This design comes from an exercise in tuning for small area on the open sky130 flow, not from production work. RTL that was checked went through simulation tests only; none was proved equivalent to the original. The series may have gaps, and a smaller design here may also do less where the tests do not look. Function not checked in runs 3 and 4: the RTL went through the layout flow alone.

File: flow/design.v
module sevenSegmentDriver(
     hex,
     seg
);
	input [3:0] hex;
	output [6:0] seg;
	reg [6:0] seg;
	always @(hex)
	begin
		case (hex)
			'h0 : seg = 7'b1000000;
			'h1 : seg = 7'b1111001;
			'h2 : seg = 7'b0100100;
			'h3 : seg = 7'b0110000;
			'h4 : seg = 7'b0011001;
			'h5 : seg = 7'b0010010;
			'h6 : seg = 7'b0000010;
			'h7 : seg = 7'b1111000;
			'h8 : seg = 7'b0000000;
			'h9 : seg = 7'b0010000;
			'ha : seg = 7'b0001000;  
			'hb : seg = 7'b1111111;  
			'hc : seg = 7'b1000110;  
			'hd : seg = 7'b1000111;  
			'he : seg = 7'b0000110;  
			'hf : seg = 7'b0001110;  
			default : seg = 7'b1111111; 
		endcase
	end
endmodule
`timescale 1ns / 1ps
module fpgaDriver(clk, rst, led0, led1, led2, led3, led4, led5, led6, led7, led8, led9,
	switch0, switch1, switch2, switch8, switch9,
	button0, button1, button2, button3,
	hex0, hex1, hex2, hex3, hex4, hex5
);
	input rst;
	input clk, switch0, switch1, switch2, switch8, switch9, button0, button1, button2, button3;
	output wire led0, led1, led2, led3, led4, led5, led6, led7, led8, led9;
	output wire [6:0] hex0, hex1, hex2, hex3, hex4, hex5;
	wire [1:0] deviceState;
	parameter showCartTotal = 'b01;
	parameter addItemToCart = 'b10;
	parameter removeItemFromCart = 'b11;
	assign led9 = deviceState[1];
	assign led8 = deviceState[0];
	assign deviceState[0] = switch8;
	assign deviceState[1] = switch9;
	wire inputState;
	assign led0 = inputState;
	assign led1 = 1'b0;
	assign led6 = 1'b0;
	assign led7 = 1'b0;
	assign inputState = switch0;
	reg [3:0] hexD0;
	reg [3:0] hexD1;
	reg [3:0] hexD2;
	reg [3:0] hexD3;
	reg [3:0] hexD4;
	reg [3:0] hexD5;
	sevenSegmentDriver sSegDriver0(hexD0, hex0);
	sevenSegmentDriver sSegDriver1(hexD1, hex1);
	sevenSegmentDriver sSegDriver2(hexD2, hex2);
	sevenSegmentDriver sSegDriver3(hexD3, hex3);
	sevenSegmentDriver sSegDriver4(hexD4, hex4);
	sevenSegmentDriver sSegDriver5(hexD5, hex5);
	reg [3:0] input3;
	reg [3:0] input2;
	reg [3:0] input1;
	reg [3:0] input0;
	reg [3:0] inputDisplay3;
	reg [3:0] inputDisplay2;
	reg [3:0] inputDisplay1;
	reg [3:0] inputDisplay0;
	reg [3:0] inputAmount;
	reg [3:0] inputDisplayAmount;
	reg inputCounter;
	reg buttonPressed;
	reg [15:0] inputtedId;
	reg [3:0] inputtedAmount;
	reg success;
	assign led2 = ~button0;
	assign led3 = ~button1;
	assign led4 = ~button2;
	assign led5 = ~button3;
	always @(posedge clk) begin
		if (rst) begin
			buttonPressed <= 0;
		end
		else if (~button3 || ~button2 || ~button1 || ~button0) begin
			buttonPressed <= 1;
		end
		else begin
			buttonPressed <= 0;
		end
	end
	always @(posedge clk) begin
		if (rst) begin
			input3 <= 'hb;
			input2 <= 'hb;
			input1 <= 'hb;
			input0 <= 'hb;
			inputAmount <= 'h0;
			inputDisplay3 <= 'hb;
			inputDisplay2 <= 'hb;
			inputDisplay1 <= 'hb;
			inputDisplay0 <= 'hb;
			inputDisplayAmount <= 'h0;
			inputCounter = 0;
			bananaCount = 'd0;
			potatoCount = 'd0;
			tomatoCount = 'd0;
			peachCount = 'd0;
			appleCount = 'd0;
			pineappleCount = 'd0;
			orangeCount = 'd0;
			mandarinCount = 'd0;
			cherryCount = 'd0;
			grapeCount = 'd0;
			pearCount = 'd0;
			cucumberCount = 'd0;
			cartItemCount = 'd0;
			cartTotal = 'd0;
		end
		else if (inputState == 1 && deviceState == addItemToCart && inputCounter == 0) begin
			if (input3 == 'hb) begin
				if (~button0) begin
					input3 <= 'h4;
					inputDisplay3 <= 'h4;
				end
				else if (~button1) begin
					input3 <= 'h3;
					inputDisplay3 <= 'h3;
				end
				else if (~button2) begin
					input3 <= 'h2;
					inputDisplay3 <= 'h2;
				end
				else if (~button3) begin
					input3 <= 'h1;
					inputDisplay3 <= 'h1;
				end
			end
			else if (input2 == 'hb) begin
				if (~button0) begin
					input2 <= 'h4;
					inputDisplay2 <= 'h4;
				end
				else if (~button1) begin
					input2 <= 'h3;
					inputDisplay2 <= 'h3;
				end
				else if (~button2) begin
					input2 <= 'h2;
					inputDisplay2 <= 'h2;
				end
				else if (~button3) begin
					input2 <= 'h1;
					inputDisplay2 <= 'h1;
				end
			end
			else if (input1 == 'hb) begin
				if (~button0) begin
					input1 <= 'h4;
					inputDisplay1 <= 'h4;
				end
				else if (~button1) begin
					input1 <= 'h3;
					inputDisplay1 <= 'h3;
				end
				else if (~button2) begin
					input1 <= 'h2;
					inputDisplay1 <= 'h2;
				end
				else if (~button3) begin
					input1 = 'h1;
					inputDisplay1 = 'h1;
				end
			end
			else if (input0 == 'hb) begin
				if (~button0) begin
					input0 <= 'h4;
					inputDisplay0 <= 'h4;
				end
				else if (~button1) begin
					input0 <= 'h3;
					inputDisplay0 <= 'h3;
				end
				else if (~button2) begin
					input0 <= 'h2;
					inputDisplay0 <= 'h2;
				end
				else if (~button3) begin
					input0 <= 'h1;
					inputDisplay0 <= 'h1;
				end
			end
			else if (inputAmount == 'h0) begin
				if (~button0) begin
					inputAmount <= 'h4;
					inputDisplayAmount <= 'h4;
				end
				else if (~button1) begin
					inputAmount <= 'h3;
					inputDisplayAmount <= 'h3;
				end
				else if (~button2) begin
					inputAmount <= 'h2;
					inputDisplayAmount <= 'h2;
				end
				else if (~button3) begin
					inputAmount <= 'h1;
					inputDisplayAmount <= 'h1;
				end
			end
			else if (input3 != 'hb && input2 != 'hb && input1 != 'hb && input0 != 'hb && inputAmount != 'h0) begin
				inputtedId = input3 * 1000 + input2 * 100 + input1 * 10 + input0;
				inputtedAmount = inputAmount;
				addItemToCartTask(inputtedId, inputtedAmount, success);
				input3 <= 'hb;
				input2 <= 'hb;
				input1 <= 'hb;
				input0 <= 'hb;
				inputAmount <= 'h0;
			end
			inputCounter = 1;
		end
		else if (inputState == 1 && deviceState == removeItemFromCart && inputCounter == 0) begin
			if (input3 == 'hb) begin
				if (~button0) begin
					input3 <= 'h4;
					inputDisplay3 <= 'h4;
				end
				else if (~button1) begin
					input3 <= 'h3;
					inputDisplay3 <= 'h3;
				end
				else if (~button2) begin
					input3 <= 'h2;
					inputDisplay3 <= 'h2;
				end
				else if (~button3) begin
					input3 <= 'h1;
					inputDisplay3 <= 'h1;
				end
			end
			else if (input2 == 'hb) begin
				if (~button0) begin
					input2 <= 'h4;
					inputDisplay2 <= 'h4;
				end
				else if (~button1) begin
					input2 <= 'h3;
					inputDisplay2 <= 'h3;
				end
				else if (~button2) begin
					input2 <= 'h2;
					inputDisplay2 <= 'h2;
				end
				else if (~button3) begin
					input2 <= 'h1;
					inputDisplay2 <= 'h1;
				end
			end
			else if (input1 == 'hb) begin
				if (~button0) begin
					input1 <= 'h4;
					inputDisplay1 <= 'h4;
				end
				else if (~button1) begin
					input1 <= 'h3;
					inputDisplay1 <= 'h3;
				end
				else if (~button2) begin
					input1 <= 'h2;
					inputDisplay1 <= 'h2;
				end
				else if (~button3) begin
					input1 = 'h1;
					inputDisplay1 = 'h1;
				end
			end
			else if (input0 == 'hb) begin
				if (~button0) begin
					input0 <= 'h4;
					inputDisplay0 <= 'h4;
				end
				else if (~button1) begin
					input0 <= 'h3;
					inputDisplay0 <= 'h3;
				end
				else if (~button2) begin
					input0 <= 'h2;
					inputDisplay0 <= 'h2;
				end
				else if (~button3) begin
					input0 <= 'h1;
					inputDisplay0 <= 'h1;
				end
			end
			else if (input3 != 'hb && input2 != 'hb && input1 != 'hb && input0 != 'hb) begin
				inputtedId = input3 * 1000 + input2 * 100 + input1 * 10 + input0;
				removeItemFromCartTask(inputtedId, success);
				input3 <= 'hb;
				input2 <= 'hb;
				input1 <= 'hb;
				input0 <= 'hb;
			end
			inputCounter = 1;
		end
		else if (inputCounter == 1 && buttonPressed == 0) begin
			inputCounter = 0;
		end
		else if (~button3 && ~button2) begin
			input3 <= 'hb;
			input2 <= 'hb;
			input1 <= 'hb;
			input0 <= 'hb;
			inputAmount <= 'h0;
			inputDisplay3 <= 'hb;
			inputDisplay2 <= 'hb;
			inputDisplay1 <= 'hb;
			inputDisplay0 <= 'hb;
			inputDisplayAmount <= 'h0;
		end
	end
	always @* begin
		case (deviceState)
			showCartTotal:
				begin
					hexD0 = cartTotal % 10;
					hexD1 = (cartTotal % 100) / 10;
					hexD2 = (cartTotal % 1000) / 100;
					hexD3 = (cartTotal % 10000) / 1000 == 0 ? 'hb : (cartTotal % 10000) / 1000;
					hexD4 = (cartTotal % 100000) / 10000 == 0 ? 'hb : (cartTotal % 100000) / 10000;
					hexD5 = (cartTotal / 100000) == 0 ? 'hb : cartTotal / 100000;
				end
			addItemToCart:
				begin
					if (inputDisplay3 == 'hb) begin
						hexD0 = 'h0;
						hexD1 = 'h0;
						hexD2 = 'ha;
						hexD3 = 'hb;
						hexD4 = 'hb;
						hexD5 = 'hb;
					end
					else begin
						hexD0 = inputDisplayAmount;
						hexD1 = 'hb;
						hexD2 = inputDisplay0;
						hexD3 = inputDisplay1;
						hexD4 = inputDisplay2;
						hexD5 = inputDisplay3;
					end
				end
			removeItemFromCart:
				begin
					if (inputDisplay3 == 'hb) begin
						hexD0 = 'hd;
						hexD1 = 'he;
						hexD2 = 'h0;
						hexD3 = 'hb;
						hexD4 = 'hb;
						hexD5 = 'hb;
					end
					else begin
						hexD0 = 'hb;
						hexD1 = inputDisplay0;
						hexD2 = inputDisplay1;
						hexD3 = inputDisplay2;
						hexD4 = inputDisplay3;
						hexD5 = 'hb;
					end
				end
			default:
				begin
					hexD0 = 'hb;
					hexD1 = 'hb;
					hexD2 = 'hb;
					hexD3 = 'hb;
					hexD4 = 'hb;
					hexD5 = 'hb;
				end
		endcase
	end
	reg [3:0] bananaCount;
	reg [3:0] potatoCount;
	reg [3:0] tomatoCount;
	reg [3:0] peachCount;
	reg [3:0] appleCount;
	reg [3:0] pineappleCount;
	reg [3:0] orangeCount;
	reg [3:0] mandarinCount;
	reg [3:0] cherryCount;
	reg [3:0] grapeCount;
	reg [3:0] pearCount;
	reg [3:0] cucumberCount;
	reg [4:0] cartItemCount;
	reg [15:0] cartTotal;
	parameter viewItemsMode = 1'b0;
	parameter viewCartMode = 1'b1;
	parameter addItemMode = 1'b0;
	parameter removeItemMode = 1'b1;
	parameter bananaId = 'd3124;
	parameter potatoId = 'd4132;
	parameter tomatoId = 'd4133;
	parameter peachId = 'd3121;
	parameter appleId = 'd3133;
	parameter pineappleId = 'd3214;
	parameter orangeId = 'd1111;
	parameter mandarinId = 'd2222;
	parameter cherryId = 'd3333;
	parameter grapeId = 'd4444;
	parameter pearId = 'd1122;
	parameter cucumberId = 'd3344;
	parameter bananaPrice = 'd250;
	parameter potatoPrice = 'd50 ;
	parameter tomatoPrice = 'd75;
	parameter peachPrice = 'd200;
	parameter applePrice = 'd100;
	parameter pineapplePrice = 'd995;
	parameter orangePrice = 'd450;
	parameter mandarinPrice = 'd300;
	parameter cherryPrice = 'd400;
	parameter grapePrice = 'd600;
	parameter pearPrice = 'd500;
	parameter cucumberPrice = 'd150;
	parameter maxItemTypeInCart= 'd6;
	parameter maxItemCountOfOneType = 'd4;
	task addItemToCartTask;
		input [15:0] addedItemId;
		input [3:0] addedItemAmount;
		output success;
		begin
			if (cartItemCount < maxItemTypeInCart) begin
				case (addedItemId)
				bananaId:
					begin
						if (bananaCount < maxItemCountOfOneType) begin
							if ((bananaCount + addedItemAmount) <= maxItemCountOfOneType) begin
								if (bananaCount == 'd0) begin
									cartItemCount = cartItemCount + 'd1;
								end
								bananaCount = bananaCount + addedItemAmount;
								cartTotal = cartTotal + (addedItemAmount * bananaPrice);
								success = 'b1;
							end
							else begin
								success = 'b0;
							end
						end
						else begin
							success = 'b0;
						end
					end
				potatoId:
					begin
						if (potatoCount < maxItemCountOfOneType) begin
							if ((potatoCount + addedItemAmount) <= maxItemCountOfOneType) begin
								if (potatoCount == 'd0) begin
									cartItemCount = cartItemCount + 'd1;
								end
								potatoCount = potatoCount+ addedItemAmount;
								cartTotal = cartTotal + (addedItemAmount * potatoPrice);
								success = 'b1;
							end
							else begin
								success = 'b0;
							end
						end
						else begin
							success = 'b0;
						end
					end
				tomatoId:
					begin
						if (tomatoCount < maxItemCountOfOneType) begin
							if ((tomatoCount + addedItemAmount) <= maxItemCountOfOneType) begin
								if (tomatoCount == 'd0) begin
									cartItemCount = cartItemCount + 'd1;
								end
								tomatoCount = tomatoCount + addedItemAmount;
								cartTotal = cartTotal + (addedItemAmount * tomatoPrice);
								success = 'b1;
							end
							else begin
								success = 'b0;
							end
						end
						else begin
							success = 'b0;
						end
					end
				peachId:
					begin
						if (peachCount < maxItemCountOfOneType) begin
							if ((peachCount + addedItemAmount) <= maxItemCountOfOneType) begin
								if (peachCount == 'd0) begin
									cartItemCount = cartItemCount + 'd1;
								end
								peachCount = peachCount+ addedItemAmount;
								cartTotal = cartTotal + (addedItemAmount * peachPrice);
								success = 'b1;
							end
							else begin
								success = 'b0;
							end
						end
						else begin
							success = 'b0;
						end
					end
				appleId:
					begin
						if (appleCount < maxItemCountOfOneType) begin
							if ((appleCount + addedItemAmount) <= maxItemCountOfOneType) begin
								if (appleCount == 'd0) begin
									cartItemCount = cartItemCount + 'd1;
								end
								appleCount = appleCount+ addedItemAmount;
								cartTotal = cartTotal + (addedItemAmount * applePrice);
								success = 'b1;
							end
							else begin
								success = 'b0;
							end
						end
						else begin
							success = 'b0;
						end
					end
				pineappleId:
					begin
						if (pineappleCount < maxItemCountOfOneType) begin
							if ((pineappleCount + addedItemAmount) <= maxItemCountOfOneType) begin
								if (pineappleCount == 'd0) begin
									cartItemCount = cartItemCount + 'd1;
								end
								pineappleCount = pineappleCount + addedItemAmount;
								cartTotal = cartTotal + (addedItemAmount * pineapplePrice);
								success = 'b1;
							end
							else begin
								success = 'b0;
							end
						end
						else begin
							success = 'b0;
						end
					end
				orangeId:
					begin
						if (orangeCount < maxItemCountOfOneType) begin
							if ((orangeCount + addedItemAmount) <= maxItemCountOfOneType) begin
								if (orangeCount == 'd0) begin
									cartItemCount = cartItemCount + 'd1;
								end
								orangeCount = orangeCount + addedItemAmount;
								cartTotal = cartTotal + (addedItemAmount * orangePrice);
								success = 'b1;
							end
							else begin
								success = 'b0;
							end
						end
						else begin
							success = 'b0;
						end
					end
				mandarinId:
					begin
						if (mandarinCount < maxItemCountOfOneType) begin
							if ((mandarinCount + addedItemAmount) <= maxItemCountOfOneType) begin
								if (mandarinCount == 'd0) begin
									cartItemCount = cartItemCount + 'd1;
								end
								mandarinCount = mandarinCount + addedItemAmount;
								cartTotal = cartTotal + (addedItemAmount * mandarinPrice);
							end
							else begin
								success = 'b0;
							end
						end
						else begin
							success = 'b0;
						end
					end
				cherryId:
					begin
						if (cherryCount < maxItemCountOfOneType) begin
							if ((cherryCount + addedItemAmount) <= maxItemCountOfOneType) begin
								if (cherryCount == 'd0) begin
									cartItemCount = cartItemCount + 'd1;
								end
								cherryCount = cherryCount + addedItemAmount;
								cartTotal = cartTotal + (addedItemAmount * cherryPrice);
								success = 'b1;
							end
							else begin
								success = 'b0;
							end
						end
						else begin
							success = 'b0;
						end
					end
				grapeId:
					begin
						if (grapeCount < maxItemCountOfOneType) begin
							if ((grapeCount + addedItemAmount) <= maxItemCountOfOneType) begin
								if (grapeCount == 'd0) begin
									cartItemCount = cartItemCount + 'd1;
								end
								grapeCount = grapeCount + addedItemAmount;
								cartTotal = cartTotal + (addedItemAmount * grapePrice);
								success = 'b1;
							end
							else begin
								success = 'b0;
							end
						end
						else begin
							success = 'b0;
						end
					end
				pearId:
					begin
						if (pearCount < maxItemCountOfOneType) begin
							if ((pearCount + addedItemAmount) <= maxItemCountOfOneType) begin
								if (pearCount == 'd0) begin
									cartItemCount = cartItemCount + 'd1;
								end
								pearCount = pearCount + addedItemAmount;
								cartTotal = cartTotal + (addedItemAmount * pearPrice);
								success = 'b1;
							end
							else begin
								success = 'b0;
							end
						end
						else begin
							success = 'b0;
						end
					end
				cucumberId:
					begin
						if (cucumberCount < maxItemCountOfOneType) begin
							if ((cucumberCount + addedItemAmount) <= maxItemCountOfOneType) begin
								if (cucumberCount == 'd0) begin
									cartItemCount = cartItemCount + 'd1;
								end
								cucumberCount = cucumberCount + addedItemAmount;
								cartTotal = cartTotal + (addedItemAmount * cucumberPrice);
								success = 'b1;
							end
							else begin
								success = 'b0;
							end
						end
						else begin
							success = 'b0;
						end
					end
				endcase
			end
			else begin
				success = 'b0;
			end
		end
	endtask
	task removeItemFromCartTask;
		input [15:0] removedItemId;
		output success;
		begin
			if (cartItemCount > 'd0) begin
				case (removedItemId)
				bananaId:
					begin
						if (bananaCount > 'd0) begin
							cartTotal = cartTotal - (bananaCount * bananaPrice);
							bananaCount = 'd0;
							cartItemCount = cartItemCount - 'd1;
							success = 'b1;
						end
						else begin
							success = 'b0;
						end
					end
				potatoId:
					begin
						if (potatoCount > 'd0) begin
							cartTotal = cartTotal - (potatoCount * potatoPrice);
							potatoCount = 'd0;
							cartItemCount = cartItemCount - 'd1;
							success = 'b1;
						end
						else begin
							success = 'b0;
						end
					end
				tomatoId:
					begin
						if (tomatoCount > 'd0) begin
							cartTotal = cartTotal - (tomatoCount * tomatoPrice);
							tomatoCount = 'd0;
							cartItemCount = cartItemCount - 'd1;
							success = 'b1;
						end
						else begin
							success = 'b0;
						end
					end
				peachId:
					begin
						if (peachCount > 'd0) begin
							cartTotal = cartTotal - (peachCount * peachPrice);
							peachCount = 'd0;
							cartItemCount = cartItemCount - 'd1;
							success = 'b1;
						end
						else begin
							success = 'b0;
						end
					end
				appleId:
					begin
						if (appleCount > 'd0) begin
							cartTotal = cartTotal - (appleCount * applePrice);
							appleCount = 'd0;
							cartItemCount = cartItemCount - 'd1;
							success = 'b1;
						end
						else begin
							success = 'b0;
						end
					end
				pineappleId:
					begin
						if (pineappleCount > 'd0) begin
							cartTotal = cartTotal - (pineappleCount * pineapplePrice);
							pineappleCount = 'd0;
							cartItemCount = cartItemCount - 'd1;
							success = 'b1;
						end
						else begin
							success = 'b0;
						end
					end
				orangeId:
					begin
						if (orangeCount > 'd0) begin
							cartTotal = cartTotal - (orangeCount * orangePrice);
							orangeCount = 'd0;
							cartItemCount = cartItemCount - 'd1;
							success = 'b1;
						end
						else begin
							success = 'b0;
						end
					end
				mandarinId:
					begin
						if (mandarinCount > 'd0) begin
							cartTotal = cartTotal - (mandarinCount * mandarinPrice);
							mandarinCount = 'd0;
							cartItemCount = cartItemCount - 'd1;
							success = 'b1;
						end
						else begin
							success = 'b0;
						end
					end
				cherryId:
					begin
						if (cherryCount > 'd0) begin
							cartTotal = cartTotal - (cherryCount * cherryPrice);
							cherryCount = 'd0;
							cartItemCount = cartItemCount - 'd1;
							success = 'b1;
						end
						else begin
							success = 'b0;
						end
					end
				grapeId:
					begin
						if (grapeCount > 'd0) begin
							cartTotal = cartTotal - (grapeCount * grapePrice);
							grapeCount = 'd0;
							cartItemCount = cartItemCount - 'd1;
							success = 'b1;
						end
						else begin
							success = 'b0;
						end
					end
				pearId:
					begin
						if (pearCount > 'd0) begin
							cartTotal = cartTotal - (pearCount * pearPrice);
							pearCount = 'd0;
							cartItemCount = cartItemCount - 'd1;
							success = 'b1;
						end
						else begin
							success = 'b0;
						end
					end
				cucumberId:
					begin
						if (cucumberCount > 'd0) begin
							cartTotal = cartTotal - (cucumberCount * cucumberPrice);
							cucumberCount = 'd0;
							cartItemCount = cartItemCount - 'd1;
							success = 'b1;
						end
						else begin
							success = 'b0;
						end
					end
				endcase
			end
			else begin
			success = 'b0;
			end
		end
	endtask
endmodule
File: flow/run.sh
#!/bin/bash
# synth_recipe.tcl (not shown) runs the flow's synth.tcl, then flattens the netlist and writes it again
# the make line also repeats each setting of config.mk as NAME=value (left out here)
make -C /OpenROAD-flow-scripts/flow DESIGN_CONFIG=/design/flow/config.mk WORK_HOME=/design/flow/orfs CLKGATE_MAP_FILE= SYNTH_SCRIPT=/design/flow/synth_recipe.tcl finish
File: flow/config.mk
export PLATFORM = sky130hd
export DESIGN_NAME = fpgaDriver
export DESIGN_NICKNAME = fpgaDriver
export VERILOG_FILES = /design/flow/design.v
export SDC_FILE = /design/flow/constraint.sdc
export NUM_CORES = 4
export LEC_CHECK = 0
export CAP_MARGIN = 20
export CORE_MARGIN = 2
export CORE_UTILIZATION = 40
export SLEW_MARGIN = 20
File: flow/constraint.sdc
create_clock -name core_clock -period 25.0 [get_ports {clk}]
set_input_delay 5.0000 -clock core_clock [delete_from_list [all_inputs] [get_ports {clk}]]
set_output_delay 5.0000 -clock core_clock [all_outputs]
set_load 0.01 [all_outputs]
Figure 1. Drive-strength map (run 1).
Drawn at 2 px/um.
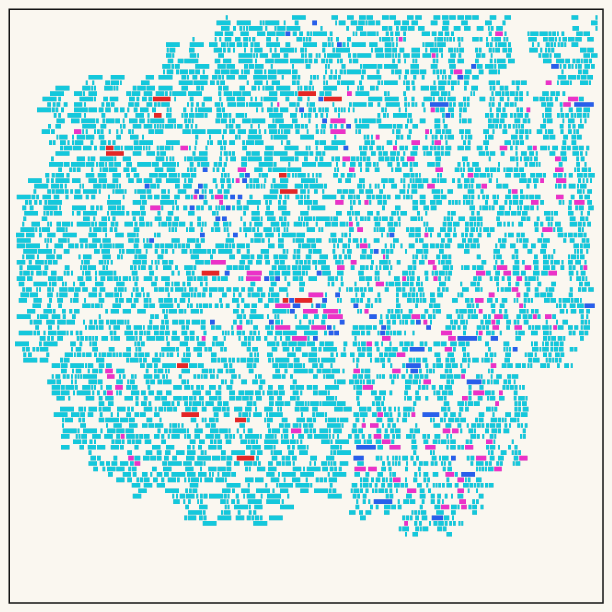
color	size	cells	share
blue	_3 and _4 cells	70	1.5%
magenta	_2 cells	145	3.2%
red	_6 and larger	15	0.33%
cyan	_0 and _1 cells	4339	95%
P&R area growth vs syn: 5.113%
final worst slack: 4.849 ns
non-clock buffer count: 106
Final Cell Area: 0.03588 mm^2

Figure 2. Close-up of the layout (run 1).
Region (133, 74) to (163, 104) um. Cells in gray, sequential cells in the stronger gray; small squares are vias.
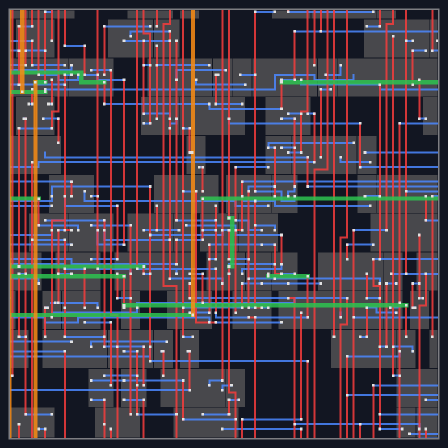
color	layer
red	metal 2
green	metal 3
orange	metal 4
blue	metal 1
cells with their middle in the window	65
sequential cells in the window	0
most frequent	inv_1 (17), ha_1 (15), a21oi_1 (7)

Figure 3. Placed cells, one color a class (run 1).
Drawn at 1 px/um.
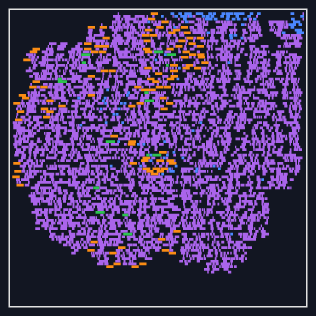
color	class	cells	share of their area
purple	combinational and other logic	4338	90%
orange	flops	109	6.4%
blue	other buffers and delay cells	106	2.7%
green	clock drivers and dummy loads	16	0.89%

==> impl_metrics.toml, run 1 <==
[status]
outcome = "finished clean"

[sta]
slew_headroom = 0.2871
setup_viol = 0
slew_viol_final = 0
timing.hold.ws_ns = 0.4772
fin_crit_sh = 0.8060
hold_violations = 0
period_minus_slack_ns = 20.15

[worst_setup_path]
critPathMaxFanout = 17
crit_slowest_cell = "mux2i_2"
crit_path_end_kind = "output pin"
crit_type = "register to output pin"

[finish]
multi_input_area_mm2 = 0.02971
fill_cells = 8985
drive_above_1_share = 0.05034
largest_reg_flops = 16
regArea_mm2 = 0.002198

[logic_synthesis]
syn_area_per_cell_um2 = 7.349
synth_area_mm2 = 0.03414
yosysWarnings = 2
synth_compound_area_frac = 0.3150
postSynthCellCount = 4645
synth_edf_count = 0
yosys.area.top_type = "ha_1"
synth_xor_area_frac = 0.08691
ys_ff_latch = 109
synthFlopType = "dfxtp_1"
synthArstFlopShare = 0

[drt]
vias_per_cell = 6.111
wl_per_cell_um = 19.32
num_vias = 34910
drtIter0Drc = 2937
ant_nets = 0

[floorplanning]
ios = 63
die_w_um = 296.1
die_h_um = 296.1
die_area_mm2 = 0.08769

[placed_design]
hpwl_um = 83770
io_buffers = 57

[cts]
cts_buffer_depth = 2
cts_sinks = 109
clkSlewWorstSetupHoldPaths_ns = 0.11
ctsHoldBuffers = 0
post_cts_buffers = 0
cts_tree = "done"

[min_path]
hold_path.class = "register to register"

[global_routing]
grt_pass1_vias = 32330
grtUsageTotal = 0.2455
run 1: through the flow:
| step | utilization | std cells | setup WS [ns] |
|---|---|---|---|
| 2_1_floorplan | - | 4647 | 8.159 |
| 3_3_place_gp | 0.4190 | 5697 | 5.594 |
| 3_5_place_dp | 0.4190 | 5697 | 5.538 |
| 4_1_cts | 0.4227 | 5713 | 5.070 |
| 5_1_grt | 0.4227 | 5713 | 3.800 |
| 6_report | 0.4227 | 5713 | 4.849 |
run 1: cell usage after synthesis, drive strengths merged (25+ instances only):
| library cell | n |
|---|---|
| ha | 464 |
| o21a | 44 |
| nand2b | 84 |
| a31oi | 69 |
| nor4 | 40 |
| o21ai | 289 |
| nand4 | 38 |
| and2 | 51 |
| or3 | 40 |
| nor2b | 55 |
| buf | 73 |
| dfxtp | 109 |
| a22oi | 28 |
| a221oi | 51 |
| o21bai | 54 |
| or2 | 37 |
| a21o | 132 |
| and3 | 40 |
| a21oi | 358 |
| fa | 92 |
| o31ai | 45 |
| clkbuf | 127 |
| inv | 339 |
| nor3 | 131 |
| nand3 | 148 |
| xor2 | 101 |
| o22ai | 43 |
| nor2 | 360 |
| xnor2 | 236 |
| mux2i | 60 |
| o221ai | 25 |
| o211ai | 48 |
| nand2 | 342 |
| a211oi | 68 |
run 1: final timing paths:
kind	startpoint	to	slack [ns]	depth (start not counted)
max	cartTotal[14]$_SDFFE_PP0P_	hex1[3]	4.85	44
min	inputDisplay2[3]$_SDFFE_PP1P_	inputDisplay2[3]$_SDFFE_PP1P_	0.48	2
max reg2reg	input3[2]$_SDFFE_PP0P_	cartTotal[15]$_SDFFE_PP0P_	14.81	42
min reg2reg	inputDisplay2[3]$_SDFFE_PP1P_	inputDisplay2[3]$_SDFFE_PP1P_	0.48	2
run 1: area by class of cell:
cell class	count	area share
clock buffer	9	0.006277
clock inverter	7	0.002301
inverter	345	0.03609
multi-input combinational	3993	0.8281
sequential	109	0.06127
tap	1144	0.03989
timing repair buffer	106	0.02608
run 1: routing by layer:
metal / track usage / vias up / share of wire
li1: - / 17030 / -
met1: 0.3302 / 16590 / 0.45
met2: 0.4178 / 1113 / 0.47
met3: 0.01964 / 184 / 0.054
met4: 0.07095 / 2 / 0.027
met5: 0 / - / 0.00012
run 1: critical path: cells and delay by family, from the launching register on:
family                     cells  cell delay (ns)
AOI/OAI and AO/OA             24             7.89
adders and majority gates      2             0.55
buffers and inverters          3             1.02
DFF                            1             0.35
muxes                          3             1.62
and+or+nand+nor               12             3.27
run 1: kinds of logic after synthesis:
group,count (synthesis)
flops,109
simple gates,1448
buf+inv,545
mux,82
other cells,1
compound gates,1550
xor+xnor,337
fa+ha+maj,573
Figure 4. Cell placement (run 1).
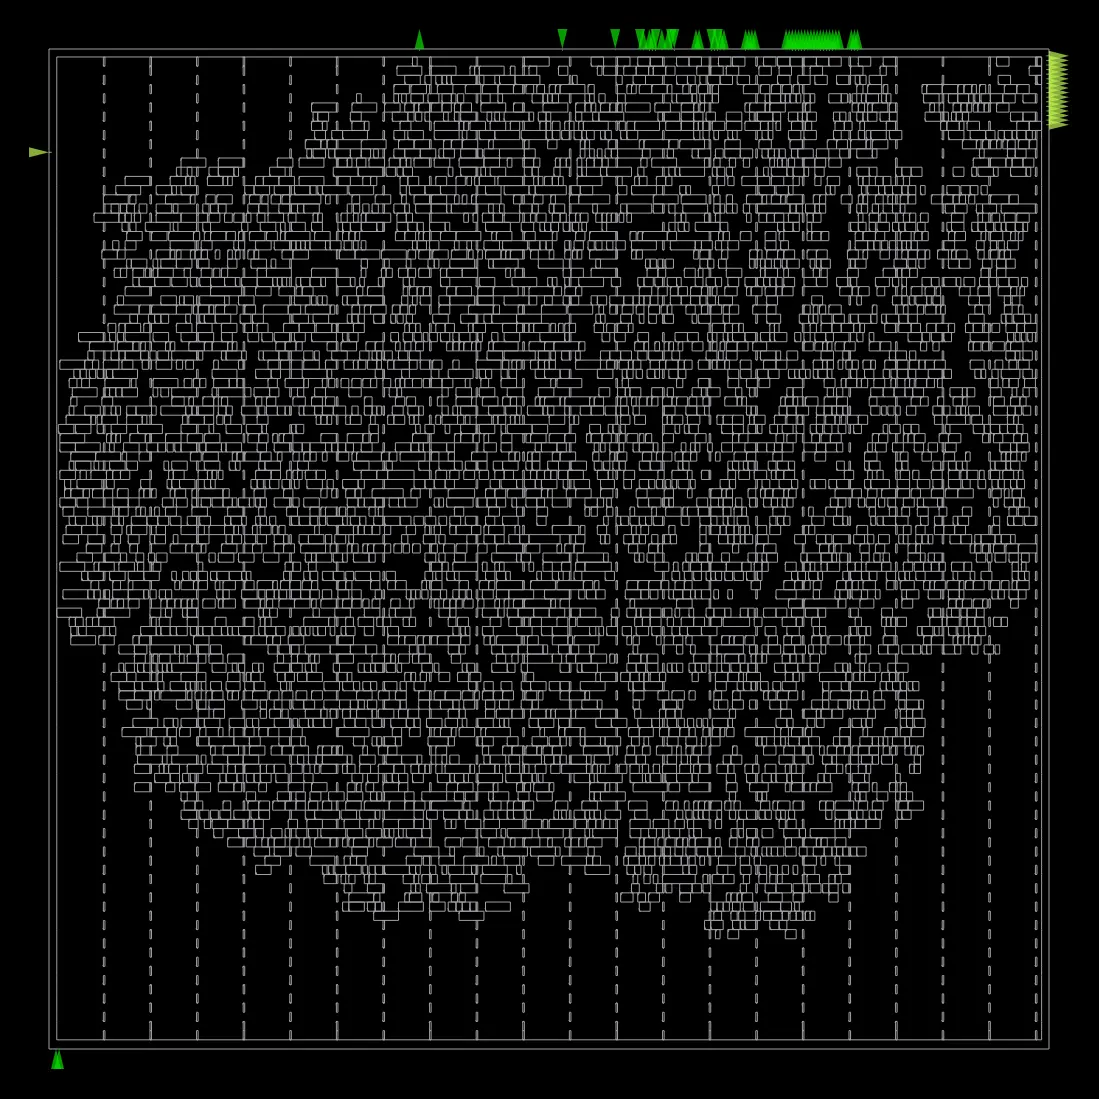

## Run 2: files that changed since run 1, shown whole
==> flow/design.v <==
module sevenSegmentDriver(
     hex,
     seg
);
	input [3:0] hex;
	output [6:0] seg;
	reg [6:0] seg;
	always @(hex)
	begin
		case (hex)
			'h0 : seg = 7'b1000000;
			'h1 : seg = 7'b1111001;
			'h2 : seg = 7'b0100100;
			'h3 : seg = 7'b0110000;
			'h4 : seg = 7'b0011001;
			'h5 : seg = 7'b0010010;
			'h6 : seg = 7'b0000010;
			'h7 : seg = 7'b1111000;
			'h8 : seg = 7'b0000000;
			'h9 : seg = 7'b0010000;
			'ha : seg = 7'b0001000;  
			'hb : seg = 7'b1111111;  
			'hc : seg = 7'b1000110;  
			'hd : seg = 7'b1000111;  
			'he : seg = 7'b0000110;  
			'hf : seg = 7'b0001110;  
			default : seg = 7'b1111111; 
		endcase
	end
endmodule
`timescale 1ns / 1ps
module fpgaDriver(clk, rst, led0, led1, led2, led3, led4, led5, led6, led7, led8, led9,
	switch0, switch1, switch2, switch8, switch9,
	button0, button1, button2, button3,
	hex0, hex1, hex2, hex3, hex4, hex5
);
	input rst;
	input clk, switch0, switch1, switch2, switch8, switch9, button0, button1, button2, button3;
	output wire led0, led1, led2, led3, led4, led5, led6, led7, led8, led9;
	output wire [6:0] hex0, hex1, hex2, hex3, hex4, hex5;
	assign led0 = switch0;
	assign led1 = 1'b0;
	assign led2 = ~button0;
	assign led3 = ~button1;
	assign led4 = ~button2;
	assign led5 = ~button3;
	assign led6 = 1'b0;
	assign led7 = 1'b0;
	assign led8 = switch8;
	assign led9 = switch9;
	reg buttonPressed;
	reg inputCounter;
	reg [2:0] p;             
	reg [3:0] dv;            
	reg [1:0] dg3, dg2, dg1, dg0;  
	reg av;                  
	reg af;                  
	reg [1:0] ag;            
	reg [2:0] cnt [0:11];
	reg [2:0] nItems;
	reg th;                  
	reg [3:0] t0, t1, t2;    
	reg t3;
	wire anyBtn = ~button0 | ~button1 | ~button2 | ~button3;
	wire [1:0] v = ~button0 ? 2'd3 : ~button1 ? 2'd2 : ~button2 ? 2'd1 : 2'd0;
	wire entry = switch0 & switch9 & ~inputCounter;
	wire addMode = ~switch8;
	wire [7:0] code = {dg3, dg2, dg1, dg0};
	wire [11:0] hit;
	assign hit[0] = code == {2'd2,2'd0,2'd1,2'd3};   
	assign hit[1] = code == {2'd3,2'd0,2'd2,2'd1};   
	assign hit[2] = code == {2'd3,2'd0,2'd2,2'd2};   
	assign hit[3] = code == {2'd2,2'd0,2'd1,2'd0};   
	assign hit[4] = code == {2'd2,2'd0,2'd2,2'd2};   
	assign hit[5] = code == {2'd2,2'd1,2'd0,2'd3};   
	assign hit[6] = code == {2'd0,2'd0,2'd0,2'd0};   
	assign hit[7] = code == {2'd1,2'd1,2'd1,2'd1};   
	assign hit[8] = code == {2'd2,2'd2,2'd2,2'd2};   
	assign hit[9] = code == {2'd3,2'd3,2'd3,2'd3};   
	assign hit[10] = code == {2'd0,2'd0,2'd1,2'd1};  
	assign hit[11] = code == {2'd2,2'd2,2'd3,2'd3};  
	wire anyHit = |hit;
	function [11:0] price;
		input integer n;
		case (n)
			0: price = 250; 1: price = 50; 2: price = 75; 3: price = 200;
			4: price = 100; 5: price = 995; 6: price = 450; 7: price = 300;
			8: price = 400; 9: price = 600; 10: price = 500; 11: price = 150;
			default: price = 0;
		endcase
	endfunction
	function [12:0] dec;
		input [11:0] x;
		dec = {x % 10 == 5, 4'(x / 1000 % 10), 4'(x / 100 % 10), 4'(x / 10 % 10)};
	endfunction
	reg [2:0] cs;
	integer j;
	always @* begin
		cs = 3'd0;
		for (j = 0; j < 12; j = j + 1)
			cs = cs | ({3{hit[j]}} & cnt[j]);
	end
	wire [2:0] sum = cs + {1'b0, ag} + 3'd1;
	wire addOk = anyHit & (nItems != 3'd6) & ({1'b0, cs} + {2'b00, ag} <= 4'd3);
	wire remOk = anyHit & (cs != 3'd0);
	wire [1:0] kk = addMode ? ag : cs[1:0] - 2'd1;
	reg [12:0] dd;
	always @* begin
		dd = 13'd0;
		for (j = 0; j < 12; j = j + 1)
			dd = dd | ({13{hit[j]}} & (kk == 2'd0 ? dec(price(j)) : kk == 2'd1 ? dec(price(j) * 2) :
				kk == 2'd2 ? dec(price(j) * 3) : dec(price(j) * 4)));
	end
	function [3:0] nine;
		input [3:0] d;
		nine = {~d[3] & ~d[2] & ~d[1], d[2] ^ d[1], d[1], ~d[0]};
	endfunction
	wire [3:0] a0 = addMode ? dd[3:0] : nine(dd[3:0]);
	wire [3:0] a1 = addMode ? dd[7:4] : nine(dd[7:4]);
	wire [3:0] a2 = addMode ? dd[11:8] : nine(dd[11:8]);
	wire dh = dd[12];
	wire nh = th ^ dh;
	wire c0 = addMode ? th & dh : th | ~dh;
	wire [4:0] s0 = t0 + a0 + c0;
	wire c1 = s0 > 5'd9;
	wire [3:0] n0 = c1 ? s0[3:0] + 4'd6 : s0[3:0];
	wire [4:0] s1 = t1 + a1 + c1;
	wire c2 = s1 > 5'd9;
	wire [3:0] n1 = c2 ? s1[3:0] + 4'd6 : s1[3:0];
	wire [4:0] s2 = t2 + a2 + c2;
	wire c3 = s2 > 5'd9;
	wire [3:0] n2 = c3 ? s2[3:0] + 4'd6 : s2[3:0];
	wire n3 = addMode ? t3 | c3 : t3 & c3;
	always @(posedge clk) begin
		if (rst) buttonPressed <= 1'b0;
		else buttonPressed <= anyBtn;
	end
	always @(posedge clk) begin
		if (p == 3'd0 & anyBtn & entry) dg3 <= v;
		if (p == 3'd1 & anyBtn & entry) dg2 <= v;
		if (p == 3'd2 & anyBtn & entry) dg1 <= v;
		if (p == 3'd3 & anyBtn & entry) dg0 <= v;
		if (p == 3'd4 & ~af & addMode & anyBtn & entry) ag <= v;
	end
	wire commit = entry & (p == 3'd4) & ~(addMode & ~af);
	wire addDo = commit & addMode & addOk;
	wire remDo = commit & ~addMode & remOk;
	wire clear = ~entry & ~(inputCounter & ~buttonPressed) & ~button3 & ~button2;
	wire take = entry & anyBtn & (p != 3'd4);
	always @(posedge clk) begin
		if (rst) inputCounter <= 1'b0;
		else if (entry) inputCounter <= 1'b1;
		else if (inputCounter & ~buttonPressed) inputCounter <= 1'b0;
	end
	always @(posedge clk) begin
		if (rst | clear | commit) p <= 3'd0;
		else if (take) p <= p + 3'd1;
	end
	always @(posedge clk) begin
		if (rst | clear) dv <= 4'd0;
		else if (take) dv <= dv | {p == 3'd0, p == 3'd1, p == 3'd2, p == 3'd3};
	end
	always @(posedge clk) begin
		if (rst | clear) av <= 1'b0;
		else if (p == 3'd4 & ~af & addMode & anyBtn & entry) av <= 1'b1;
	end
	always @(posedge clk) begin
		if (rst | clear | (commit & addMode)) af <= 1'b0;
		else if (p == 3'd4 & ~af & addMode & anyBtn & entry) af <= 1'b1;
	end
	genvar gi;
	generate
		for (gi = 0; gi < 12; gi = gi + 1) begin : g_cnt
			always @(posedge clk) begin
				if (rst | (remDo & hit[gi])) cnt[gi] <= 3'd0;
				else if (addDo & hit[gi]) cnt[gi] <= sum;
			end
		end
	endgenerate
	always @(posedge clk) begin
		if (rst) nItems <= 3'd0;
		else if (addDo & cs == 3'd0) nItems <= nItems + 3'd1;
		else if (remDo) nItems <= nItems - 3'd1;
	end
	always @(posedge clk) begin
		if (rst) begin
			th <= 1'b0; t0 <= 4'd0; t1 <= 4'd0; t2 <= 4'd0; t3 <= 1'b0;
		end else if (addDo | remDo) begin
			th <= nh; t0 <= n0; t1 <= n1; t2 <= n2; t3 <= n3;
		end
	end
	localparam [6:0] S0 = 7'b1000000, S1 = 7'b1111001, S2 = 7'b0100100,
		S3 = 7'b0110000, S4 = 7'b0011001, S5 = 7'b0010010, S6 = 7'b0000010,
		S7 = 7'b1111000, S8 = 7'b0000000, S9 = 7'b0010000, SA = 7'b0001000,
		SB = 7'b1111111, SD = 7'b1000111, SE = 7'b0000110;
	function [6:0] seg;
		input [3:0] h;
		seg = h == 4'h0 ? S0 : h == 4'h1 ? S1 : h == 4'h2 ? S2 : h == 4'h3 ? S3 :
			h == 4'h4 ? S4 : h == 4'h5 ? S5 : h == 4'h6 ? S6 : h == 4'h7 ? S7 :
			h == 4'h8 ? S8 : S9;
	endfunction
	function [6:0] seg4;
		input [1:0] g;
		seg4 = g == 2'd0 ? S1 : g == 2'd1 ? S2 : g == 2'd2 ? S3 : S4;
	endfunction
	wire [6:0] e0 = dv[0] ? seg4(dg0) : SB;
	wire [6:0] e1 = dv[1] ? seg4(dg1) : SB;
	wire [6:0] e2 = dv[2] ? seg4(dg2) : SB;
	wire [6:0] e3 = seg4(dg3);
	wire [6:0] ea = av ? seg4(ag) : S0;
	reg [6:0] h0, h1, h2, h3, h4, h5;
	always @* begin
		case ({switch9, switch8})
			2'b01: begin
				h0 = th ? S5 : S0;
				h1 = seg(t0);
				h2 = seg(t1);
				h3 = t2 == 4'd0 ? SB : seg(t2);
				h4 = t3 ? S1 : SB;
				h5 = SB;
			end
			2'b10: begin
				if (~dv[3]) begin
					h0 = S0; h1 = S0; h2 = SA; h3 = SB; h4 = SB; h5 = SB;
				end else begin
					h0 = ea; h1 = SB; h2 = e0; h3 = e1; h4 = e2; h5 = e3;
				end
			end
			2'b11: begin
				if (~dv[3]) begin
					h0 = SD; h1 = SE; h2 = S0; h3 = SB; h4 = SB; h5 = SB;
				end else begin
					h0 = SB; h1 = e0; h2 = e1; h3 = e2; h4 = e3; h5 = SB;
				end
			end
			default: begin
				h0 = SB; h1 = SB; h2 = SB; h3 = SB; h4 = SB; h5 = SB;
			end
		endcase
	end
	assign hex0 = h0;
	assign hex1 = h1;
	assign hex2 = h2;
	assign hex3 = h3;
	assign hex4 = h4;
	assign hex5 = h5;
endmodule
Figure 5. Cell placement (run 2).
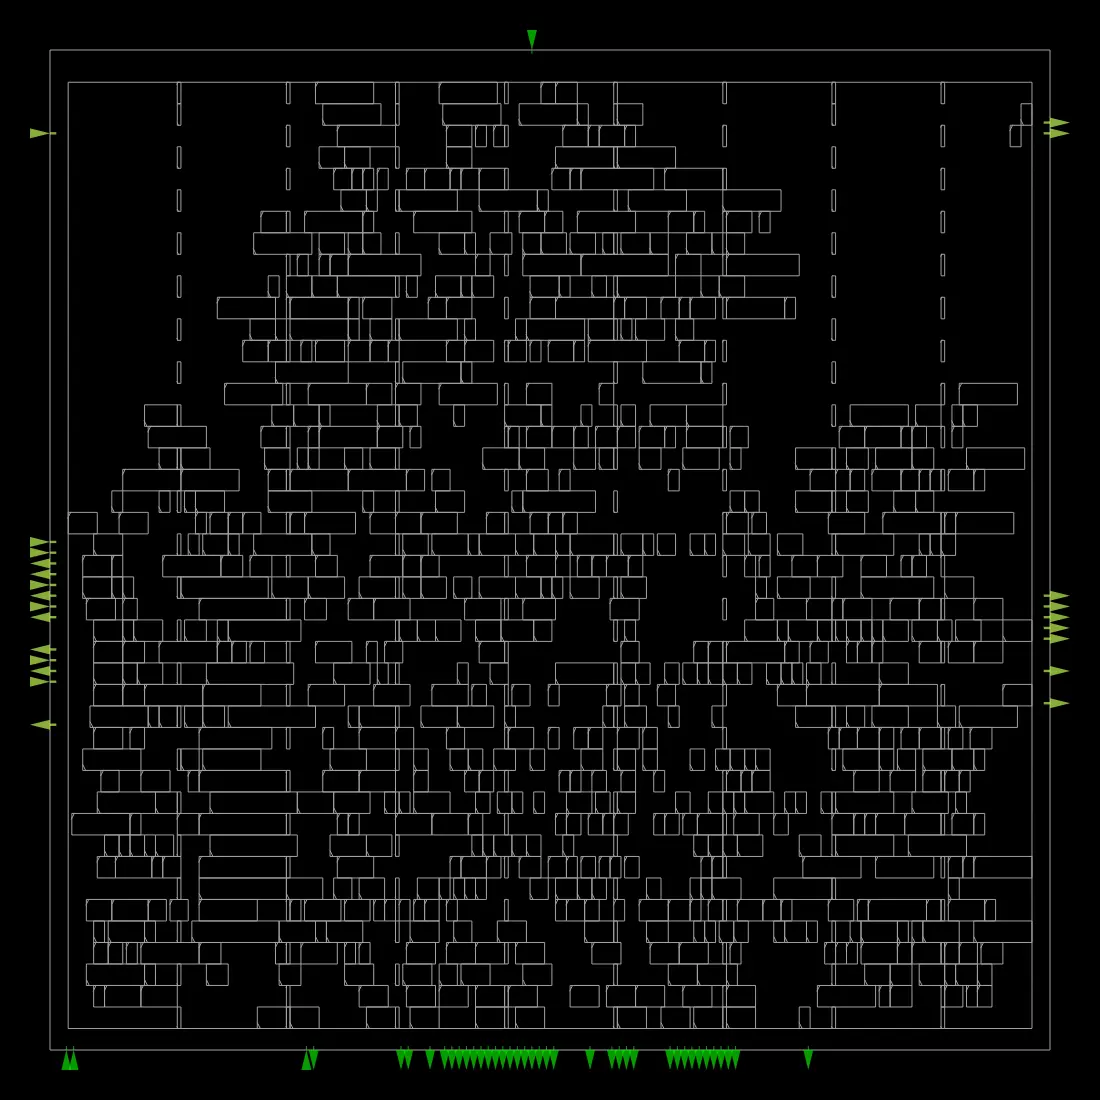
Placeable Area: 0.01459 mm^2
sequential fraction of total cell area: 0.2312
# rows: 44
sequential cell count: 74
post-layout util: 0.4689

Figure 6. Register map, names as in the netlist (run 2).
Drawn at 4 px/um.
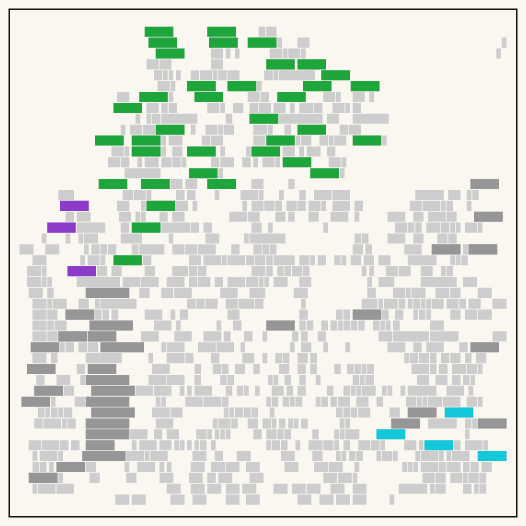
color	signal	flops
green	cnt	36
cyan	t2	4
purple	nItems	3
not colored	31
Reg area: 0.001582 mm^2

Figure 7. Placed cells, one color a class (run 2).
Drawn at 3 px/um.
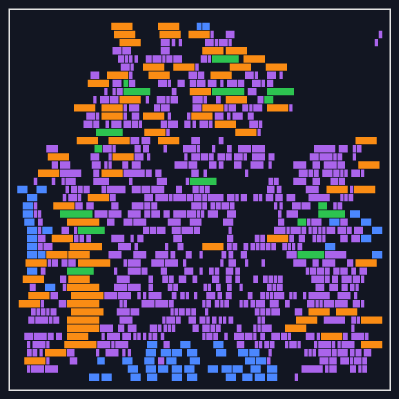
Final Cell Area: 0.006840 mm^2

==> run 2 against run 1 <==
Against the previous run: still clean on timing, DRC and antenna; core utilization increased by 4.6 points; clock-buffer cell count did not move; non-clock buffer count decreased by 46; first-iteration DRC count decreased by 82%; hold slack got worse by 0.011 ns; area after synthesis down 82%; die area is 82% lower; sequential share of layout area up 17 points.
==> impl_metrics.toml, run 2 <==
[status]
outcome = "finished clean"

[logic_synthesis]
ys_ff_latch = 74
synth_edf_count = 10
syn_area_per_cell_um2 = 8.033
synthFlopType = "dfxtp_1"
postSynthCellCount = 747
yosys.area.top_type = "dfxtp_1"
yosysWarnings = 2

[min_path]
hp-start = "buttonPressed$_SDFF_PP0_"
min_to = "inputCounter$_SDFFE_PP0P_"

[floorplanning]
die_area_mm2 = 0.01600

[drt]
num_vias = 5700
wl_per_cell_um = 18.80
ant_nets = 0

[worst_setup_path]
reg2reg_to = "t2[2]$_SDFFE_PP0P_"
critPathMaxFanout = 28
ff2ff_path_depth = 35

[cts]
ctsHoldBuffers = 0
cts_buffer_depth = 2

[finish]
drive_above_1_share = 0.05483
fill_cells = 1409

[sta]
slew_viol_final = 0
## run 2: changes by cell type after synthesis, moves of 84 or more
cell / change
a21o_1: -127
nor3_1: -112
nor2_1: -295
clkbuf_1: -92
inv_1: -262
a21oi_1: -304
nand3_1: -132
ha_1: -411
o21ai_0: -235
xor2_1: -95
fa_1: -84
xnor2_1: -221
nand2_1: -290
## run 2: how the worst max path moves through the flow
stage | from | end | slack, ns | depth (start not counted)
after detailed placement | switch8 | t2[1]$_SDFFE_PP0P_ | 11.13 | 30
after global placement | switch8 | t2[2]$_SDFFE_PP0P_ | 11.31 | 30
after CTS | switch8 | t2[2]$_SDFFE_PP0P_ | 11.48 | 30
after floorplan | switch8 | t2[2]$_SDFFE_PP0P_ | 12.73 | 31
final | switch8 | t2[2]$_SDFFE_PP0P_ | 11.47 | 30
after global routing | switch8 | t2[2]$_SDFFE_PP0P_ | 10.87 | 32
## run 2: area by class of cell
class / instances / share of cell area
clock buffers: 9 / 0.03292
clock inverters: 7 / 0.01445
inverters: 77 / 0.04225
multi-input cells: 539 / 0.5595
flip-flops and latches: 74 / 0.2312
well taps: 184 / 0.03366
repair buffers: 60 / 0.08597
## run 2: worst max-delay path: cells and delay by family
family | cells | cell delay (ns)
AO/OA/AOI/OAI | 7 | 2.27
XOR/XNOR | 3 | 0.76
adder cells (fa/ha/maj) | 10 | 3.55
buffers and inverters | 4 | 1.12
multiplexers | 1 | 0.27
AND/OR/NAND/NOR | 5 | 0.81
## run 2: per-layer routing
metal	track usage	up-vias	part of all wire
li1	-	2718	-
met1	0.2975	2707	0.45
met2	0.3485	239	0.46
met3	0.04977	36	0.068
met4	0.07434	0	0.023
met5	0	-	0
## run 2: cell families (layout without fill, tap and decap cells)
logic type / after synthesis / count (layout) / share of synthesized area
AOI/OAI and AO/OA: 205 / 205 / 0.2379
xor gates and xnor gates: 19 / 19 / 0.02773
adders and majority gates: 63 / 63 / 0.1405
buffers and inverters: 136 / 153 / 0.1001
DFF: 74 / 74 / 0.2636
muxes: 12 / 12 / 0.02064
other: 1 / 3 / 0.0006249
and+or+nand+nor: 237 / 237 / 0.2089
Figure 8. Drive-strength map (run 2).
Drawn at 6 px/um.
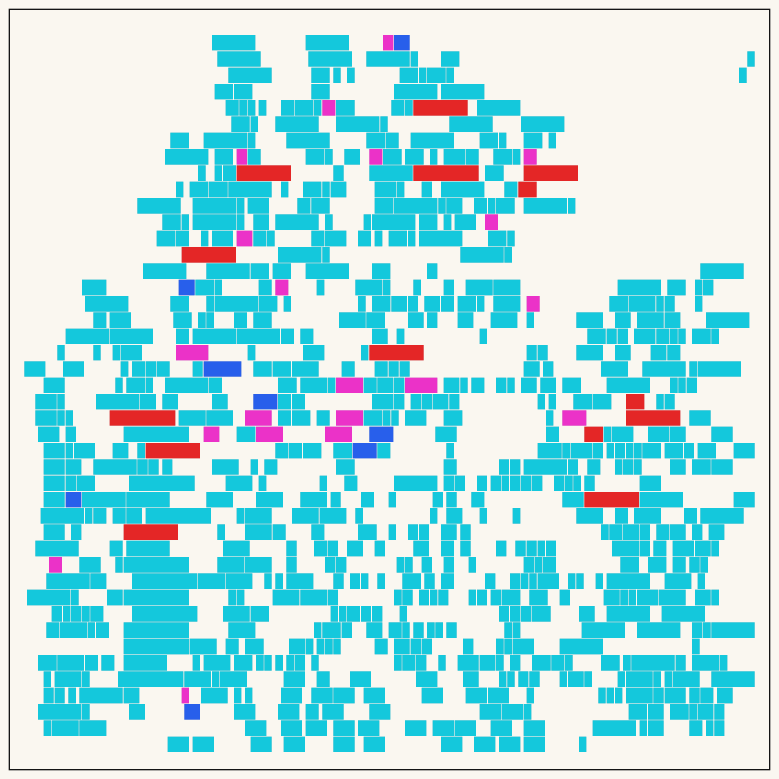

## Run 3: files that changed since run 2, shown whole
removed: flow/run.sh
==> flow/design.v <==
module sevenSegmentDriver(
     hex,
     seg
);
	input [3:0] hex;
	output [6:0] seg;
	reg [6:0] seg;
	always @(hex)
	begin
		case (hex)
			'h0 : seg = 7'b1000000;
			'h1 : seg = 7'b1111001;
			'h2 : seg = 7'b0100100;
			'h3 : seg = 7'b0110000;
			'h4 : seg = 7'b0011001;
			'h5 : seg = 7'b0010010;
			'h6 : seg = 7'b0000010;
			'h7 : seg = 7'b1111000;
			'h8 : seg = 7'b0000000;
			'h9 : seg = 7'b0010000;
			'ha : seg = 7'b0001000;  
			'hb : seg = 7'b1111111;  
			'hc : seg = 7'b1000110;  
			'hd : seg = 7'b1000111;  
			'he : seg = 7'b0000110;  
			'hf : seg = 7'b0001110;  
			default : seg = 7'b1111111; 
		endcase
	end
endmodule
`timescale 1ns / 1ps
module fpgaDriver(clk, rst, led0, led1, led2, led3, led4, led5, led6, led7, led8, led9,
	switch0, switch1, switch2, switch8, switch9,
	button0, button1, button2, button3,
	hex0, hex1, hex2, hex3, hex4, hex5
);
	input rst;
	input clk, switch0, switch1, switch2, switch8, switch9, button0, button1, button2, button3;
	output wire led0, led1, led2, led3, led4, led5, led6, led7, led8, led9;
	output wire [6:0] hex0, hex1, hex2, hex3, hex4, hex5;
	assign led0 = switch0;
	assign led1 = 1'b0;
	assign led2 = ~button0;
	assign led3 = ~button1;
	assign led4 = ~button2;
	assign led5 = ~button3;
	assign led6 = 1'b0;
	assign led7 = 1'b0;
	assign led8 = switch8;
	assign led9 = switch9;
	reg buttonPressed;
	reg inputCounter;
	reg [2:0] p;             
	reg [3:0] dv;            
	reg [1:0] dg3, dg2, dg1, dg0;  
	reg av;                  
	reg af;                  
	reg [1:0] ag;            
	reg [2:0] cnt [0:11];    
	reg [2:0] nItems;
	reg th;                  
	reg [3:0] t0, t1, t2;    
	reg t3;
	wire anyBtn = ~button0 | ~button1 | ~button2 | ~button3;
	wire [1:0] vd = {~button0 | (button1 & button2), ~button0 | ~button1};
	wire [1:0] va = ~button0 ? 2'd3 : ~button1 ? 2'd2 : ~button2 ? 2'd1 : 2'd0;
	wire entry = switch0 & switch9 & ~inputCounter;
	wire addMode = ~switch8;
	localparam [1:0] D1 = 2'b10, D2 = 2'b00, D3 = 2'b01, D4 = 2'b11;
	wire [7:0] code = {dg3, dg2, dg1, dg0};
	wire [11:0] hit;
	assign hit[0] = code == {D3, D1, D2, D4};   
	assign hit[1] = code == {D4, D1, D3, D2};   
	assign hit[2] = code == {D4, D1, D3, D3};   
	assign hit[3] = code == {D3, D1, D2, D1};   
	assign hit[4] = code == {D3, D1, D3, D3};   
	assign hit[5] = code == {D3, D2, D1, D4};   
	assign hit[6] = code == {D1, D1, D1, D1};   
	assign hit[7] = code == {D2, D2, D2, D2};   
	assign hit[8] = code == {D3, D3, D3, D3};   
	assign hit[9] = code == {D4, D4, D4, D4};   
	assign hit[10] = code == {D1, D1, D2, D2};  
	assign hit[11] = code == {D3, D3, D4, D4};  
	wire anyHit = |hit;
	function [11:0] price;
		input integer n;
		case (n)
			0: price = 250; 1: price = 50; 2: price = 75; 3: price = 200;
			4: price = 100; 5: price = 995; 6: price = 450; 7: price = 300;
			8: price = 400; 9: price = 600; 10: price = 500; 11: price = 150;
			default: price = 0;
		endcase
	endfunction
	function [12:0] dec;
		input [11:0] x;
		dec = {x % 10 == 5, 4'(x / 1000 % 10), 4'(x / 100 % 10), 4'(x / 10 % 10)};
	endfunction
	reg [2:0] cs;
	integer j;
	always @* begin
		cs = 3'd0;
		for (j = 0; j < 12; j = j + 1)
			cs = cs | ({3{hit[j]}} & cnt[j]);
	end
	wire [2:0] sum = cs[2] ? {1'b1, cs[1:0] + ag + 2'd1} : {1'b1, ag};
	wire addOk = anyHit & (nItems != 3'd6) & (~cs[2] | ({1'b0, cs[1:0]} + {1'b0, ag} <= 3'd2));
	wire remOk = anyHit & cs[2];
	wire commit = entry & (p == 3'd4) & ~(addMode & ~af);
	wire addDo = commit & addMode & addOk;
	wire remDo = commit & ~addMode & remOk;
	wire clear = ~entry & ~(inputCounter & ~buttonPressed) & ~button3 & ~button2;
	wire take = entry & anyBtn & (p != 3'd4);
	wire takeAmt = entry & anyBtn & (p == 3'd4) & ~af & addMode;
	wire [1:0] kk = addMode ? ag : cs[1:0];
	wire [11:0] hitDo = hit & {12{addDo | remDo}};
	reg [12:0] dd;
	always @* begin
		dd = 13'd0;
		for (j = 0; j < 12; j = j + 1)
			dd = dd | ({13{hitDo[j]}} & (kk == 2'd0 ? dec(price(j)) : kk == 2'd1 ? dec(price(j) * 2) :
				kk == 2'd2 ? dec(price(j) * 3) : dec(price(j) * 4)));
	end
	function [4:0] dig;   
		input [3:0] t;
		input [3:0] b;
		input sub;
		input c;
		reg [3:0] o;
		reg [4:0] s;
		begin
			o = sub ? ~b : b + 4'd6;
			s = t + o + c;
			dig = {s[4], s[4] ? s[3:0] : {s[3] ? {1'b0, s[2:1]} + 3'd1 : 3'd0, s[0]}};
		end
	endfunction
	wire dh = dd[12];
	wire nh = th ^ dh;
	wire c0 = addMode ? th & dh : th | ~dh;
	wire [4:0] r0 = dig(t0, dd[3:0], ~addMode, c0);
	wire [4:0] r1 = dig(t1, dd[7:4], ~addMode, r0[4]);
	wire [4:0] r2 = dig(t2, dd[11:8], ~addMode, r1[4]);
	wire n3 = addMode ? t3 | r2[4] : t3 & r2[4];
	always @(posedge clk) begin
		if (rst) buttonPressed <= 1'b0;
		else buttonPressed <= anyBtn;
	end
	always @(posedge clk) begin
		if (p == 3'd0 & take) dg3 <= vd;
		if (p == 3'd1 & take) dg2 <= vd;
		if (p == 3'd2 & take) dg1 <= vd;
		if (p == 3'd3 & take) dg0 <= vd;
		if (takeAmt) ag <= va;
	end
	always @(posedge clk) begin
		if (rst) inputCounter <= 1'b0;
		else if (entry) inputCounter <= 1'b1;
		else if (inputCounter & ~buttonPressed) inputCounter <= 1'b0;
	end
	always @(posedge clk) begin
		if (rst | clear | commit) p <= 3'd0;
		else if (take) p <= p + 3'd1;
	end
	always @(posedge clk) begin
		if (rst | clear) dv <= 4'd0;
		else if (take) dv <= dv | {p == 3'd0, p == 3'd1, p == 3'd2, p == 3'd3};
	end
	always @(posedge clk) begin
		if (rst | clear) av <= 1'b0;
		else if (takeAmt) av <= 1'b1;
	end
	always @(posedge clk) begin
		if (rst | clear | (commit & addMode)) af <= 1'b0;
		else if (takeAmt) af <= 1'b1;
	end
	genvar gi;
	generate
		for (gi = 0; gi < 12; gi = gi + 1) begin : g_cnt
			always @(posedge clk) begin
				if (rst | (remDo & hit[gi])) cnt[gi] <= 3'd0;
				else if (addDo & hit[gi]) cnt[gi] <= sum;
			end
		end
	endgenerate
	always @(posedge clk) begin
		if (rst) nItems <= 3'd0;
		else if (addDo & ~cs[2]) nItems <= nItems + 3'd1;
		else if (remDo) nItems <= nItems - 3'd1;
	end
	always @(posedge clk) begin
		if (rst) begin
			th <= 1'b0; t0 <= 4'd0; t1 <= 4'd0; t2 <= 4'd0; t3 <= 1'b0;
		end else begin
			th <= nh; t0 <= r0[3:0]; t1 <= r1[3:0]; t2 <= r2[3:0]; t3 <= n3;
		end
	end
	localparam [6:0] S0 = 7'b1000000, S1 = 7'b1111001, S2 = 7'b0100100,
		S3 = 7'b0110000, S4 = 7'b0011001, S5 = 7'b0010010, S6 = 7'b0000010,
		S7 = 7'b1111000, S8 = 7'b0000000, S9 = 7'b0010000, SA = 7'b0001000,
		SB = 7'b1111111, SD = 7'b1000111, SE = 7'b0000110;
	function [6:0] seg;
		input [3:0] h;
		seg = h == 4'h0 ? S0 : h == 4'h1 ? S1 : h == 4'h2 ? S2 : h == 4'h3 ? S3 :
			h == 4'h4 ? S4 : h == 4'h5 ? S5 : h == 4'h6 ? S6 : h == 4'h7 ? S7 :
			h == 4'h8 ? S8 : S9;
	endfunction
	function [6:0] segd;
		input [1:0] g;
		segd = {g[1] & ~g[0], ~(g[1] & g[0]), g[1] | g[0], g[1], ~g[1] & ~g[0], 1'b0, g[1]};
	endfunction
	function [6:0] sega;
		input [1:0] g;
		sega = g == 2'd0 ? S1 : g == 2'd1 ? S2 : g == 2'd2 ? S3 : S4;
	endfunction
	wire [6:0] e0 = dv[0] ? segd(dg0) : SB;
	wire [6:0] e1 = dv[1] ? segd(dg1) : SB;
	wire [6:0] e2 = dv[2] ? segd(dg2) : SB;
	wire [6:0] e3 = segd(dg3);
	wire [6:0] ea = av ? sega(ag) : S0;
	reg [6:0] h0, h1, h2, h3, h4, h5;
	always @* begin
		case ({switch9, switch8})
			2'b01: begin
				h0 = th ? S5 : S0;
				h1 = seg(t0);
				h2 = seg(t1);
				h3 = t2 == 4'd0 ? SB : seg(t2);
				h4 = t3 ? S1 : SB;
				h5 = SB;
			end
			2'b10: begin
				if (~dv[3]) begin
					h0 = S0; h1 = S0; h2 = SA; h3 = SB; h4 = SB; h5 = SB;
				end else begin
					h0 = ea; h1 = SB; h2 = e0; h3 = e1; h4 = e2; h5 = e3;
				end
			end
			2'b11: begin
				if (~dv[3]) begin
					h0 = SD; h1 = SE; h2 = S0; h3 = SB; h4 = SB; h5 = SB;
				end else begin
					h0 = SB; h1 = e0; h2 = e1; h3 = e2; h4 = e3; h5 = SB;
				end
			end
			default: begin
				h0 = SB; h1 = SB; h2 = SB; h3 = SB; h4 = SB; h5 = SB;
			end
		endcase
	end
	assign hex0 = h0;
	assign hex1 = h1;
	assign hex2 = h2;
	assign hex3 = h3;
	assign hex4 = h4;
	assign hex5 = h5;
endmodule
==> flow/flow/run.sh <==
#!/bin/bash
# Layout flow: the standard flow with
#  * synthesis unchanged except for the ABC script (area oriented, flow/abc_area.script)
#  * port buffers of the smallest buffer (buf_1)
#  * CTS without dummy loads
#  * power recovery (downsizing) after global route
set -euo pipefail
W=$(pwd)
# synthesis script: the standard one with our ABC script
sed "s#^source \$::env(SCRIPTS_DIR)/synth_preamble.tcl#&\nset abc_args [list -script $W/flow/abc_area.script {*}\$lib_args {*}\$lib_dont_use_args -constr \$::env(OBJECTS_DIR)/abc.constr]#" \
  "$FLOW_HOME/scripts/synth.tcl" > my_synth.tcl
sed "s#\$::env(SCRIPTS_DIR)/synth.tcl#$W/my_synth.tcl#" synth_recipe.tcl > my_synth_recipe.tcl
sed "s#SYNTH_SCRIPT=[^ ]*#SYNTH_SCRIPT=$W/my_synth_recipe.tcl#" standard.sh > my_standard.sh
grep -q my_synth_recipe.tcl my_standard.sh
export BUFFER_PORTS_ARGS="-buffer_cell sky130_fd_sc_hd__buf_1"
export CTS_ARGS="-sink_clustering_enable -repair_clock_nets -dont_use_dummy_load"
export RECOVER_POWER=100
bash my_standard.sh > flow_make.log 2>&1
==> flow/flow/abc_area.script <==
strash
&get -n
&st
&syn2
&dch -f
&nf -R 1000
&put
strash
&get -n
&st
&dch -f
&nf -R 1000
&put
mfs3 -ae
==> flow/standard.sh <==
#!/bin/bash
# synth_recipe.tcl (not shown) runs the flow's synth.tcl, then flattens the netlist and writes it again
# the make line also repeats each setting of config.mk as NAME=value (left out here)
make -C /OpenROAD-flow-scripts/flow DESIGN_CONFIG=/design/flow/config.mk WORK_HOME=/design/flow/orfs CLKGATE_MAP_FILE= SYNTH_SCRIPT=/design/flow/synth_recipe.tcl "${@:-finish}"
Figure 9. Drive-strength map (run 3).
Drawn at 6 px/um.
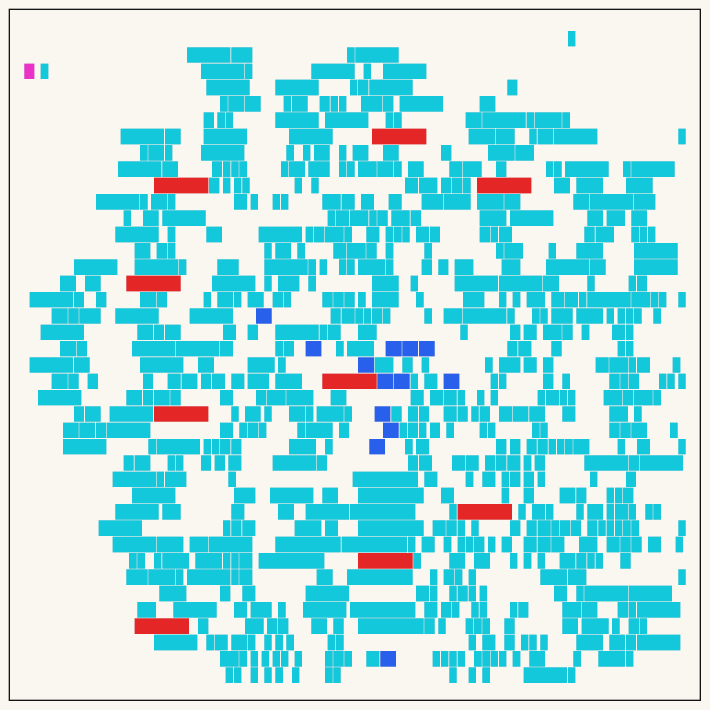
color	size	cells	share
blue	_3 and _4 cells	13	1.9%
cyan	_0 and _1 cells	679	97%
red	_6 and larger	9	1.3%
magenta	_2 cells	1	0.14%

Figure 10. Met1 routing (run 3).
Drawn at 4 px/um.
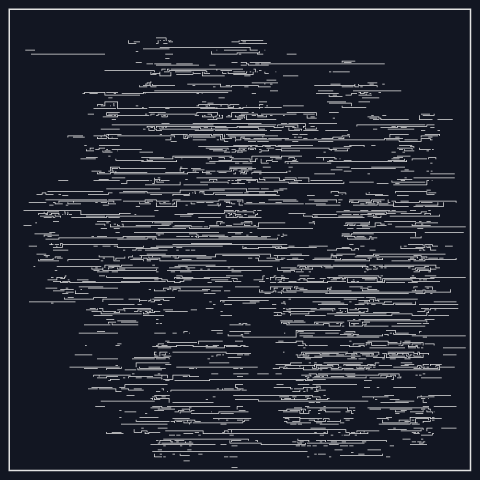
longest straight run	38.6 um
share of all routed wire	45%
main direction	horizontal
final WL: 14330 um
met1 usage: 0.2930
routed vias: 4934

==> run 3 against run 2 <==
Against the previous run: the layout now fails its checks (max-capacitance violations, max-slew violations); cell count is 11% lower; via count is 13% lower; critical path type is now primary input to output pin; final area is 18% lower.
==> impl_metrics.toml, run 3 <==
[cts]
cts_sinks = 74
cts_buffer_depth = 2
ctsHoldBuffers = 0

[logic_synthesis]
synth_top_family_by_area = "compound AO/OA/AOI/OAI gates"
synth_xor_area_frac = 0.03737
yosysWarnings = 2
synthMuxAreaShare = 0.01017
ys_ff_latch = 74
synth_common_cells = "nand2_1, nor2_1, dfxtp_1"
postSynthCellCount = 628
synth_fa_ha_area_frac = 0.1108
yosys.area.top_type = "dfxtp_1"
synth_compound_area_frac = 0.2438
synth_area_mm2 = 0.004922
syn_area_per_cell_um2 = 7.838

[drt]
wl_met1_um = 6427
met2_length_um = 6621
drtIter0Drc = 395
wl_per_cell_um = 16.88
wl_met3_um = 1035

[floorplanning]
row_count = 40
die_area_mm2 = 0.01321
die_h_um = 114.9
die_w_um = 114.9

[finish]
layoutNonFillerInstCount = 849
largest_reg_flops = 36

[sta]
slew_viol_final = 98
setup_viol = 0
hold_violations = 0

[worst_setup_path]
crit_slowest_cell = "clkbuf_1"
critPathMaxFanout = 40

[status]
failed_checks = "max-capacitance violations, max-slew violations"
outcome = "finished with violations"

[placed_design]
hpwl_um = 10600
io_buffers = 57
pre_cts_slack_ns = 12.38

[flow_run]
max_cap_violations = 2

[global_routing]
grtUsageTotal = 0.2244
grt_pass1_vias = 4681
Figure 11. Cell placement (run 3).
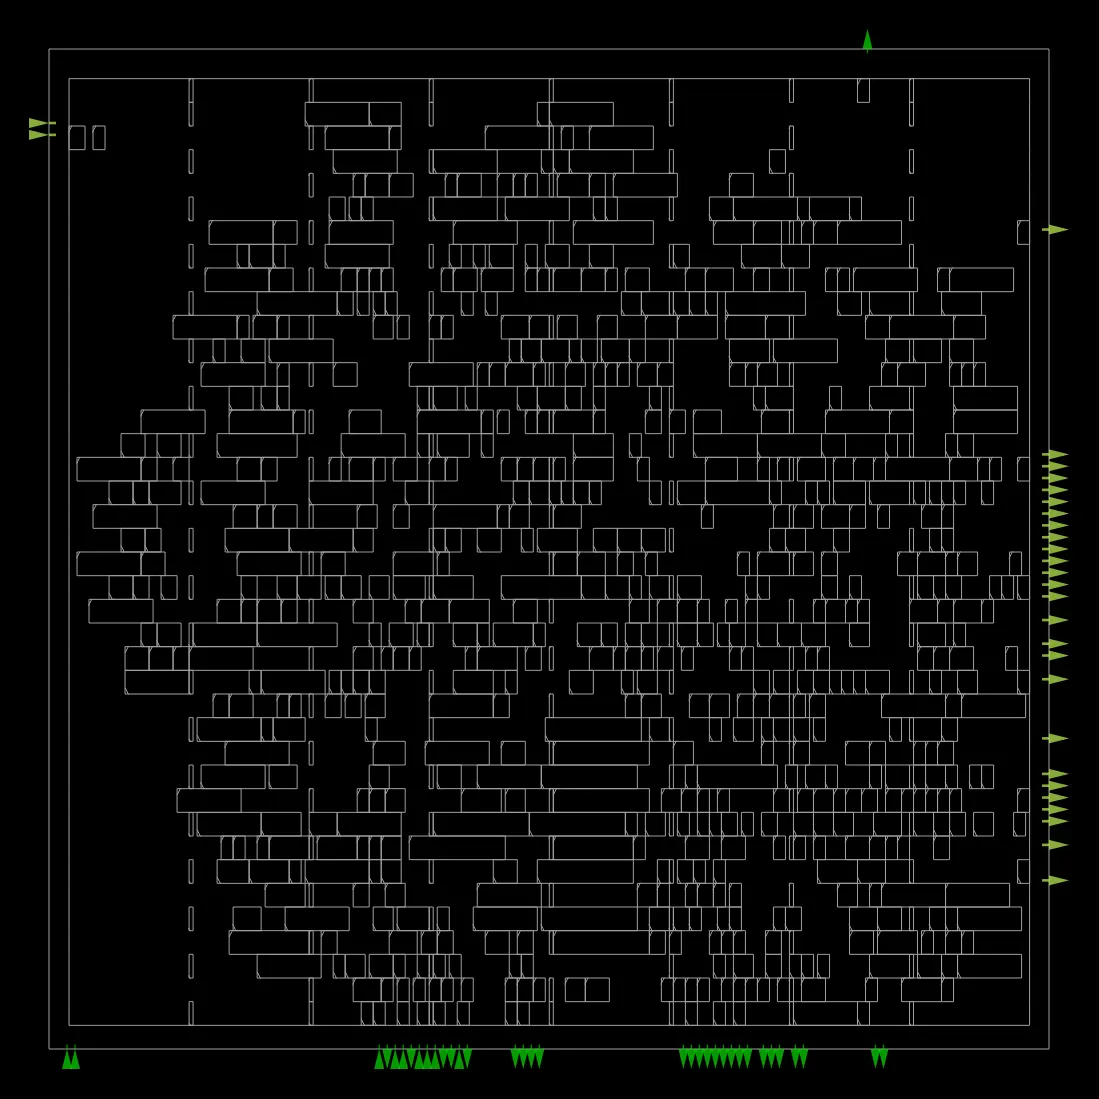
sequential fraction of total cell area: 0.2826
post-layout util: 0.4659
Fill cells: 1208

run 3: changes by cell type after synthesis, sizes merged, moves of 16 or more:
| cell | delta |
|---|---|
| buf | -17 |
| nor2 | +16 |
| clkinv | +32 |
| nand2 | +38 |
| inv | -77 |
| ha | -23 |
| o32ai | -37 |
| a22oi | +19 |
| clkbuf | -34 |
| or3 | -17 |
run 3: path summary, 6_finish.rpt:
kind / from / end / slack, ns / depth (start not counted)
setup / recovery: switch8 / hex1[0] / 12.15 / 7
hold / removal: cnt[5][1]$_SDFFE_PP0P_ / cnt[5][1]$_SDFFE_PP0P_ / 0.46 / 2
setup reg to reg: dg1[1]$_DFFE_PP_ / t2[2]$_SDFF_PP0_ / 16.35 / 33
hold reg to reg: cnt[5][1]$_SDFFE_PP0P_ / cnt[5][1]$_SDFFE_PP0P_ / 0.46 / 2
run 3: worst max-delay path, delay by kind of cell:
kind	cells	cell delay, ns
buffers and inverters	3	1.45
AOI/OAI and AO/OA	3	1.06
and+or+nand+nor	1	0.31
run 3: metrics by stage:
| step | hold WS [ns] | instance area (um^2) |
|---|---|---|
| after floorplan | 0.4252 | 4930 |
| after global placement | 0.4396 | 5375 |
| after detailed placement | 0.4510 | 5375 |
| after CTS | 0.4587 | 5600 |
| after global routing | 0.4737 | 5597 |
| final | 0.4558 | 5597 |
run 3: layout make-up:
type	count	area (um^2)	area share
timing repair buffer	71	316.6	0.05656
multi-input combinational	516	3169	0.5663
inverter	32	120.1	0.02146
clock buffer	9	225.2	0.04024
tap	147	183.9	0.03286
sequential	74	1582	0.2826
run 3: cells by family after synthesis:
logic type      Yosys count
compound gates          185
simple gates            263
xor+xnor                 21
other cells               1
flops                    74
fa+ha+maj                39
mux                       5
buf+inv                  40
run 3: per-layer routing:
metal  global-route usage  up-vias
li1                     -     2427
met1               0.2930     2309
met2               0.3741      179
met3              0.04112       19
met4              0.07631        0
met5                    0        -
Figure 12. Clock nets (run 3).
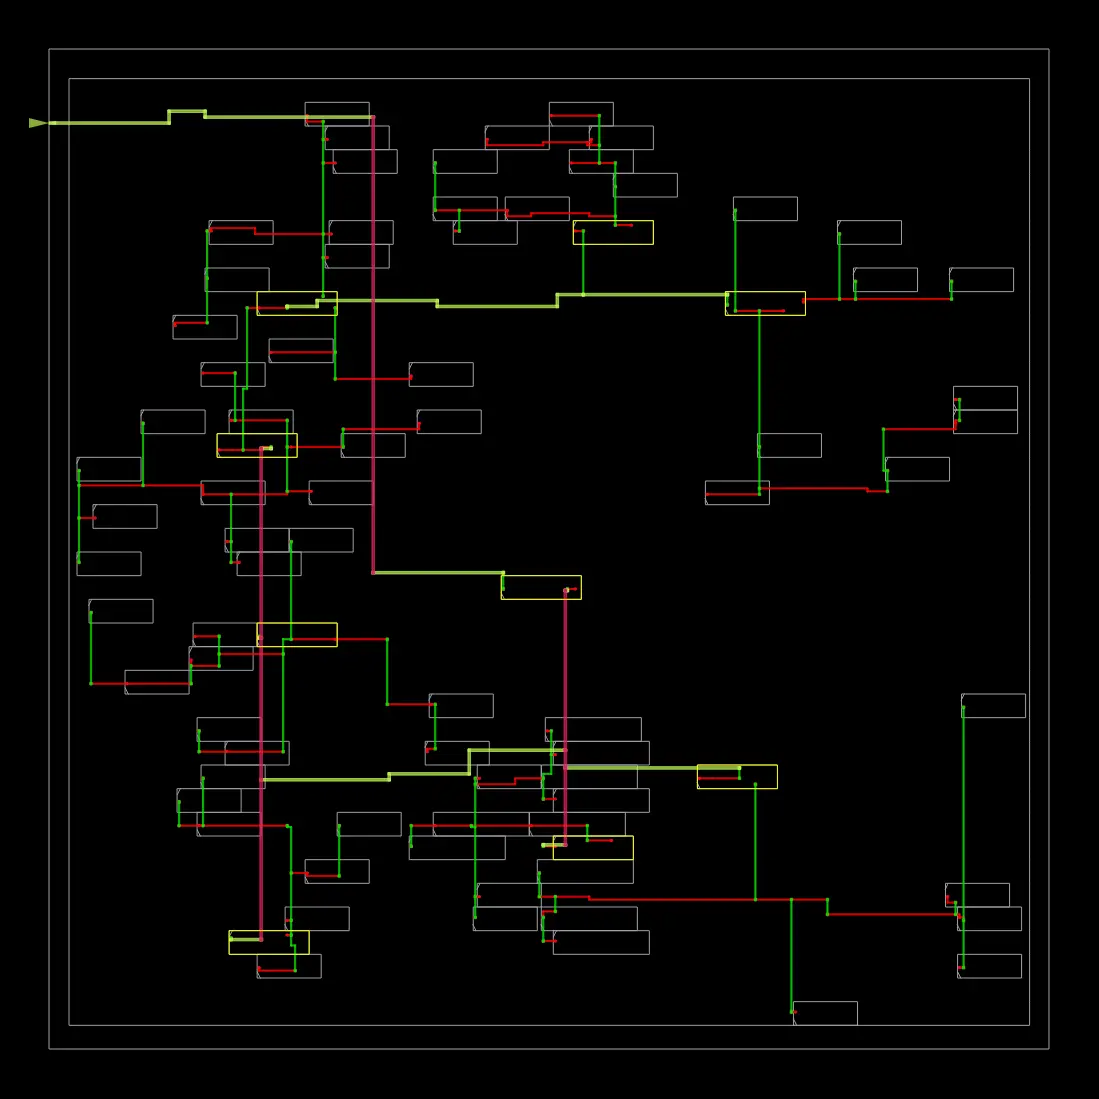

==> run 4, diff against run 3 <==
==> flow/flow/run.sh (replaced) <==
#!/bin/bash
# Layout flow: the standard flow with
#  * synthesis unchanged except that adders are left to ABC (no ADDER_MAP_FILE)
#    and ABC runs an area script (flow/abc_area.script)
#  * port buffers of the smallest buffer (buf_1)
#  * CTS without dummy loads
set -euo pipefail
W=$(pwd)
sed "s#^source \$::env(SCRIPTS_DIR)/synth_preamble.tcl#&\nset abc_args [list -script $W/flow/abc_area.script {*}\$lib_args {*}\$lib_dont_use_args -constr \$::env(OBJECTS_DIR)/abc.constr]#" \
  "$FLOW_HOME/scripts/synth.tcl" > my_synth.tcl
sed "s#\$::env(SCRIPTS_DIR)/synth.tcl#$W/my_synth.tcl#" synth_recipe.tcl > my_synth_recipe.tcl
sed "s#SYNTH_SCRIPT=[^ ]*#SYNTH_SCRIPT=$W/my_synth_recipe.tcl#" standard.sh > my_standard.sh
grep -q my_synth_recipe.tcl my_standard.sh
export ADDER_MAP_FILE=
export BUFFER_PORTS_ARGS="-buffer_cell sky130_fd_sc_hd__buf_1"
export CTS_ARGS="-sink_clustering_enable -repair_clock_nets -dont_use_dummy_load"
bash my_standard.sh > flow_make.log 2>&1
==> flow/flow/abc_area.script (replaced) <==
strash
&get -n
&st
&deepsyn -T 120
&dch -f
&nf -R 1000
&put
Figure 13. Clock nets (run 4).
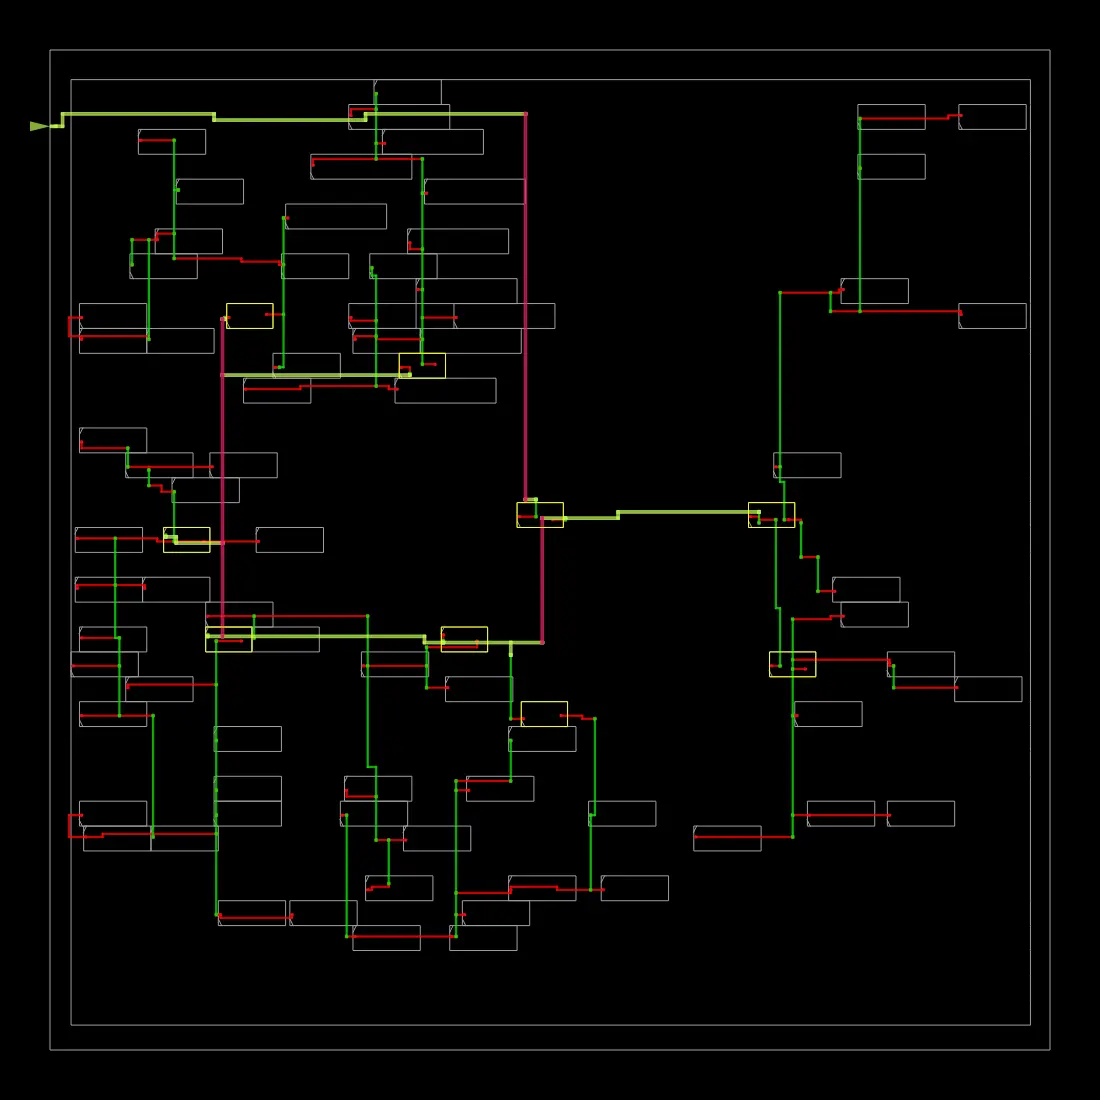
CTS Buf Count: 9
Sink Count: 74

Figure 14. Met1 routing (run 4).
Drawn at 4 px/um.
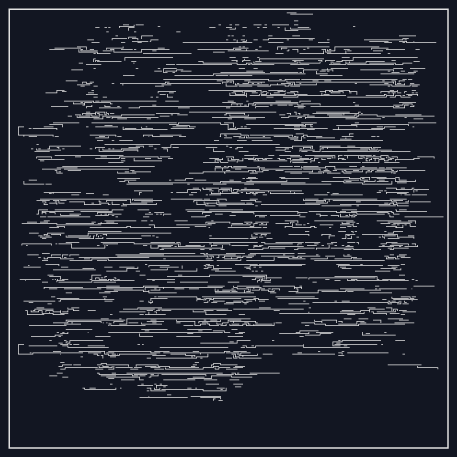
nets with wire on the layer	606
longest straight run	30.8 um
met1 usage: 0.3006
routed vias: 4601
final WL: 12770 um

==> run 4 against run 3 <==
Against the previous run: critical path type unchanged; the run now finishes clean; cell count down 6.9%; die area down 9.5%; worst setup slack better by 0.37 ns; wire length down 11%; flip-flop and latch count unchanged.
==> impl_metrics.toml, run 4 <==
[status]
outcome = "finished clean"

[drt]
vias_per_cell = 5.824
ant_nets = 0
drtIter0Drc = 358
wl_per_cell_um = 16.16

[floorplanning]
ios = 63
die_w_um = 109.3
die_h_um = 109.3
die_area_mm2 = 0.01195
coreArea_mm2 = 0.01084

[worst_setup_path]
ff2ff_path_depth = 36
crit_path_start = "switch8"
crit_type = "primary input to output pin"
crit_path_cell_trace = "clkbuf_2 -> buf_4 -> clkinv_1 -> nor2_1 -> nor2_1 -> o221ai_1 -> o211ai_1 -> or2_0 -> buf_1"
worstSetupStartpointType = "primary input"
r2r_start = "dg3[1]$_DFFE_PP_"
crit_slowest_cell = "nor2_1"
crit_path_end_kind = "output pin"
slowest_delay_ns = 0.59

[finish]
layoutNonFillerInstCount = 790
drive_above_1_share = 0.03385
largest_reg_flops = 36
fill_cells = 1136
num_antenna_cells = 0
area_delta_synth_final_pct = 12.38

[min_path]
hp-start = "cnt[5][0]$_SDFFE_PP0P_"
min_delay_path_depth = 2
hold_path.class = "register to register"

[logic_synthesis]
synthArstFlopShare = 0
synth_simple_gate_area_frac = 0.2710
synth_top_family_by_area = "compound AO/OA/AOI/OAI gates"
synth_common_cells = "a21oi_1, nor2_1, dfxtp_1"
synth_area_mm2 = 0.004437
synthMuxAreaShare = 0.007332
synth_compound_area_frac = 0.2817
synthFlopType = "dfxtp_1"
yosys.area.top_type = "dfxtp_1"
yosysWarnings = 2
ys_ff_latch = 74

[flow_run]
max_cap_violations = 0

[cts]
post_cts_buffers = 0
clkSlewWorstSetupHoldPaths_ns = 0.07
cts_buffer_depth = 2

[sta]
timing.hold.ws_ns = 0.4547
fin_crit_sh = 0.4995
hold_violations = 0
slew_viol_final = 0
setup_viol = 0
fin_ws_ns = 12.51
slew_headroom = 0.2483
period_minus_slack_ns = 12.49

[placed_design]
io_buffers = 57
pre_cts_slack_ns = 12.57
placed_cells = 781
hpwl_um = 9459

[global_routing]
grt_pass1_vias = 4153
grtUsageTotal = 0.2212

[pwr]
Figure 15. Placed cells, one color a class (run 4).
Drawn at 3 px/um.
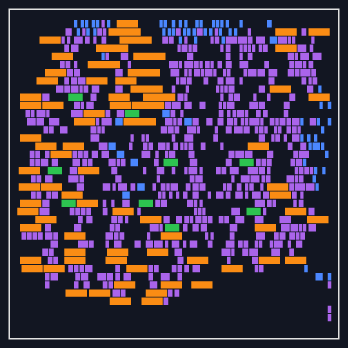
# rows: 38
sequential fraction of total cell area: 0.3172
post-layout util: 0.4599

-- run 4: critical path: cells and delay by family --
family	cells	cell delay [ns]
buffers and inverters	4	1.07
AND/OR/NAND/NOR	3	1.08
AO/OA/AOI/OAI	2	0.33
-- run 4: path summary, 6_finish.rpt --
path | to | slack [ns]
max | hex2[3] | 12.51
min | cnt[5][0]$_SDFFE_PP0P_ | 0.45
max reg2reg | t2[3]$_SDFF_PP0_ | 17.04
min reg2reg | cnt[5][0]$_SDFFE_PP0P_ | 0.45
-- run 4: metal layers --
layer  part of all wire  vias to the layer above  track usage  wire length (um)
met5                  0                        -            0                 0
met4              0.015                        0      0.06600               189
met3              0.056                       16      0.04031               714
met2               0.46                      141       0.3580              5877
met1               0.47                     2157       0.3006              5984
li1                   -                     2287            -                 -
-- run 4: final cells by class --
class                      instances  area [um^2]  area share
multi-input combinational        481         2740      0.5496
sequential                        74         1582      0.3172
tap                              140        175.2     0.03513
inverter                          18        67.56     0.01355
clock buffer                       9        123.9     0.02484
timing repair buffer              68        297.8     0.05972
-- run 4: metrics by stage --
step             util  area [um^2]
2_1_floorplan       -         4444
3_3_place_gp   0.4485         4862
3_5_place_dp   0.4485         4862
4_1_cts        0.4599         4986
5_1_grt        0.4599         4986
6_report       0.4599         4986
-- run 4: cells by family after synthesis --
| kind of cell | Yosys count |
|---|---|
| compound gates | 203 |
| mux | 3 |
| simple gates | 245 |
| fa+ha+maj | 2 |
| other cells | 1 |
| xor+xnor | 25 |
| flops | 74 |
| buf+inv | 26 |
Figure 16. Cell placement (run 4).
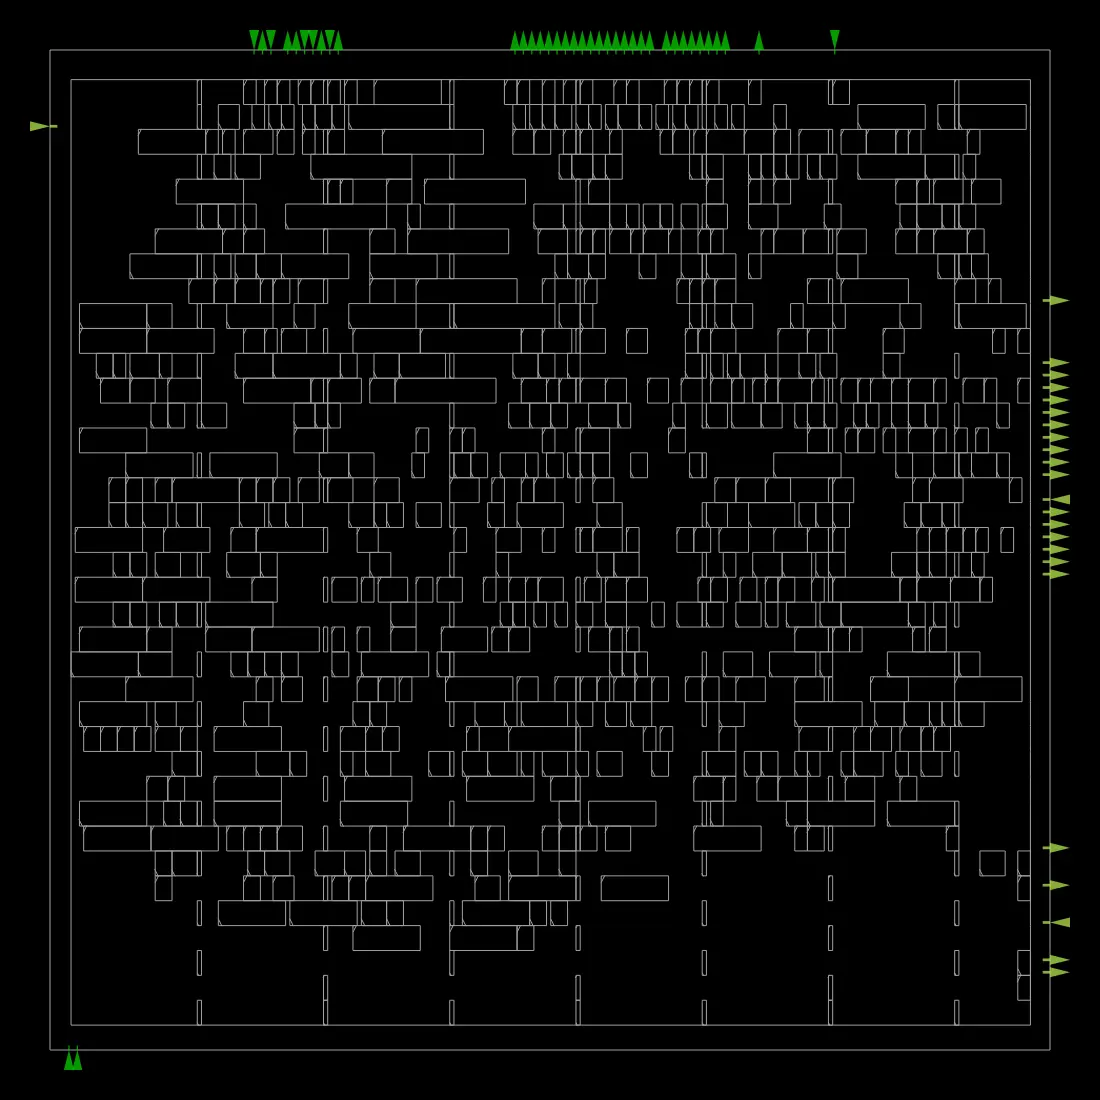

==> run 5, diff against run 4 <==
--- a/flow/design.v
+++ b/flow/design.v
@@ -64,5 +64,4 @@
 	wire anyBtn = ~button0 | ~button1 | ~button2 | ~button3;
 	wire [1:0] vd = {~button0 | (button1 & button2), ~button0 | ~button1};
-	wire [1:0] va = ~button0 ? 2'd3 : ~button1 ? 2'd2 : ~button2 ? 2'd1 : 2'd0;
 	wire entry = switch0 & switch9 & ~inputCounter;
 	wire addMode = ~switch8;
@@ -83,4 +82,5 @@
 	assign hit[11] = code == {D3, D3, D4, D4};  
 	wire anyHit = |hit;
+	wire [1:0] am1 = {ag[0], ~(ag[1] ^ ag[0])};  
 	function [11:0] price;
 		input integer n;
@@ -103,6 +103,6 @@
 			cs = cs | ({3{hit[j]}} & cnt[j]);
 	end
-	wire [2:0] sum = cs[2] ? {1'b1, cs[1:0] + ag + 2'd1} : {1'b1, ag};
-	wire addOk = anyHit & (nItems != 3'd6) & (~cs[2] | ({1'b0, cs[1:0]} + {1'b0, ag} <= 3'd2));
+	wire [2:0] sum = cs[2] ? {1'b1, cs[1:0] + am1 + 2'd1} : {1'b1, am1};
+	wire addOk = anyHit & (nItems != 3'd6) & (~cs[2] | ({1'b0, cs[1:0]} + {1'b0, am1} <= 3'd2));
 	wire remOk = anyHit & cs[2];
 	wire commit = entry & (p == 3'd4) & ~(addMode & ~af);
@@ -112,5 +112,5 @@
 	wire take = entry & anyBtn & (p != 3'd4);
 	wire takeAmt = entry & anyBtn & (p == 3'd4) & ~af & addMode;
-	wire [1:0] kk = addMode ? ag : cs[1:0];
+	wire [1:0] kk = addMode ? am1 : cs[1:0];
 	wire [11:0] hitDo = hit & {12{addDo | remDo}};
 	reg [12:0] dd;
@@ -141,8 +141,6 @@
 	wire [4:0] r2 = dig(t2, dd[11:8], ~addMode, r1[4]);
 	wire n3 = addMode ? t3 | r2[4] : t3 & r2[4];
-	always @(posedge clk) begin
-		if (rst) buttonPressed <= 1'b0;
-		else buttonPressed <= anyBtn;
-	end
+	always @(posedge clk)
+		buttonPressed <= anyBtn;
 	always @(posedge clk) begin
 		if (p == 3'd0 & take) dg3 <= vd;
@@ -150,5 +148,5 @@
 		if (p == 3'd2 & take) dg1 <= vd;
 		if (p == 3'd3 & take) dg0 <= vd;
-		if (takeAmt) ag <= va;
+		if (takeAmt) ag <= vd;
 	end
 	always @(posedge clk) begin
@@ -200,7 +198,25 @@
 	function [6:0] seg;
 		input [3:0] h;
-		seg = h == 4'h0 ? S0 : h == 4'h1 ? S1 : h == 4'h2 ? S2 : h == 4'h3 ? S3 :
-			h == 4'h4 ? S4 : h == 4'h5 ? S5 : h == 4'h6 ? S6 : h == 4'h7 ? S7 :
-			h == 4'h8 ? S8 : S9;
+		begin
+			seg[0] = ~(h[3] | (~h[2] & ~h[0]) | (h[2] & h[0]) | h[1]);
+			seg[1] = ~(~h[2] | (~h[1] & ~h[0]) | (h[1] & h[0]));
+			seg[2] = ~h[2] & h[1] & ~h[0];
+			seg[3] = (~h[3] & ~h[2] & ~h[1] & h[0]) | (h[2] & ~h[1] & ~h[0]) | (h[2] & h[1] & h[0]);
+			seg[4] = (h[2] & ~h[1]) | h[0];
+			seg[5] = (~h[3] & ~h[2] & h[0]) | (~h[2] & h[1]) | (h[1] & h[0]);
+			seg[6] = (~h[3] & ~h[2] & ~h[1]) | (h[2] & h[1] & h[0]);
+		end
+	endfunction
+	function [6:0] segz;
+		input [3:0] h;
+		begin
+			segz[0] = ~(h[3] | (h[2] & h[0]) | h[1]);
+			segz[1] = (~h[3] & ~h[2] & ~h[1] & ~h[0]) | (h[2] & ~h[1] & h[0]) | (h[2] & h[1] & ~h[0]);
+			segz[2] = ~h[3] & ~h[2] & ~h[0];
+			segz[3] = ~(h[3] | (~h[2] & h[1]) | (h[2] & ~h[1] & h[0]) | (h[1] & ~h[0]));
+			segz[4] = (~h[3] & ~h[1]) | h[0];
+			segz[5] = (~h[3] & ~h[2]) | (h[1] & h[0]);
+			segz[6] = (~h[3] & ~h[2] & ~h[1]) | (h[2] & h[1] & h[0]);
+		end
 	endfunction
 	function [6:0] segd;
@@ -215,6 +231,5 @@
 	wire [6:0] e1 = dv[1] ? segd(dg1) : SB;
 	wire [6:0] e2 = dv[2] ? segd(dg2) : SB;
-	wire [6:0] e3 = segd(dg3);
-	wire [6:0] ea = av ? sega(ag) : S0;
+	wire [6:0] e3 = dv[3] ? segd(dg3) : SB;
 	reg [6:0] h0, h1, h2, h3, h4, h5;
 	always @* begin
@@ -224,21 +239,23 @@
 				h1 = seg(t0);
 				h2 = seg(t1);
-				h3 = t2 == 4'd0 ? SB : seg(t2);
+				h3 = segz(t2);
 				h4 = t3 ? S1 : SB;
 				h5 = SB;
 			end
 			2'b10: begin
-				if (~dv[3]) begin
-					h0 = S0; h1 = S0; h2 = SA; h3 = SB; h4 = SB; h5 = SB;
-				end else begin
-					h0 = ea; h1 = SB; h2 = e0; h3 = e1; h4 = e2; h5 = e3;
-				end
+				h0 = av ? segd(ag) : S0;
+				h1 = dv[3] ? SB : S0;
+				h2 = dv[3] ? e0 : SA;
+				h3 = e1;
+				h4 = e2;
+				h5 = e3;
 			end
 			2'b11: begin
-				if (~dv[3]) begin
-					h0 = SD; h1 = SE; h2 = S0; h3 = SB; h4 = SB; h5 = SB;
-				end else begin
-					h0 = SB; h1 = e0; h2 = e1; h3 = e2; h4 = e3; h5 = SB;
-				end
+				h0 = dv[3] ? SB : SD;
+				h1 = dv[3] ? e0 : SE;
+				h2 = dv[3] ? e1 : S0;
+				h3 = e2;
+				h4 = e3;
+				h5 = SB;
 			end
 			default: begin
--- a/flow/flow/run.sh
+++ b/flow/flow/run.sh
@@ -14,4 +14,4 @@
 export ADDER_MAP_FILE=
 export BUFFER_PORTS_ARGS="-buffer_cell sky130_fd_sc_hd__buf_1"
-export CTS_ARGS="-sink_clustering_enable -repair_clock_nets -dont_use_dummy_load"
+export CTS_ARGS="-sink_clustering_enable -sink_clustering_size 40 -sink_clustering_max_diameter 300 -buf_list sky130_fd_sc_hd__clkbuf_8 -dont_use_dummy_load"
 bash my_standard.sh > flow_make.log 2>&1
Figure 17. Cell placement (run 5).
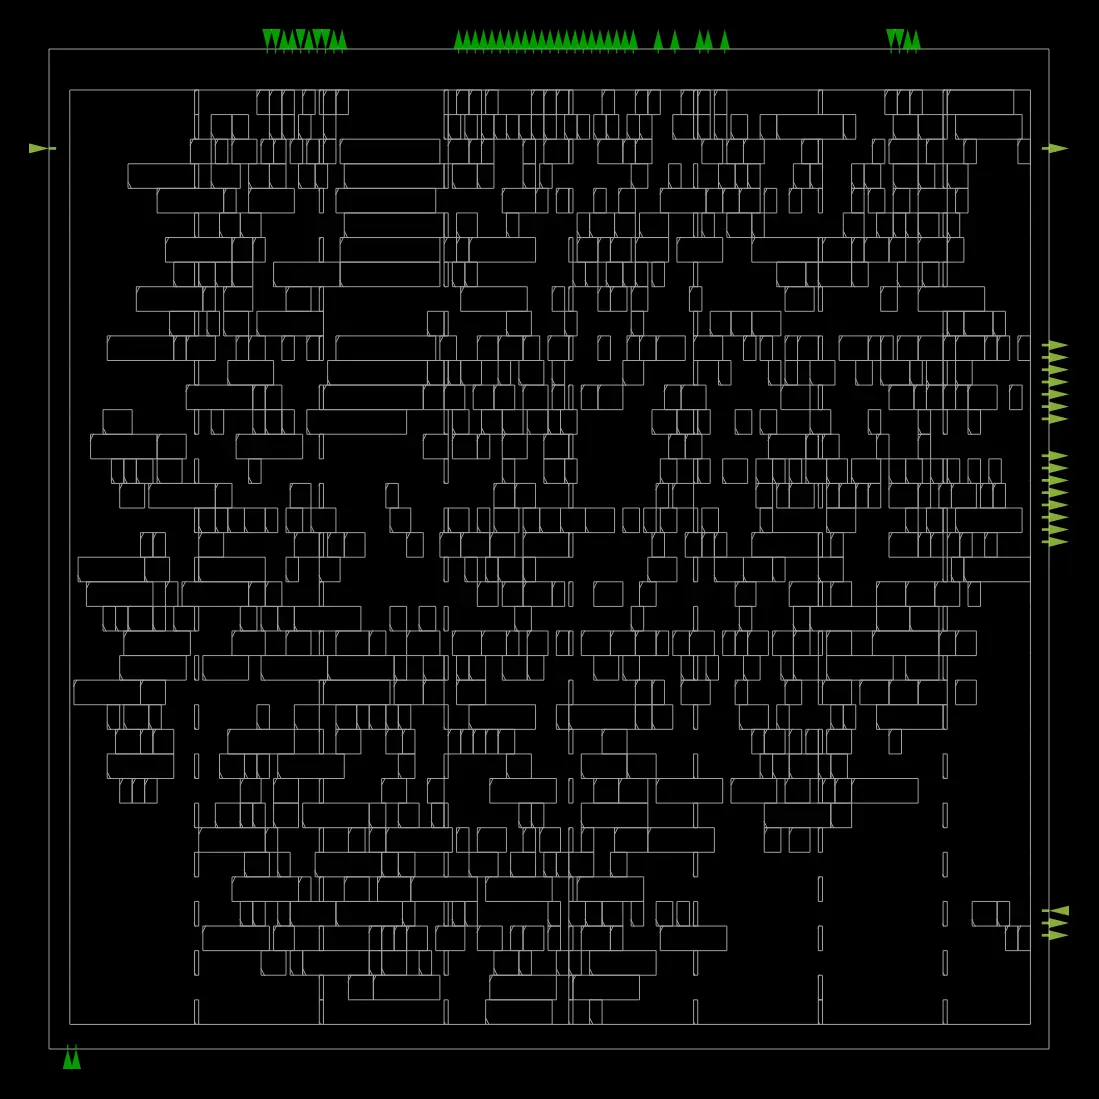
sequential fraction of total cell area: 0.3112
Tap Count: 140

Figure 18. Clock nets (run 5).
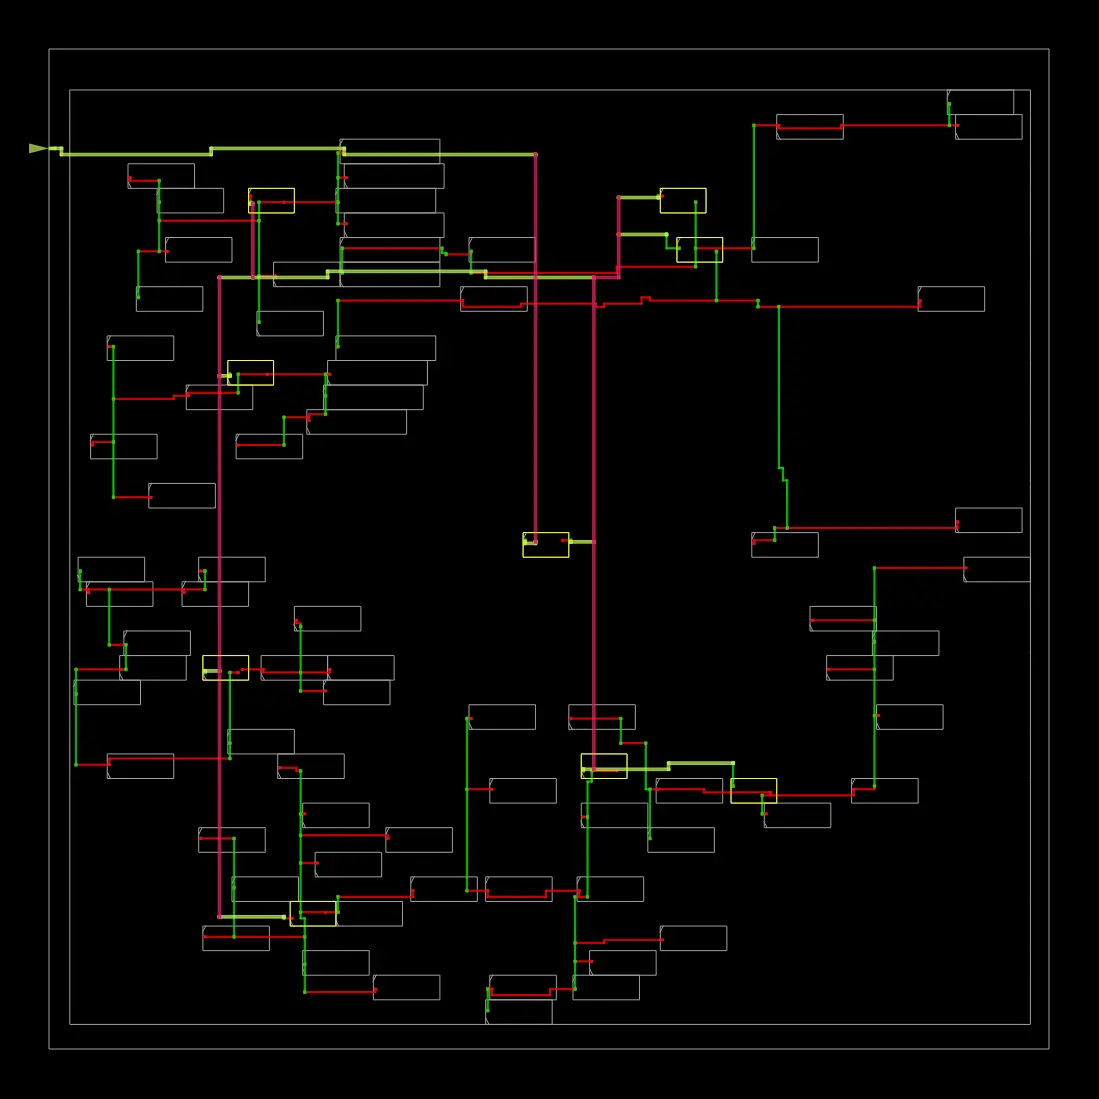
worst setup skew after layout: 0.01916 ns
clk latency of the worst-skew pair: 0.37 ns
Layout clock buffers: 9

==> run 5 against run 4 <==
Against the previous run: still clean; register-to-register slack got worse by 0.77 ns; core utilization rose by 0.28 points; synthesized cell count rose by 5.7%; area after synthesis rose by 2.5%; cell count rose by 4.1%; non-clock buffer count fell by 1; sequential share of layout area fell by 0.60 points; largest cell class unchanged; highest routed layer unchanged.
==> impl_metrics.toml, run 5 <==
[placed_design]
hpwl_um = 10050
io_buffers = 57

[logic_synthesis]
syn_area_per_cell_um2 = 7.430
postSynthCellCount = 612
synth_top_family_by_area = "simple AND/OR/NAND/NOR gates"
synth_most_common_cell = "nor2_1"
synth_fa_ha_area_frac = 0.006604
synthMuxAreaShare = 0.006879
synthArstFlopShare = 0
yosys.area.top_type = "dfxtp_1"
ys_ff_latch = 74
synth_simple_gate_area_frac = 0.3148
yosysWarnings = 2

[min_path]
hold_path.class = "register to register"

[floorplanning]
row_count = 38
die_w_um = 110.6

[worst_setup_path]
r2r_start = "dg3[0]$_DFFE_PP_"
path_buf_inv = 4
worstSetupStartpointType = "primary input"

[finish]
layoutNonFillerInstCount = 822
fill_cells = 1147
largest_reg_flops = 36

[drt]
ant_nets = 0

[global_routing]
grtUsageTotal = 0.2200

[cts]
cts_sinks = 74

[status]
outcome = "finished clean"

[sta]
fin_crit_sh = 0.4973
timing.hold.ws_ns = 0.4594
Figure 19. Placed cells, one color a class (run 5).
Drawn at 3 px/um.
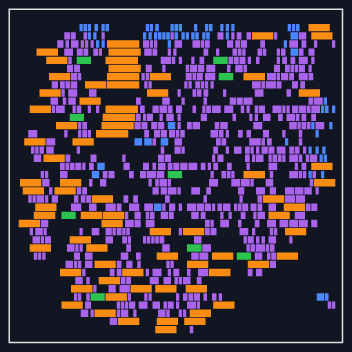
color	class	cells	share of their area
blue	other buffers and delay cells	67	5.9%
purple	combinational and other logic	532	59%
green	clock drivers	9	2.5%
orange	flops	74	32%
post-layout util: 0.4627
Placeable Area: 0.01098 mm^2
Final Cell Area: 0.005082 mm^2

-- run 5: cell count changes in the layout (fill, tap and decap cells not counted), sizes merged, moves of 5 or more --
cell and change:
nor4 +5, o21ai -24, a21oi -23, nand2 -6
a211oi +10, xor2 +7, nor3 +7, nor2 +71
o21a -17, a21o +8
-- run 5: cells by family (layout without fill, tap and decap cells) --
kind of cell | Yosys count | count (layout)
flops | 74 | 74
mux | 3 | 3
compound gates | 166 | 166
fa+ha+maj | 3 | 3
other cells | 1 | 3
xor+xnor | 29 | 29
buf+inv | 27 | 95
simple gates | 309 | 309
-- run 5: worst reg2reg max path, delay by kind of cell (launching register included) --
family | cells | cell delay (ns)
muxes | 1 | 0.20
xor gates and xnor gates | 1 | 0.21
DFF | 1 | 0.52
AOI/OAI and AO/OA | 13 | 3.67
and+or+nand+nor | 12 | 2.51
buffers and inverters | 1 | 0.25
adders and majority gates | 3 | 1.27
-- run 5: per-layer routing --
layer	track usage	up-vias	wire length, um
met5	0	-	0
met4	0.09000	0	347
met3	0.04775	31	730
met2	0.3427	154	6081
met1	0.2956	2284	6395
li1	-	2353	-
-- run 5: through the flow --
stage               worst slack (ns)
floorplan                      13.79
global placement               12.65
detailed placement             12.62
CTS                            12.61
global route                   12.34
finish                         12.57
-- run 5: path summary, 6_finish.rpt --
path	endpoint	depth (start not counted)
worst min register to register	cnt[10][2]$_SDFFE_PP0P_	2
worst max-delay path	hex2[5]	10
worst min-delay path	cnt[10][2]$_SDFFE_PP0P_	2
worst max register to register	t2[2]$_SDFF_PP0_	31
-- run 5: area by class of cell --
type	count	area, um^2	area share
timing repair buffer	67	289.0	0.05687
sequential	74	1582	0.3112
multi-input combinational	513	2841	0.5591
clock buffer	9	123.9	0.02437
tap	140	175.2	0.03447
inverter	19	71.32	0.01403
Figure 20. Drive-strength map (run 5).
Drawn at 6 px/um.
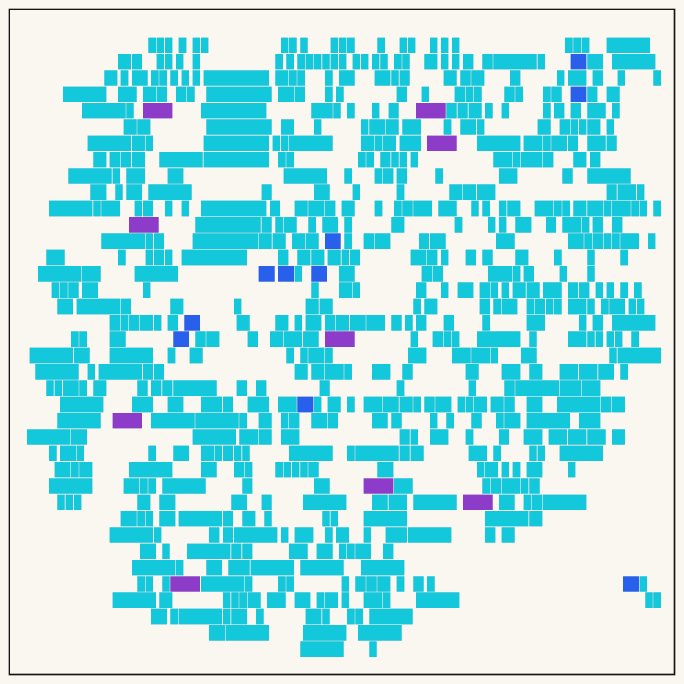

==> run 6, diff against run 5 <==
--- a/flow/flow/run.sh
+++ b/flow/flow/run.sh
@@ -14,4 +14,4 @@
 export ADDER_MAP_FILE=
 export BUFFER_PORTS_ARGS="-buffer_cell sky130_fd_sc_hd__buf_1"
-export CTS_ARGS="-sink_clustering_enable -sink_clustering_size 40 -sink_clustering_max_diameter 300 -buf_list sky130_fd_sc_hd__clkbuf_8 -dont_use_dummy_load"
+export CTS_ARGS="-sink_clustering_enable -repair_clock_nets -dont_use_dummy_load"
 bash my_standard.sh > flow_make.log 2>&1
Figure 21. Drive-strength map (run 6).
Drawn at 6 px/um.
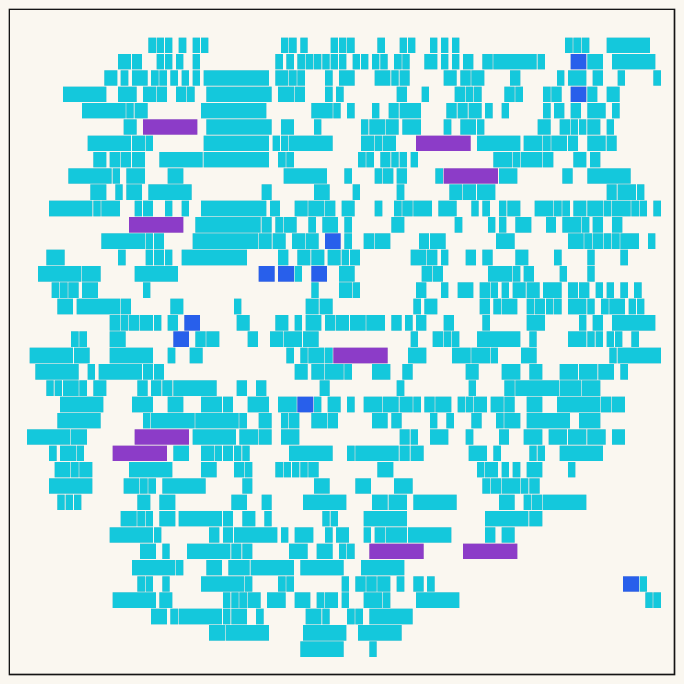
final worst slack: 12.57 ns
Final Cell Area: 0.005184 mm^2
P&R area growth vs syn: 14.01%
non-clock buffer count: 67

Figure 22. Cell placement (run 6).
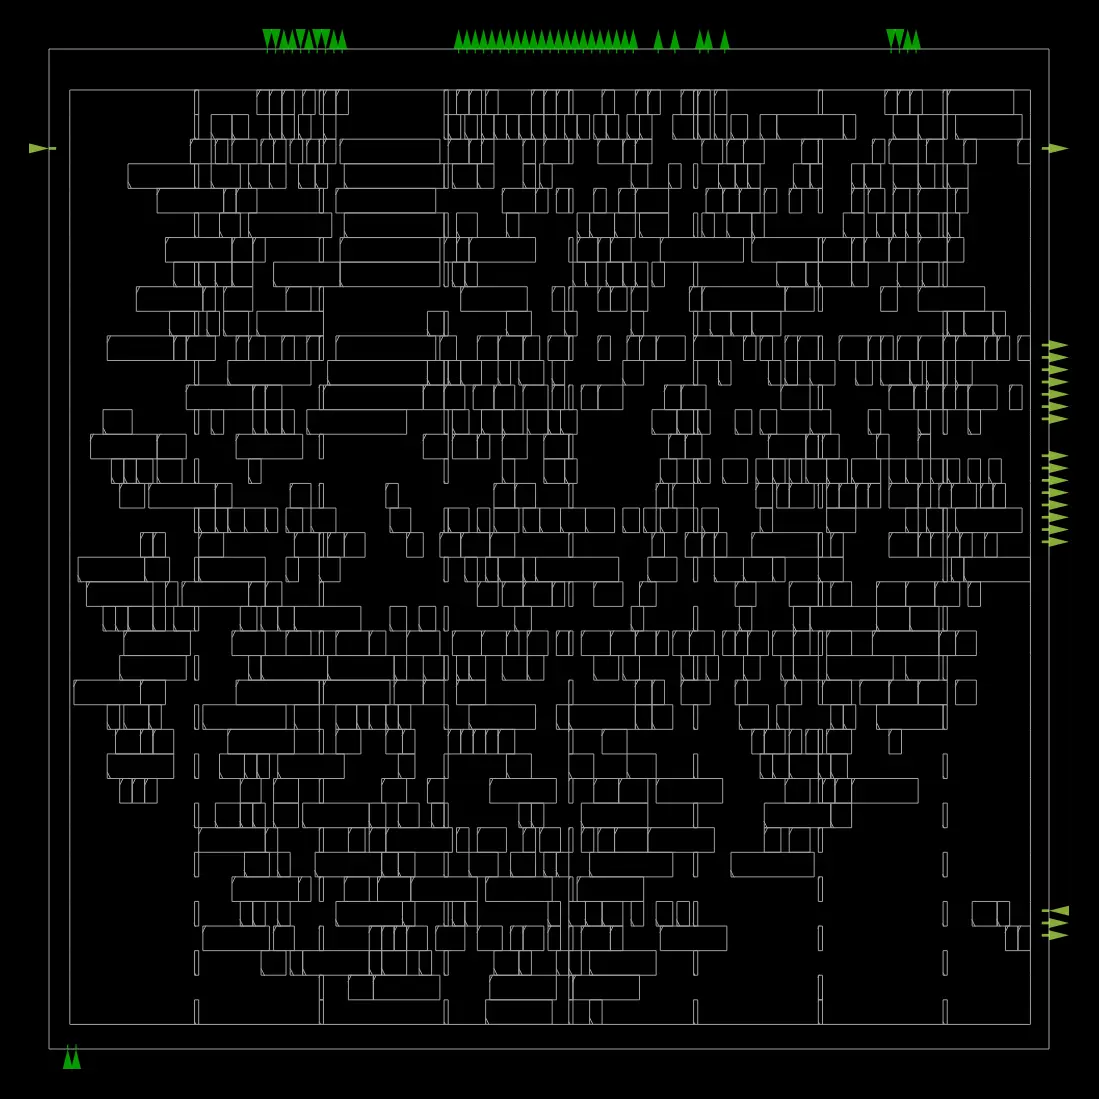
Fill cells: 1138
fin cells: 822
post-layout util: 0.4720
sequential fraction of total cell area: 0.3051

==> run 6 against run 5 <==
Against the previous run: non-clock buffer count did not move; worst setup slack better by 0.0050 ns; core utilization rose by 0.92 points; clock-buffer cell count did not move; first-iteration DRC count decreased by 1.2%; synthesized cell count did not move; via count fell by 0.10%; clock skew decreased by 0.0046 ns; area after synthesis unchanged; global-route usage shrank 0.058 points; hold slack got worse by 0.0023 ns.
==> impl_metrics.toml, run 6 <==
[status]
outcome = "finished clean"

[worst_setup_path]
crit_path_end_kind = "output pin"
reg2reg_slack_ns = 16.30
crit_type = "primary input to output pin"
ff2ff_path_depth = 31
r2r_start = "dg3[0]$_DFFE_PP_"
worstSetupStartpointType = "primary input"

[drt]
vias_per_cell = 5.860
wl_per_cell_um = 16.42
ant_nets = 0
drtIter0Drc = 426

[global_routing]
use_met2 = 0.3476
grtUsageTotal = 0.2194
use_met1 = 0.2970
top_usage_layer = "met2"

[cts]
cts_tree = "done"
cts_sinks = 74
ctsHoldBuffers = 0
clkSlewWorstSetupHoldPaths_ns = 0.05
worstSkewPairLatency_ns = 0.34

[flow_run]
max_cap_violations = 0

[finish]
num_antenna_cells = 0
largest_reg_flops = 36

[sta]
period_minus_slack_ns = 12.43
fin_skew_ns = 0.01451
fin_crit_sh = 0.4971
setup_viol = 0
slew_viol_final = 0
hold_violations = 0

[placed_design]
hpwl_um = 10050
placed_cells = 813
io_buffers = 57

[logic_synthesis]
synth_edf_count = 10
synth_most_common_cell = "nor2_1"
ys_ff_latch = 74
yosys.area.top_type = "dfxtp_1"
yosysWarnings = 2
synthFlopType = "dfxtp_1"
synth_area_mm2 = 0.004547
syn_area_per_cell_um2 = 7.430
synthArstFlopShare = 0

[min_path]
min_to = "cnt[10][2]$_SDFFE_PP0P_"
hp-start = "cnt[10][2]$_SDFFE_PP0P_"

[floorplanning]
die_area_mm2 = 0.01224
ios = 63
row_count = 38
coreArea_mm2 = 0.01098
die_w_um = 110.6
die_h_um = 110.6
Figure 23. Placed cells, one color a class (run 6).
Drawn at 3 px/um.
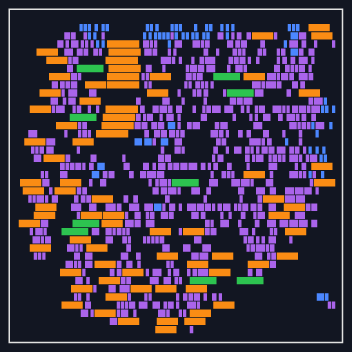
color	class	cells	share of their area
green	clock drivers	9	4.5%
orange	flops	74	32%
blue	other buffers and delay cells	67	5.8%
purple	combinational and other logic	532	58%

==> run 6: cell counts after synthesis <==
Identical to the previous run, type by type.
==> run 6: critical path, cell delays in order <==
cell      delay [ns]
buf_1           0.07
buf_4           0.35
clkinv_1        0.54
nor2_1          0.50
nor2_1          0.16
nor2_1          0.12
a41oi_1         0.07
a31oi_1         0.26
xor2_1          0.17
buf_1           0.16
==> run 6: area by class of cell <==
type                    instances  area (um^2)  share of cell area
multi-input cells             513         2841              0.5482
flip-flops and latches         74         1582              0.3051
repair buffers                 67        289.0             0.05576
clock buffers                   9        225.2             0.04345
well taps                     140        175.2             0.03379
inverters                      19        71.32             0.01376
==> run 6: layer usage <==
layer | share of wire | vias up
met3 | 0.056 | 22
met5 | 0 | -
met4 | 0.018 | 0
met1 | 0.48 | 2302
met2 | 0.45 | 140
li1 | - | 2353
==> run 6: how the worst max path moves through the flow <==
stage                        from       to  slack (ns)  depth (start not counted)
final                     switch8  hex2[5]       12.57                         10
after global placement    switch8  hex2[5]       12.65                         10
after detailed placement  switch8  hex2[5]       12.62                         10
after floorplan           switch8  hex2[5]       13.79                          7
after global routing      switch8  hex2[5]       12.34                         10
after CTS                 switch8  hex2[5]       12.61                         10
==> run 6: cells by family after synthesis <==
| logic type | count (synthesis) | share of synthesized area |
|---|---|---|
| xor gates and xnor gates | 29 | 0.05586 |
| AOI/OAI and AO/OA | 166 | 0.2383 |
| DFF | 74 | 0.3478 |
| other | 1 | 0.0008247 |
| buffers and inverters | 27 | 0.02889 |
| and+or+nand+nor | 309 | 0.3148 |
| muxes | 3 | 0.006879 |
| adders and majority gates | 3 | 0.006605 |
==> run 6: through the flow <==
stage               utilization  hold slack (ns)  instance area [um^2]  setup slack (ns)
global placement         0.4515           0.4399                  4959             12.65
CTS                      0.4720           0.4598                  5184             12.61
floorplan                     -           0.4222                  4554             13.79
finish                   0.4720           0.4571                  5184             12.57
global route             0.4720           0.4769                  5184             12.34
detailed placement       0.4515           0.4478                  4959             12.62

==> gallery <==
Register map, names as in the netlist.
Drawn at 4 px/um.
Plate I
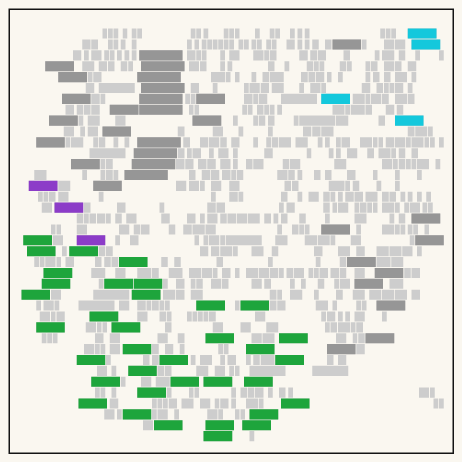
Plate II
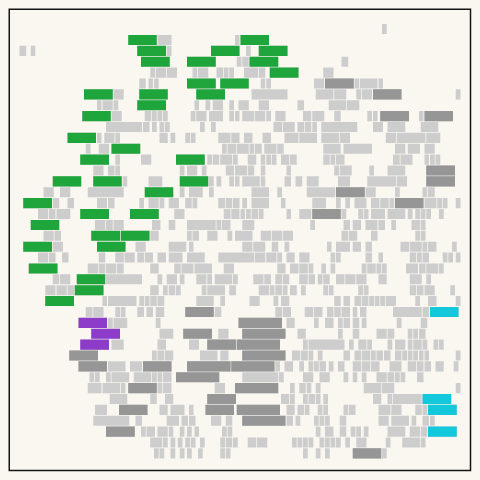
| from | picture |
|---|---|
| run 3 | Plate II |
| run 6 | Plate I |


==> notes/layouts.md <==
Pictures saved along the way, in no particular order.

Met1 routing.
panel A
Drawn at 4 px/um.
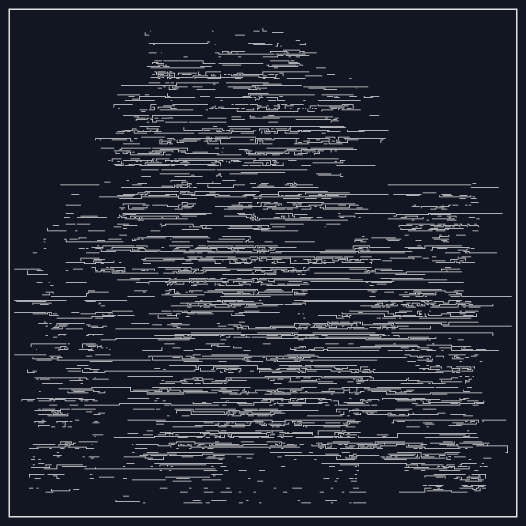
panel B
Drawn at 4 px/um.
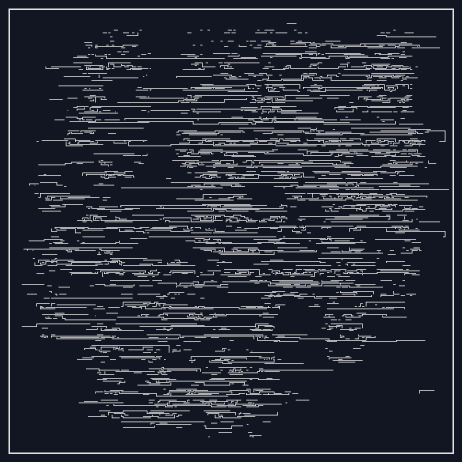
panel C
Drawn at 2 px/um.
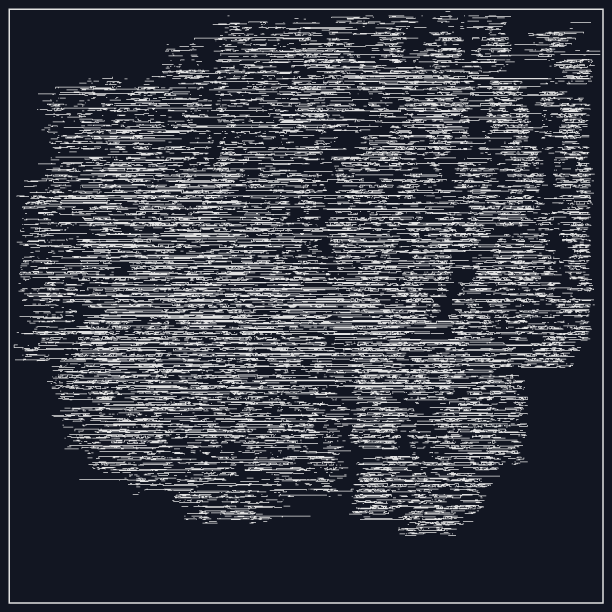
panel B -> run 5
panel A -> run 2
panel C -> run 1
Of these, largest die: panel C
Of these, smallest die: panel B

-- re-timing with driven ports --
No port has a modelled driver above. Below, the same layouts with a new extraction and two added sets of constraints.
Step 1, drivers: a clkbuf_16 drives clk and a buf_2 each remaining input, both assumed.
Step 2 times the ports against the registers' clock, not the clock port: input delays grow and output delays shrink by t, the midpoint of the rising clock arrivals with the driver on.
a / b / c = ideal / step 1 / step 2; a / b = the first two.
run	shift t [ns]	slack for setup (ns)	worst register clock-pin slew, ns	worst data-port slew with drivers (ns)	cell pins on the clock port's net
run 1	0.457	4.849 / 4.794 / 5.250	0.11 / 0.11	0.04	1
run 2	0.394	11.469 / 11.487 / 11.093	0.07 / 0.07	0.03	1
run 3	0.375	12.147 / 12.109 / 11.798	0.06 / 0.06	0.03	1
run 4	0.376	12.513 / 12.491 / 12.491	0.08 / 0.08	0.03	1
run 5	0.396	12.569 / 12.545 / 12.545	0.08 / 0.08	0.03	1
run 6	0.373	12.574 / 12.550 / 12.550	0.06 / 0.06	0.03	1
The setup slack of run 2, which loses most, moves by +0.018 ns with the drivers and by -0.376 ns with both steps.
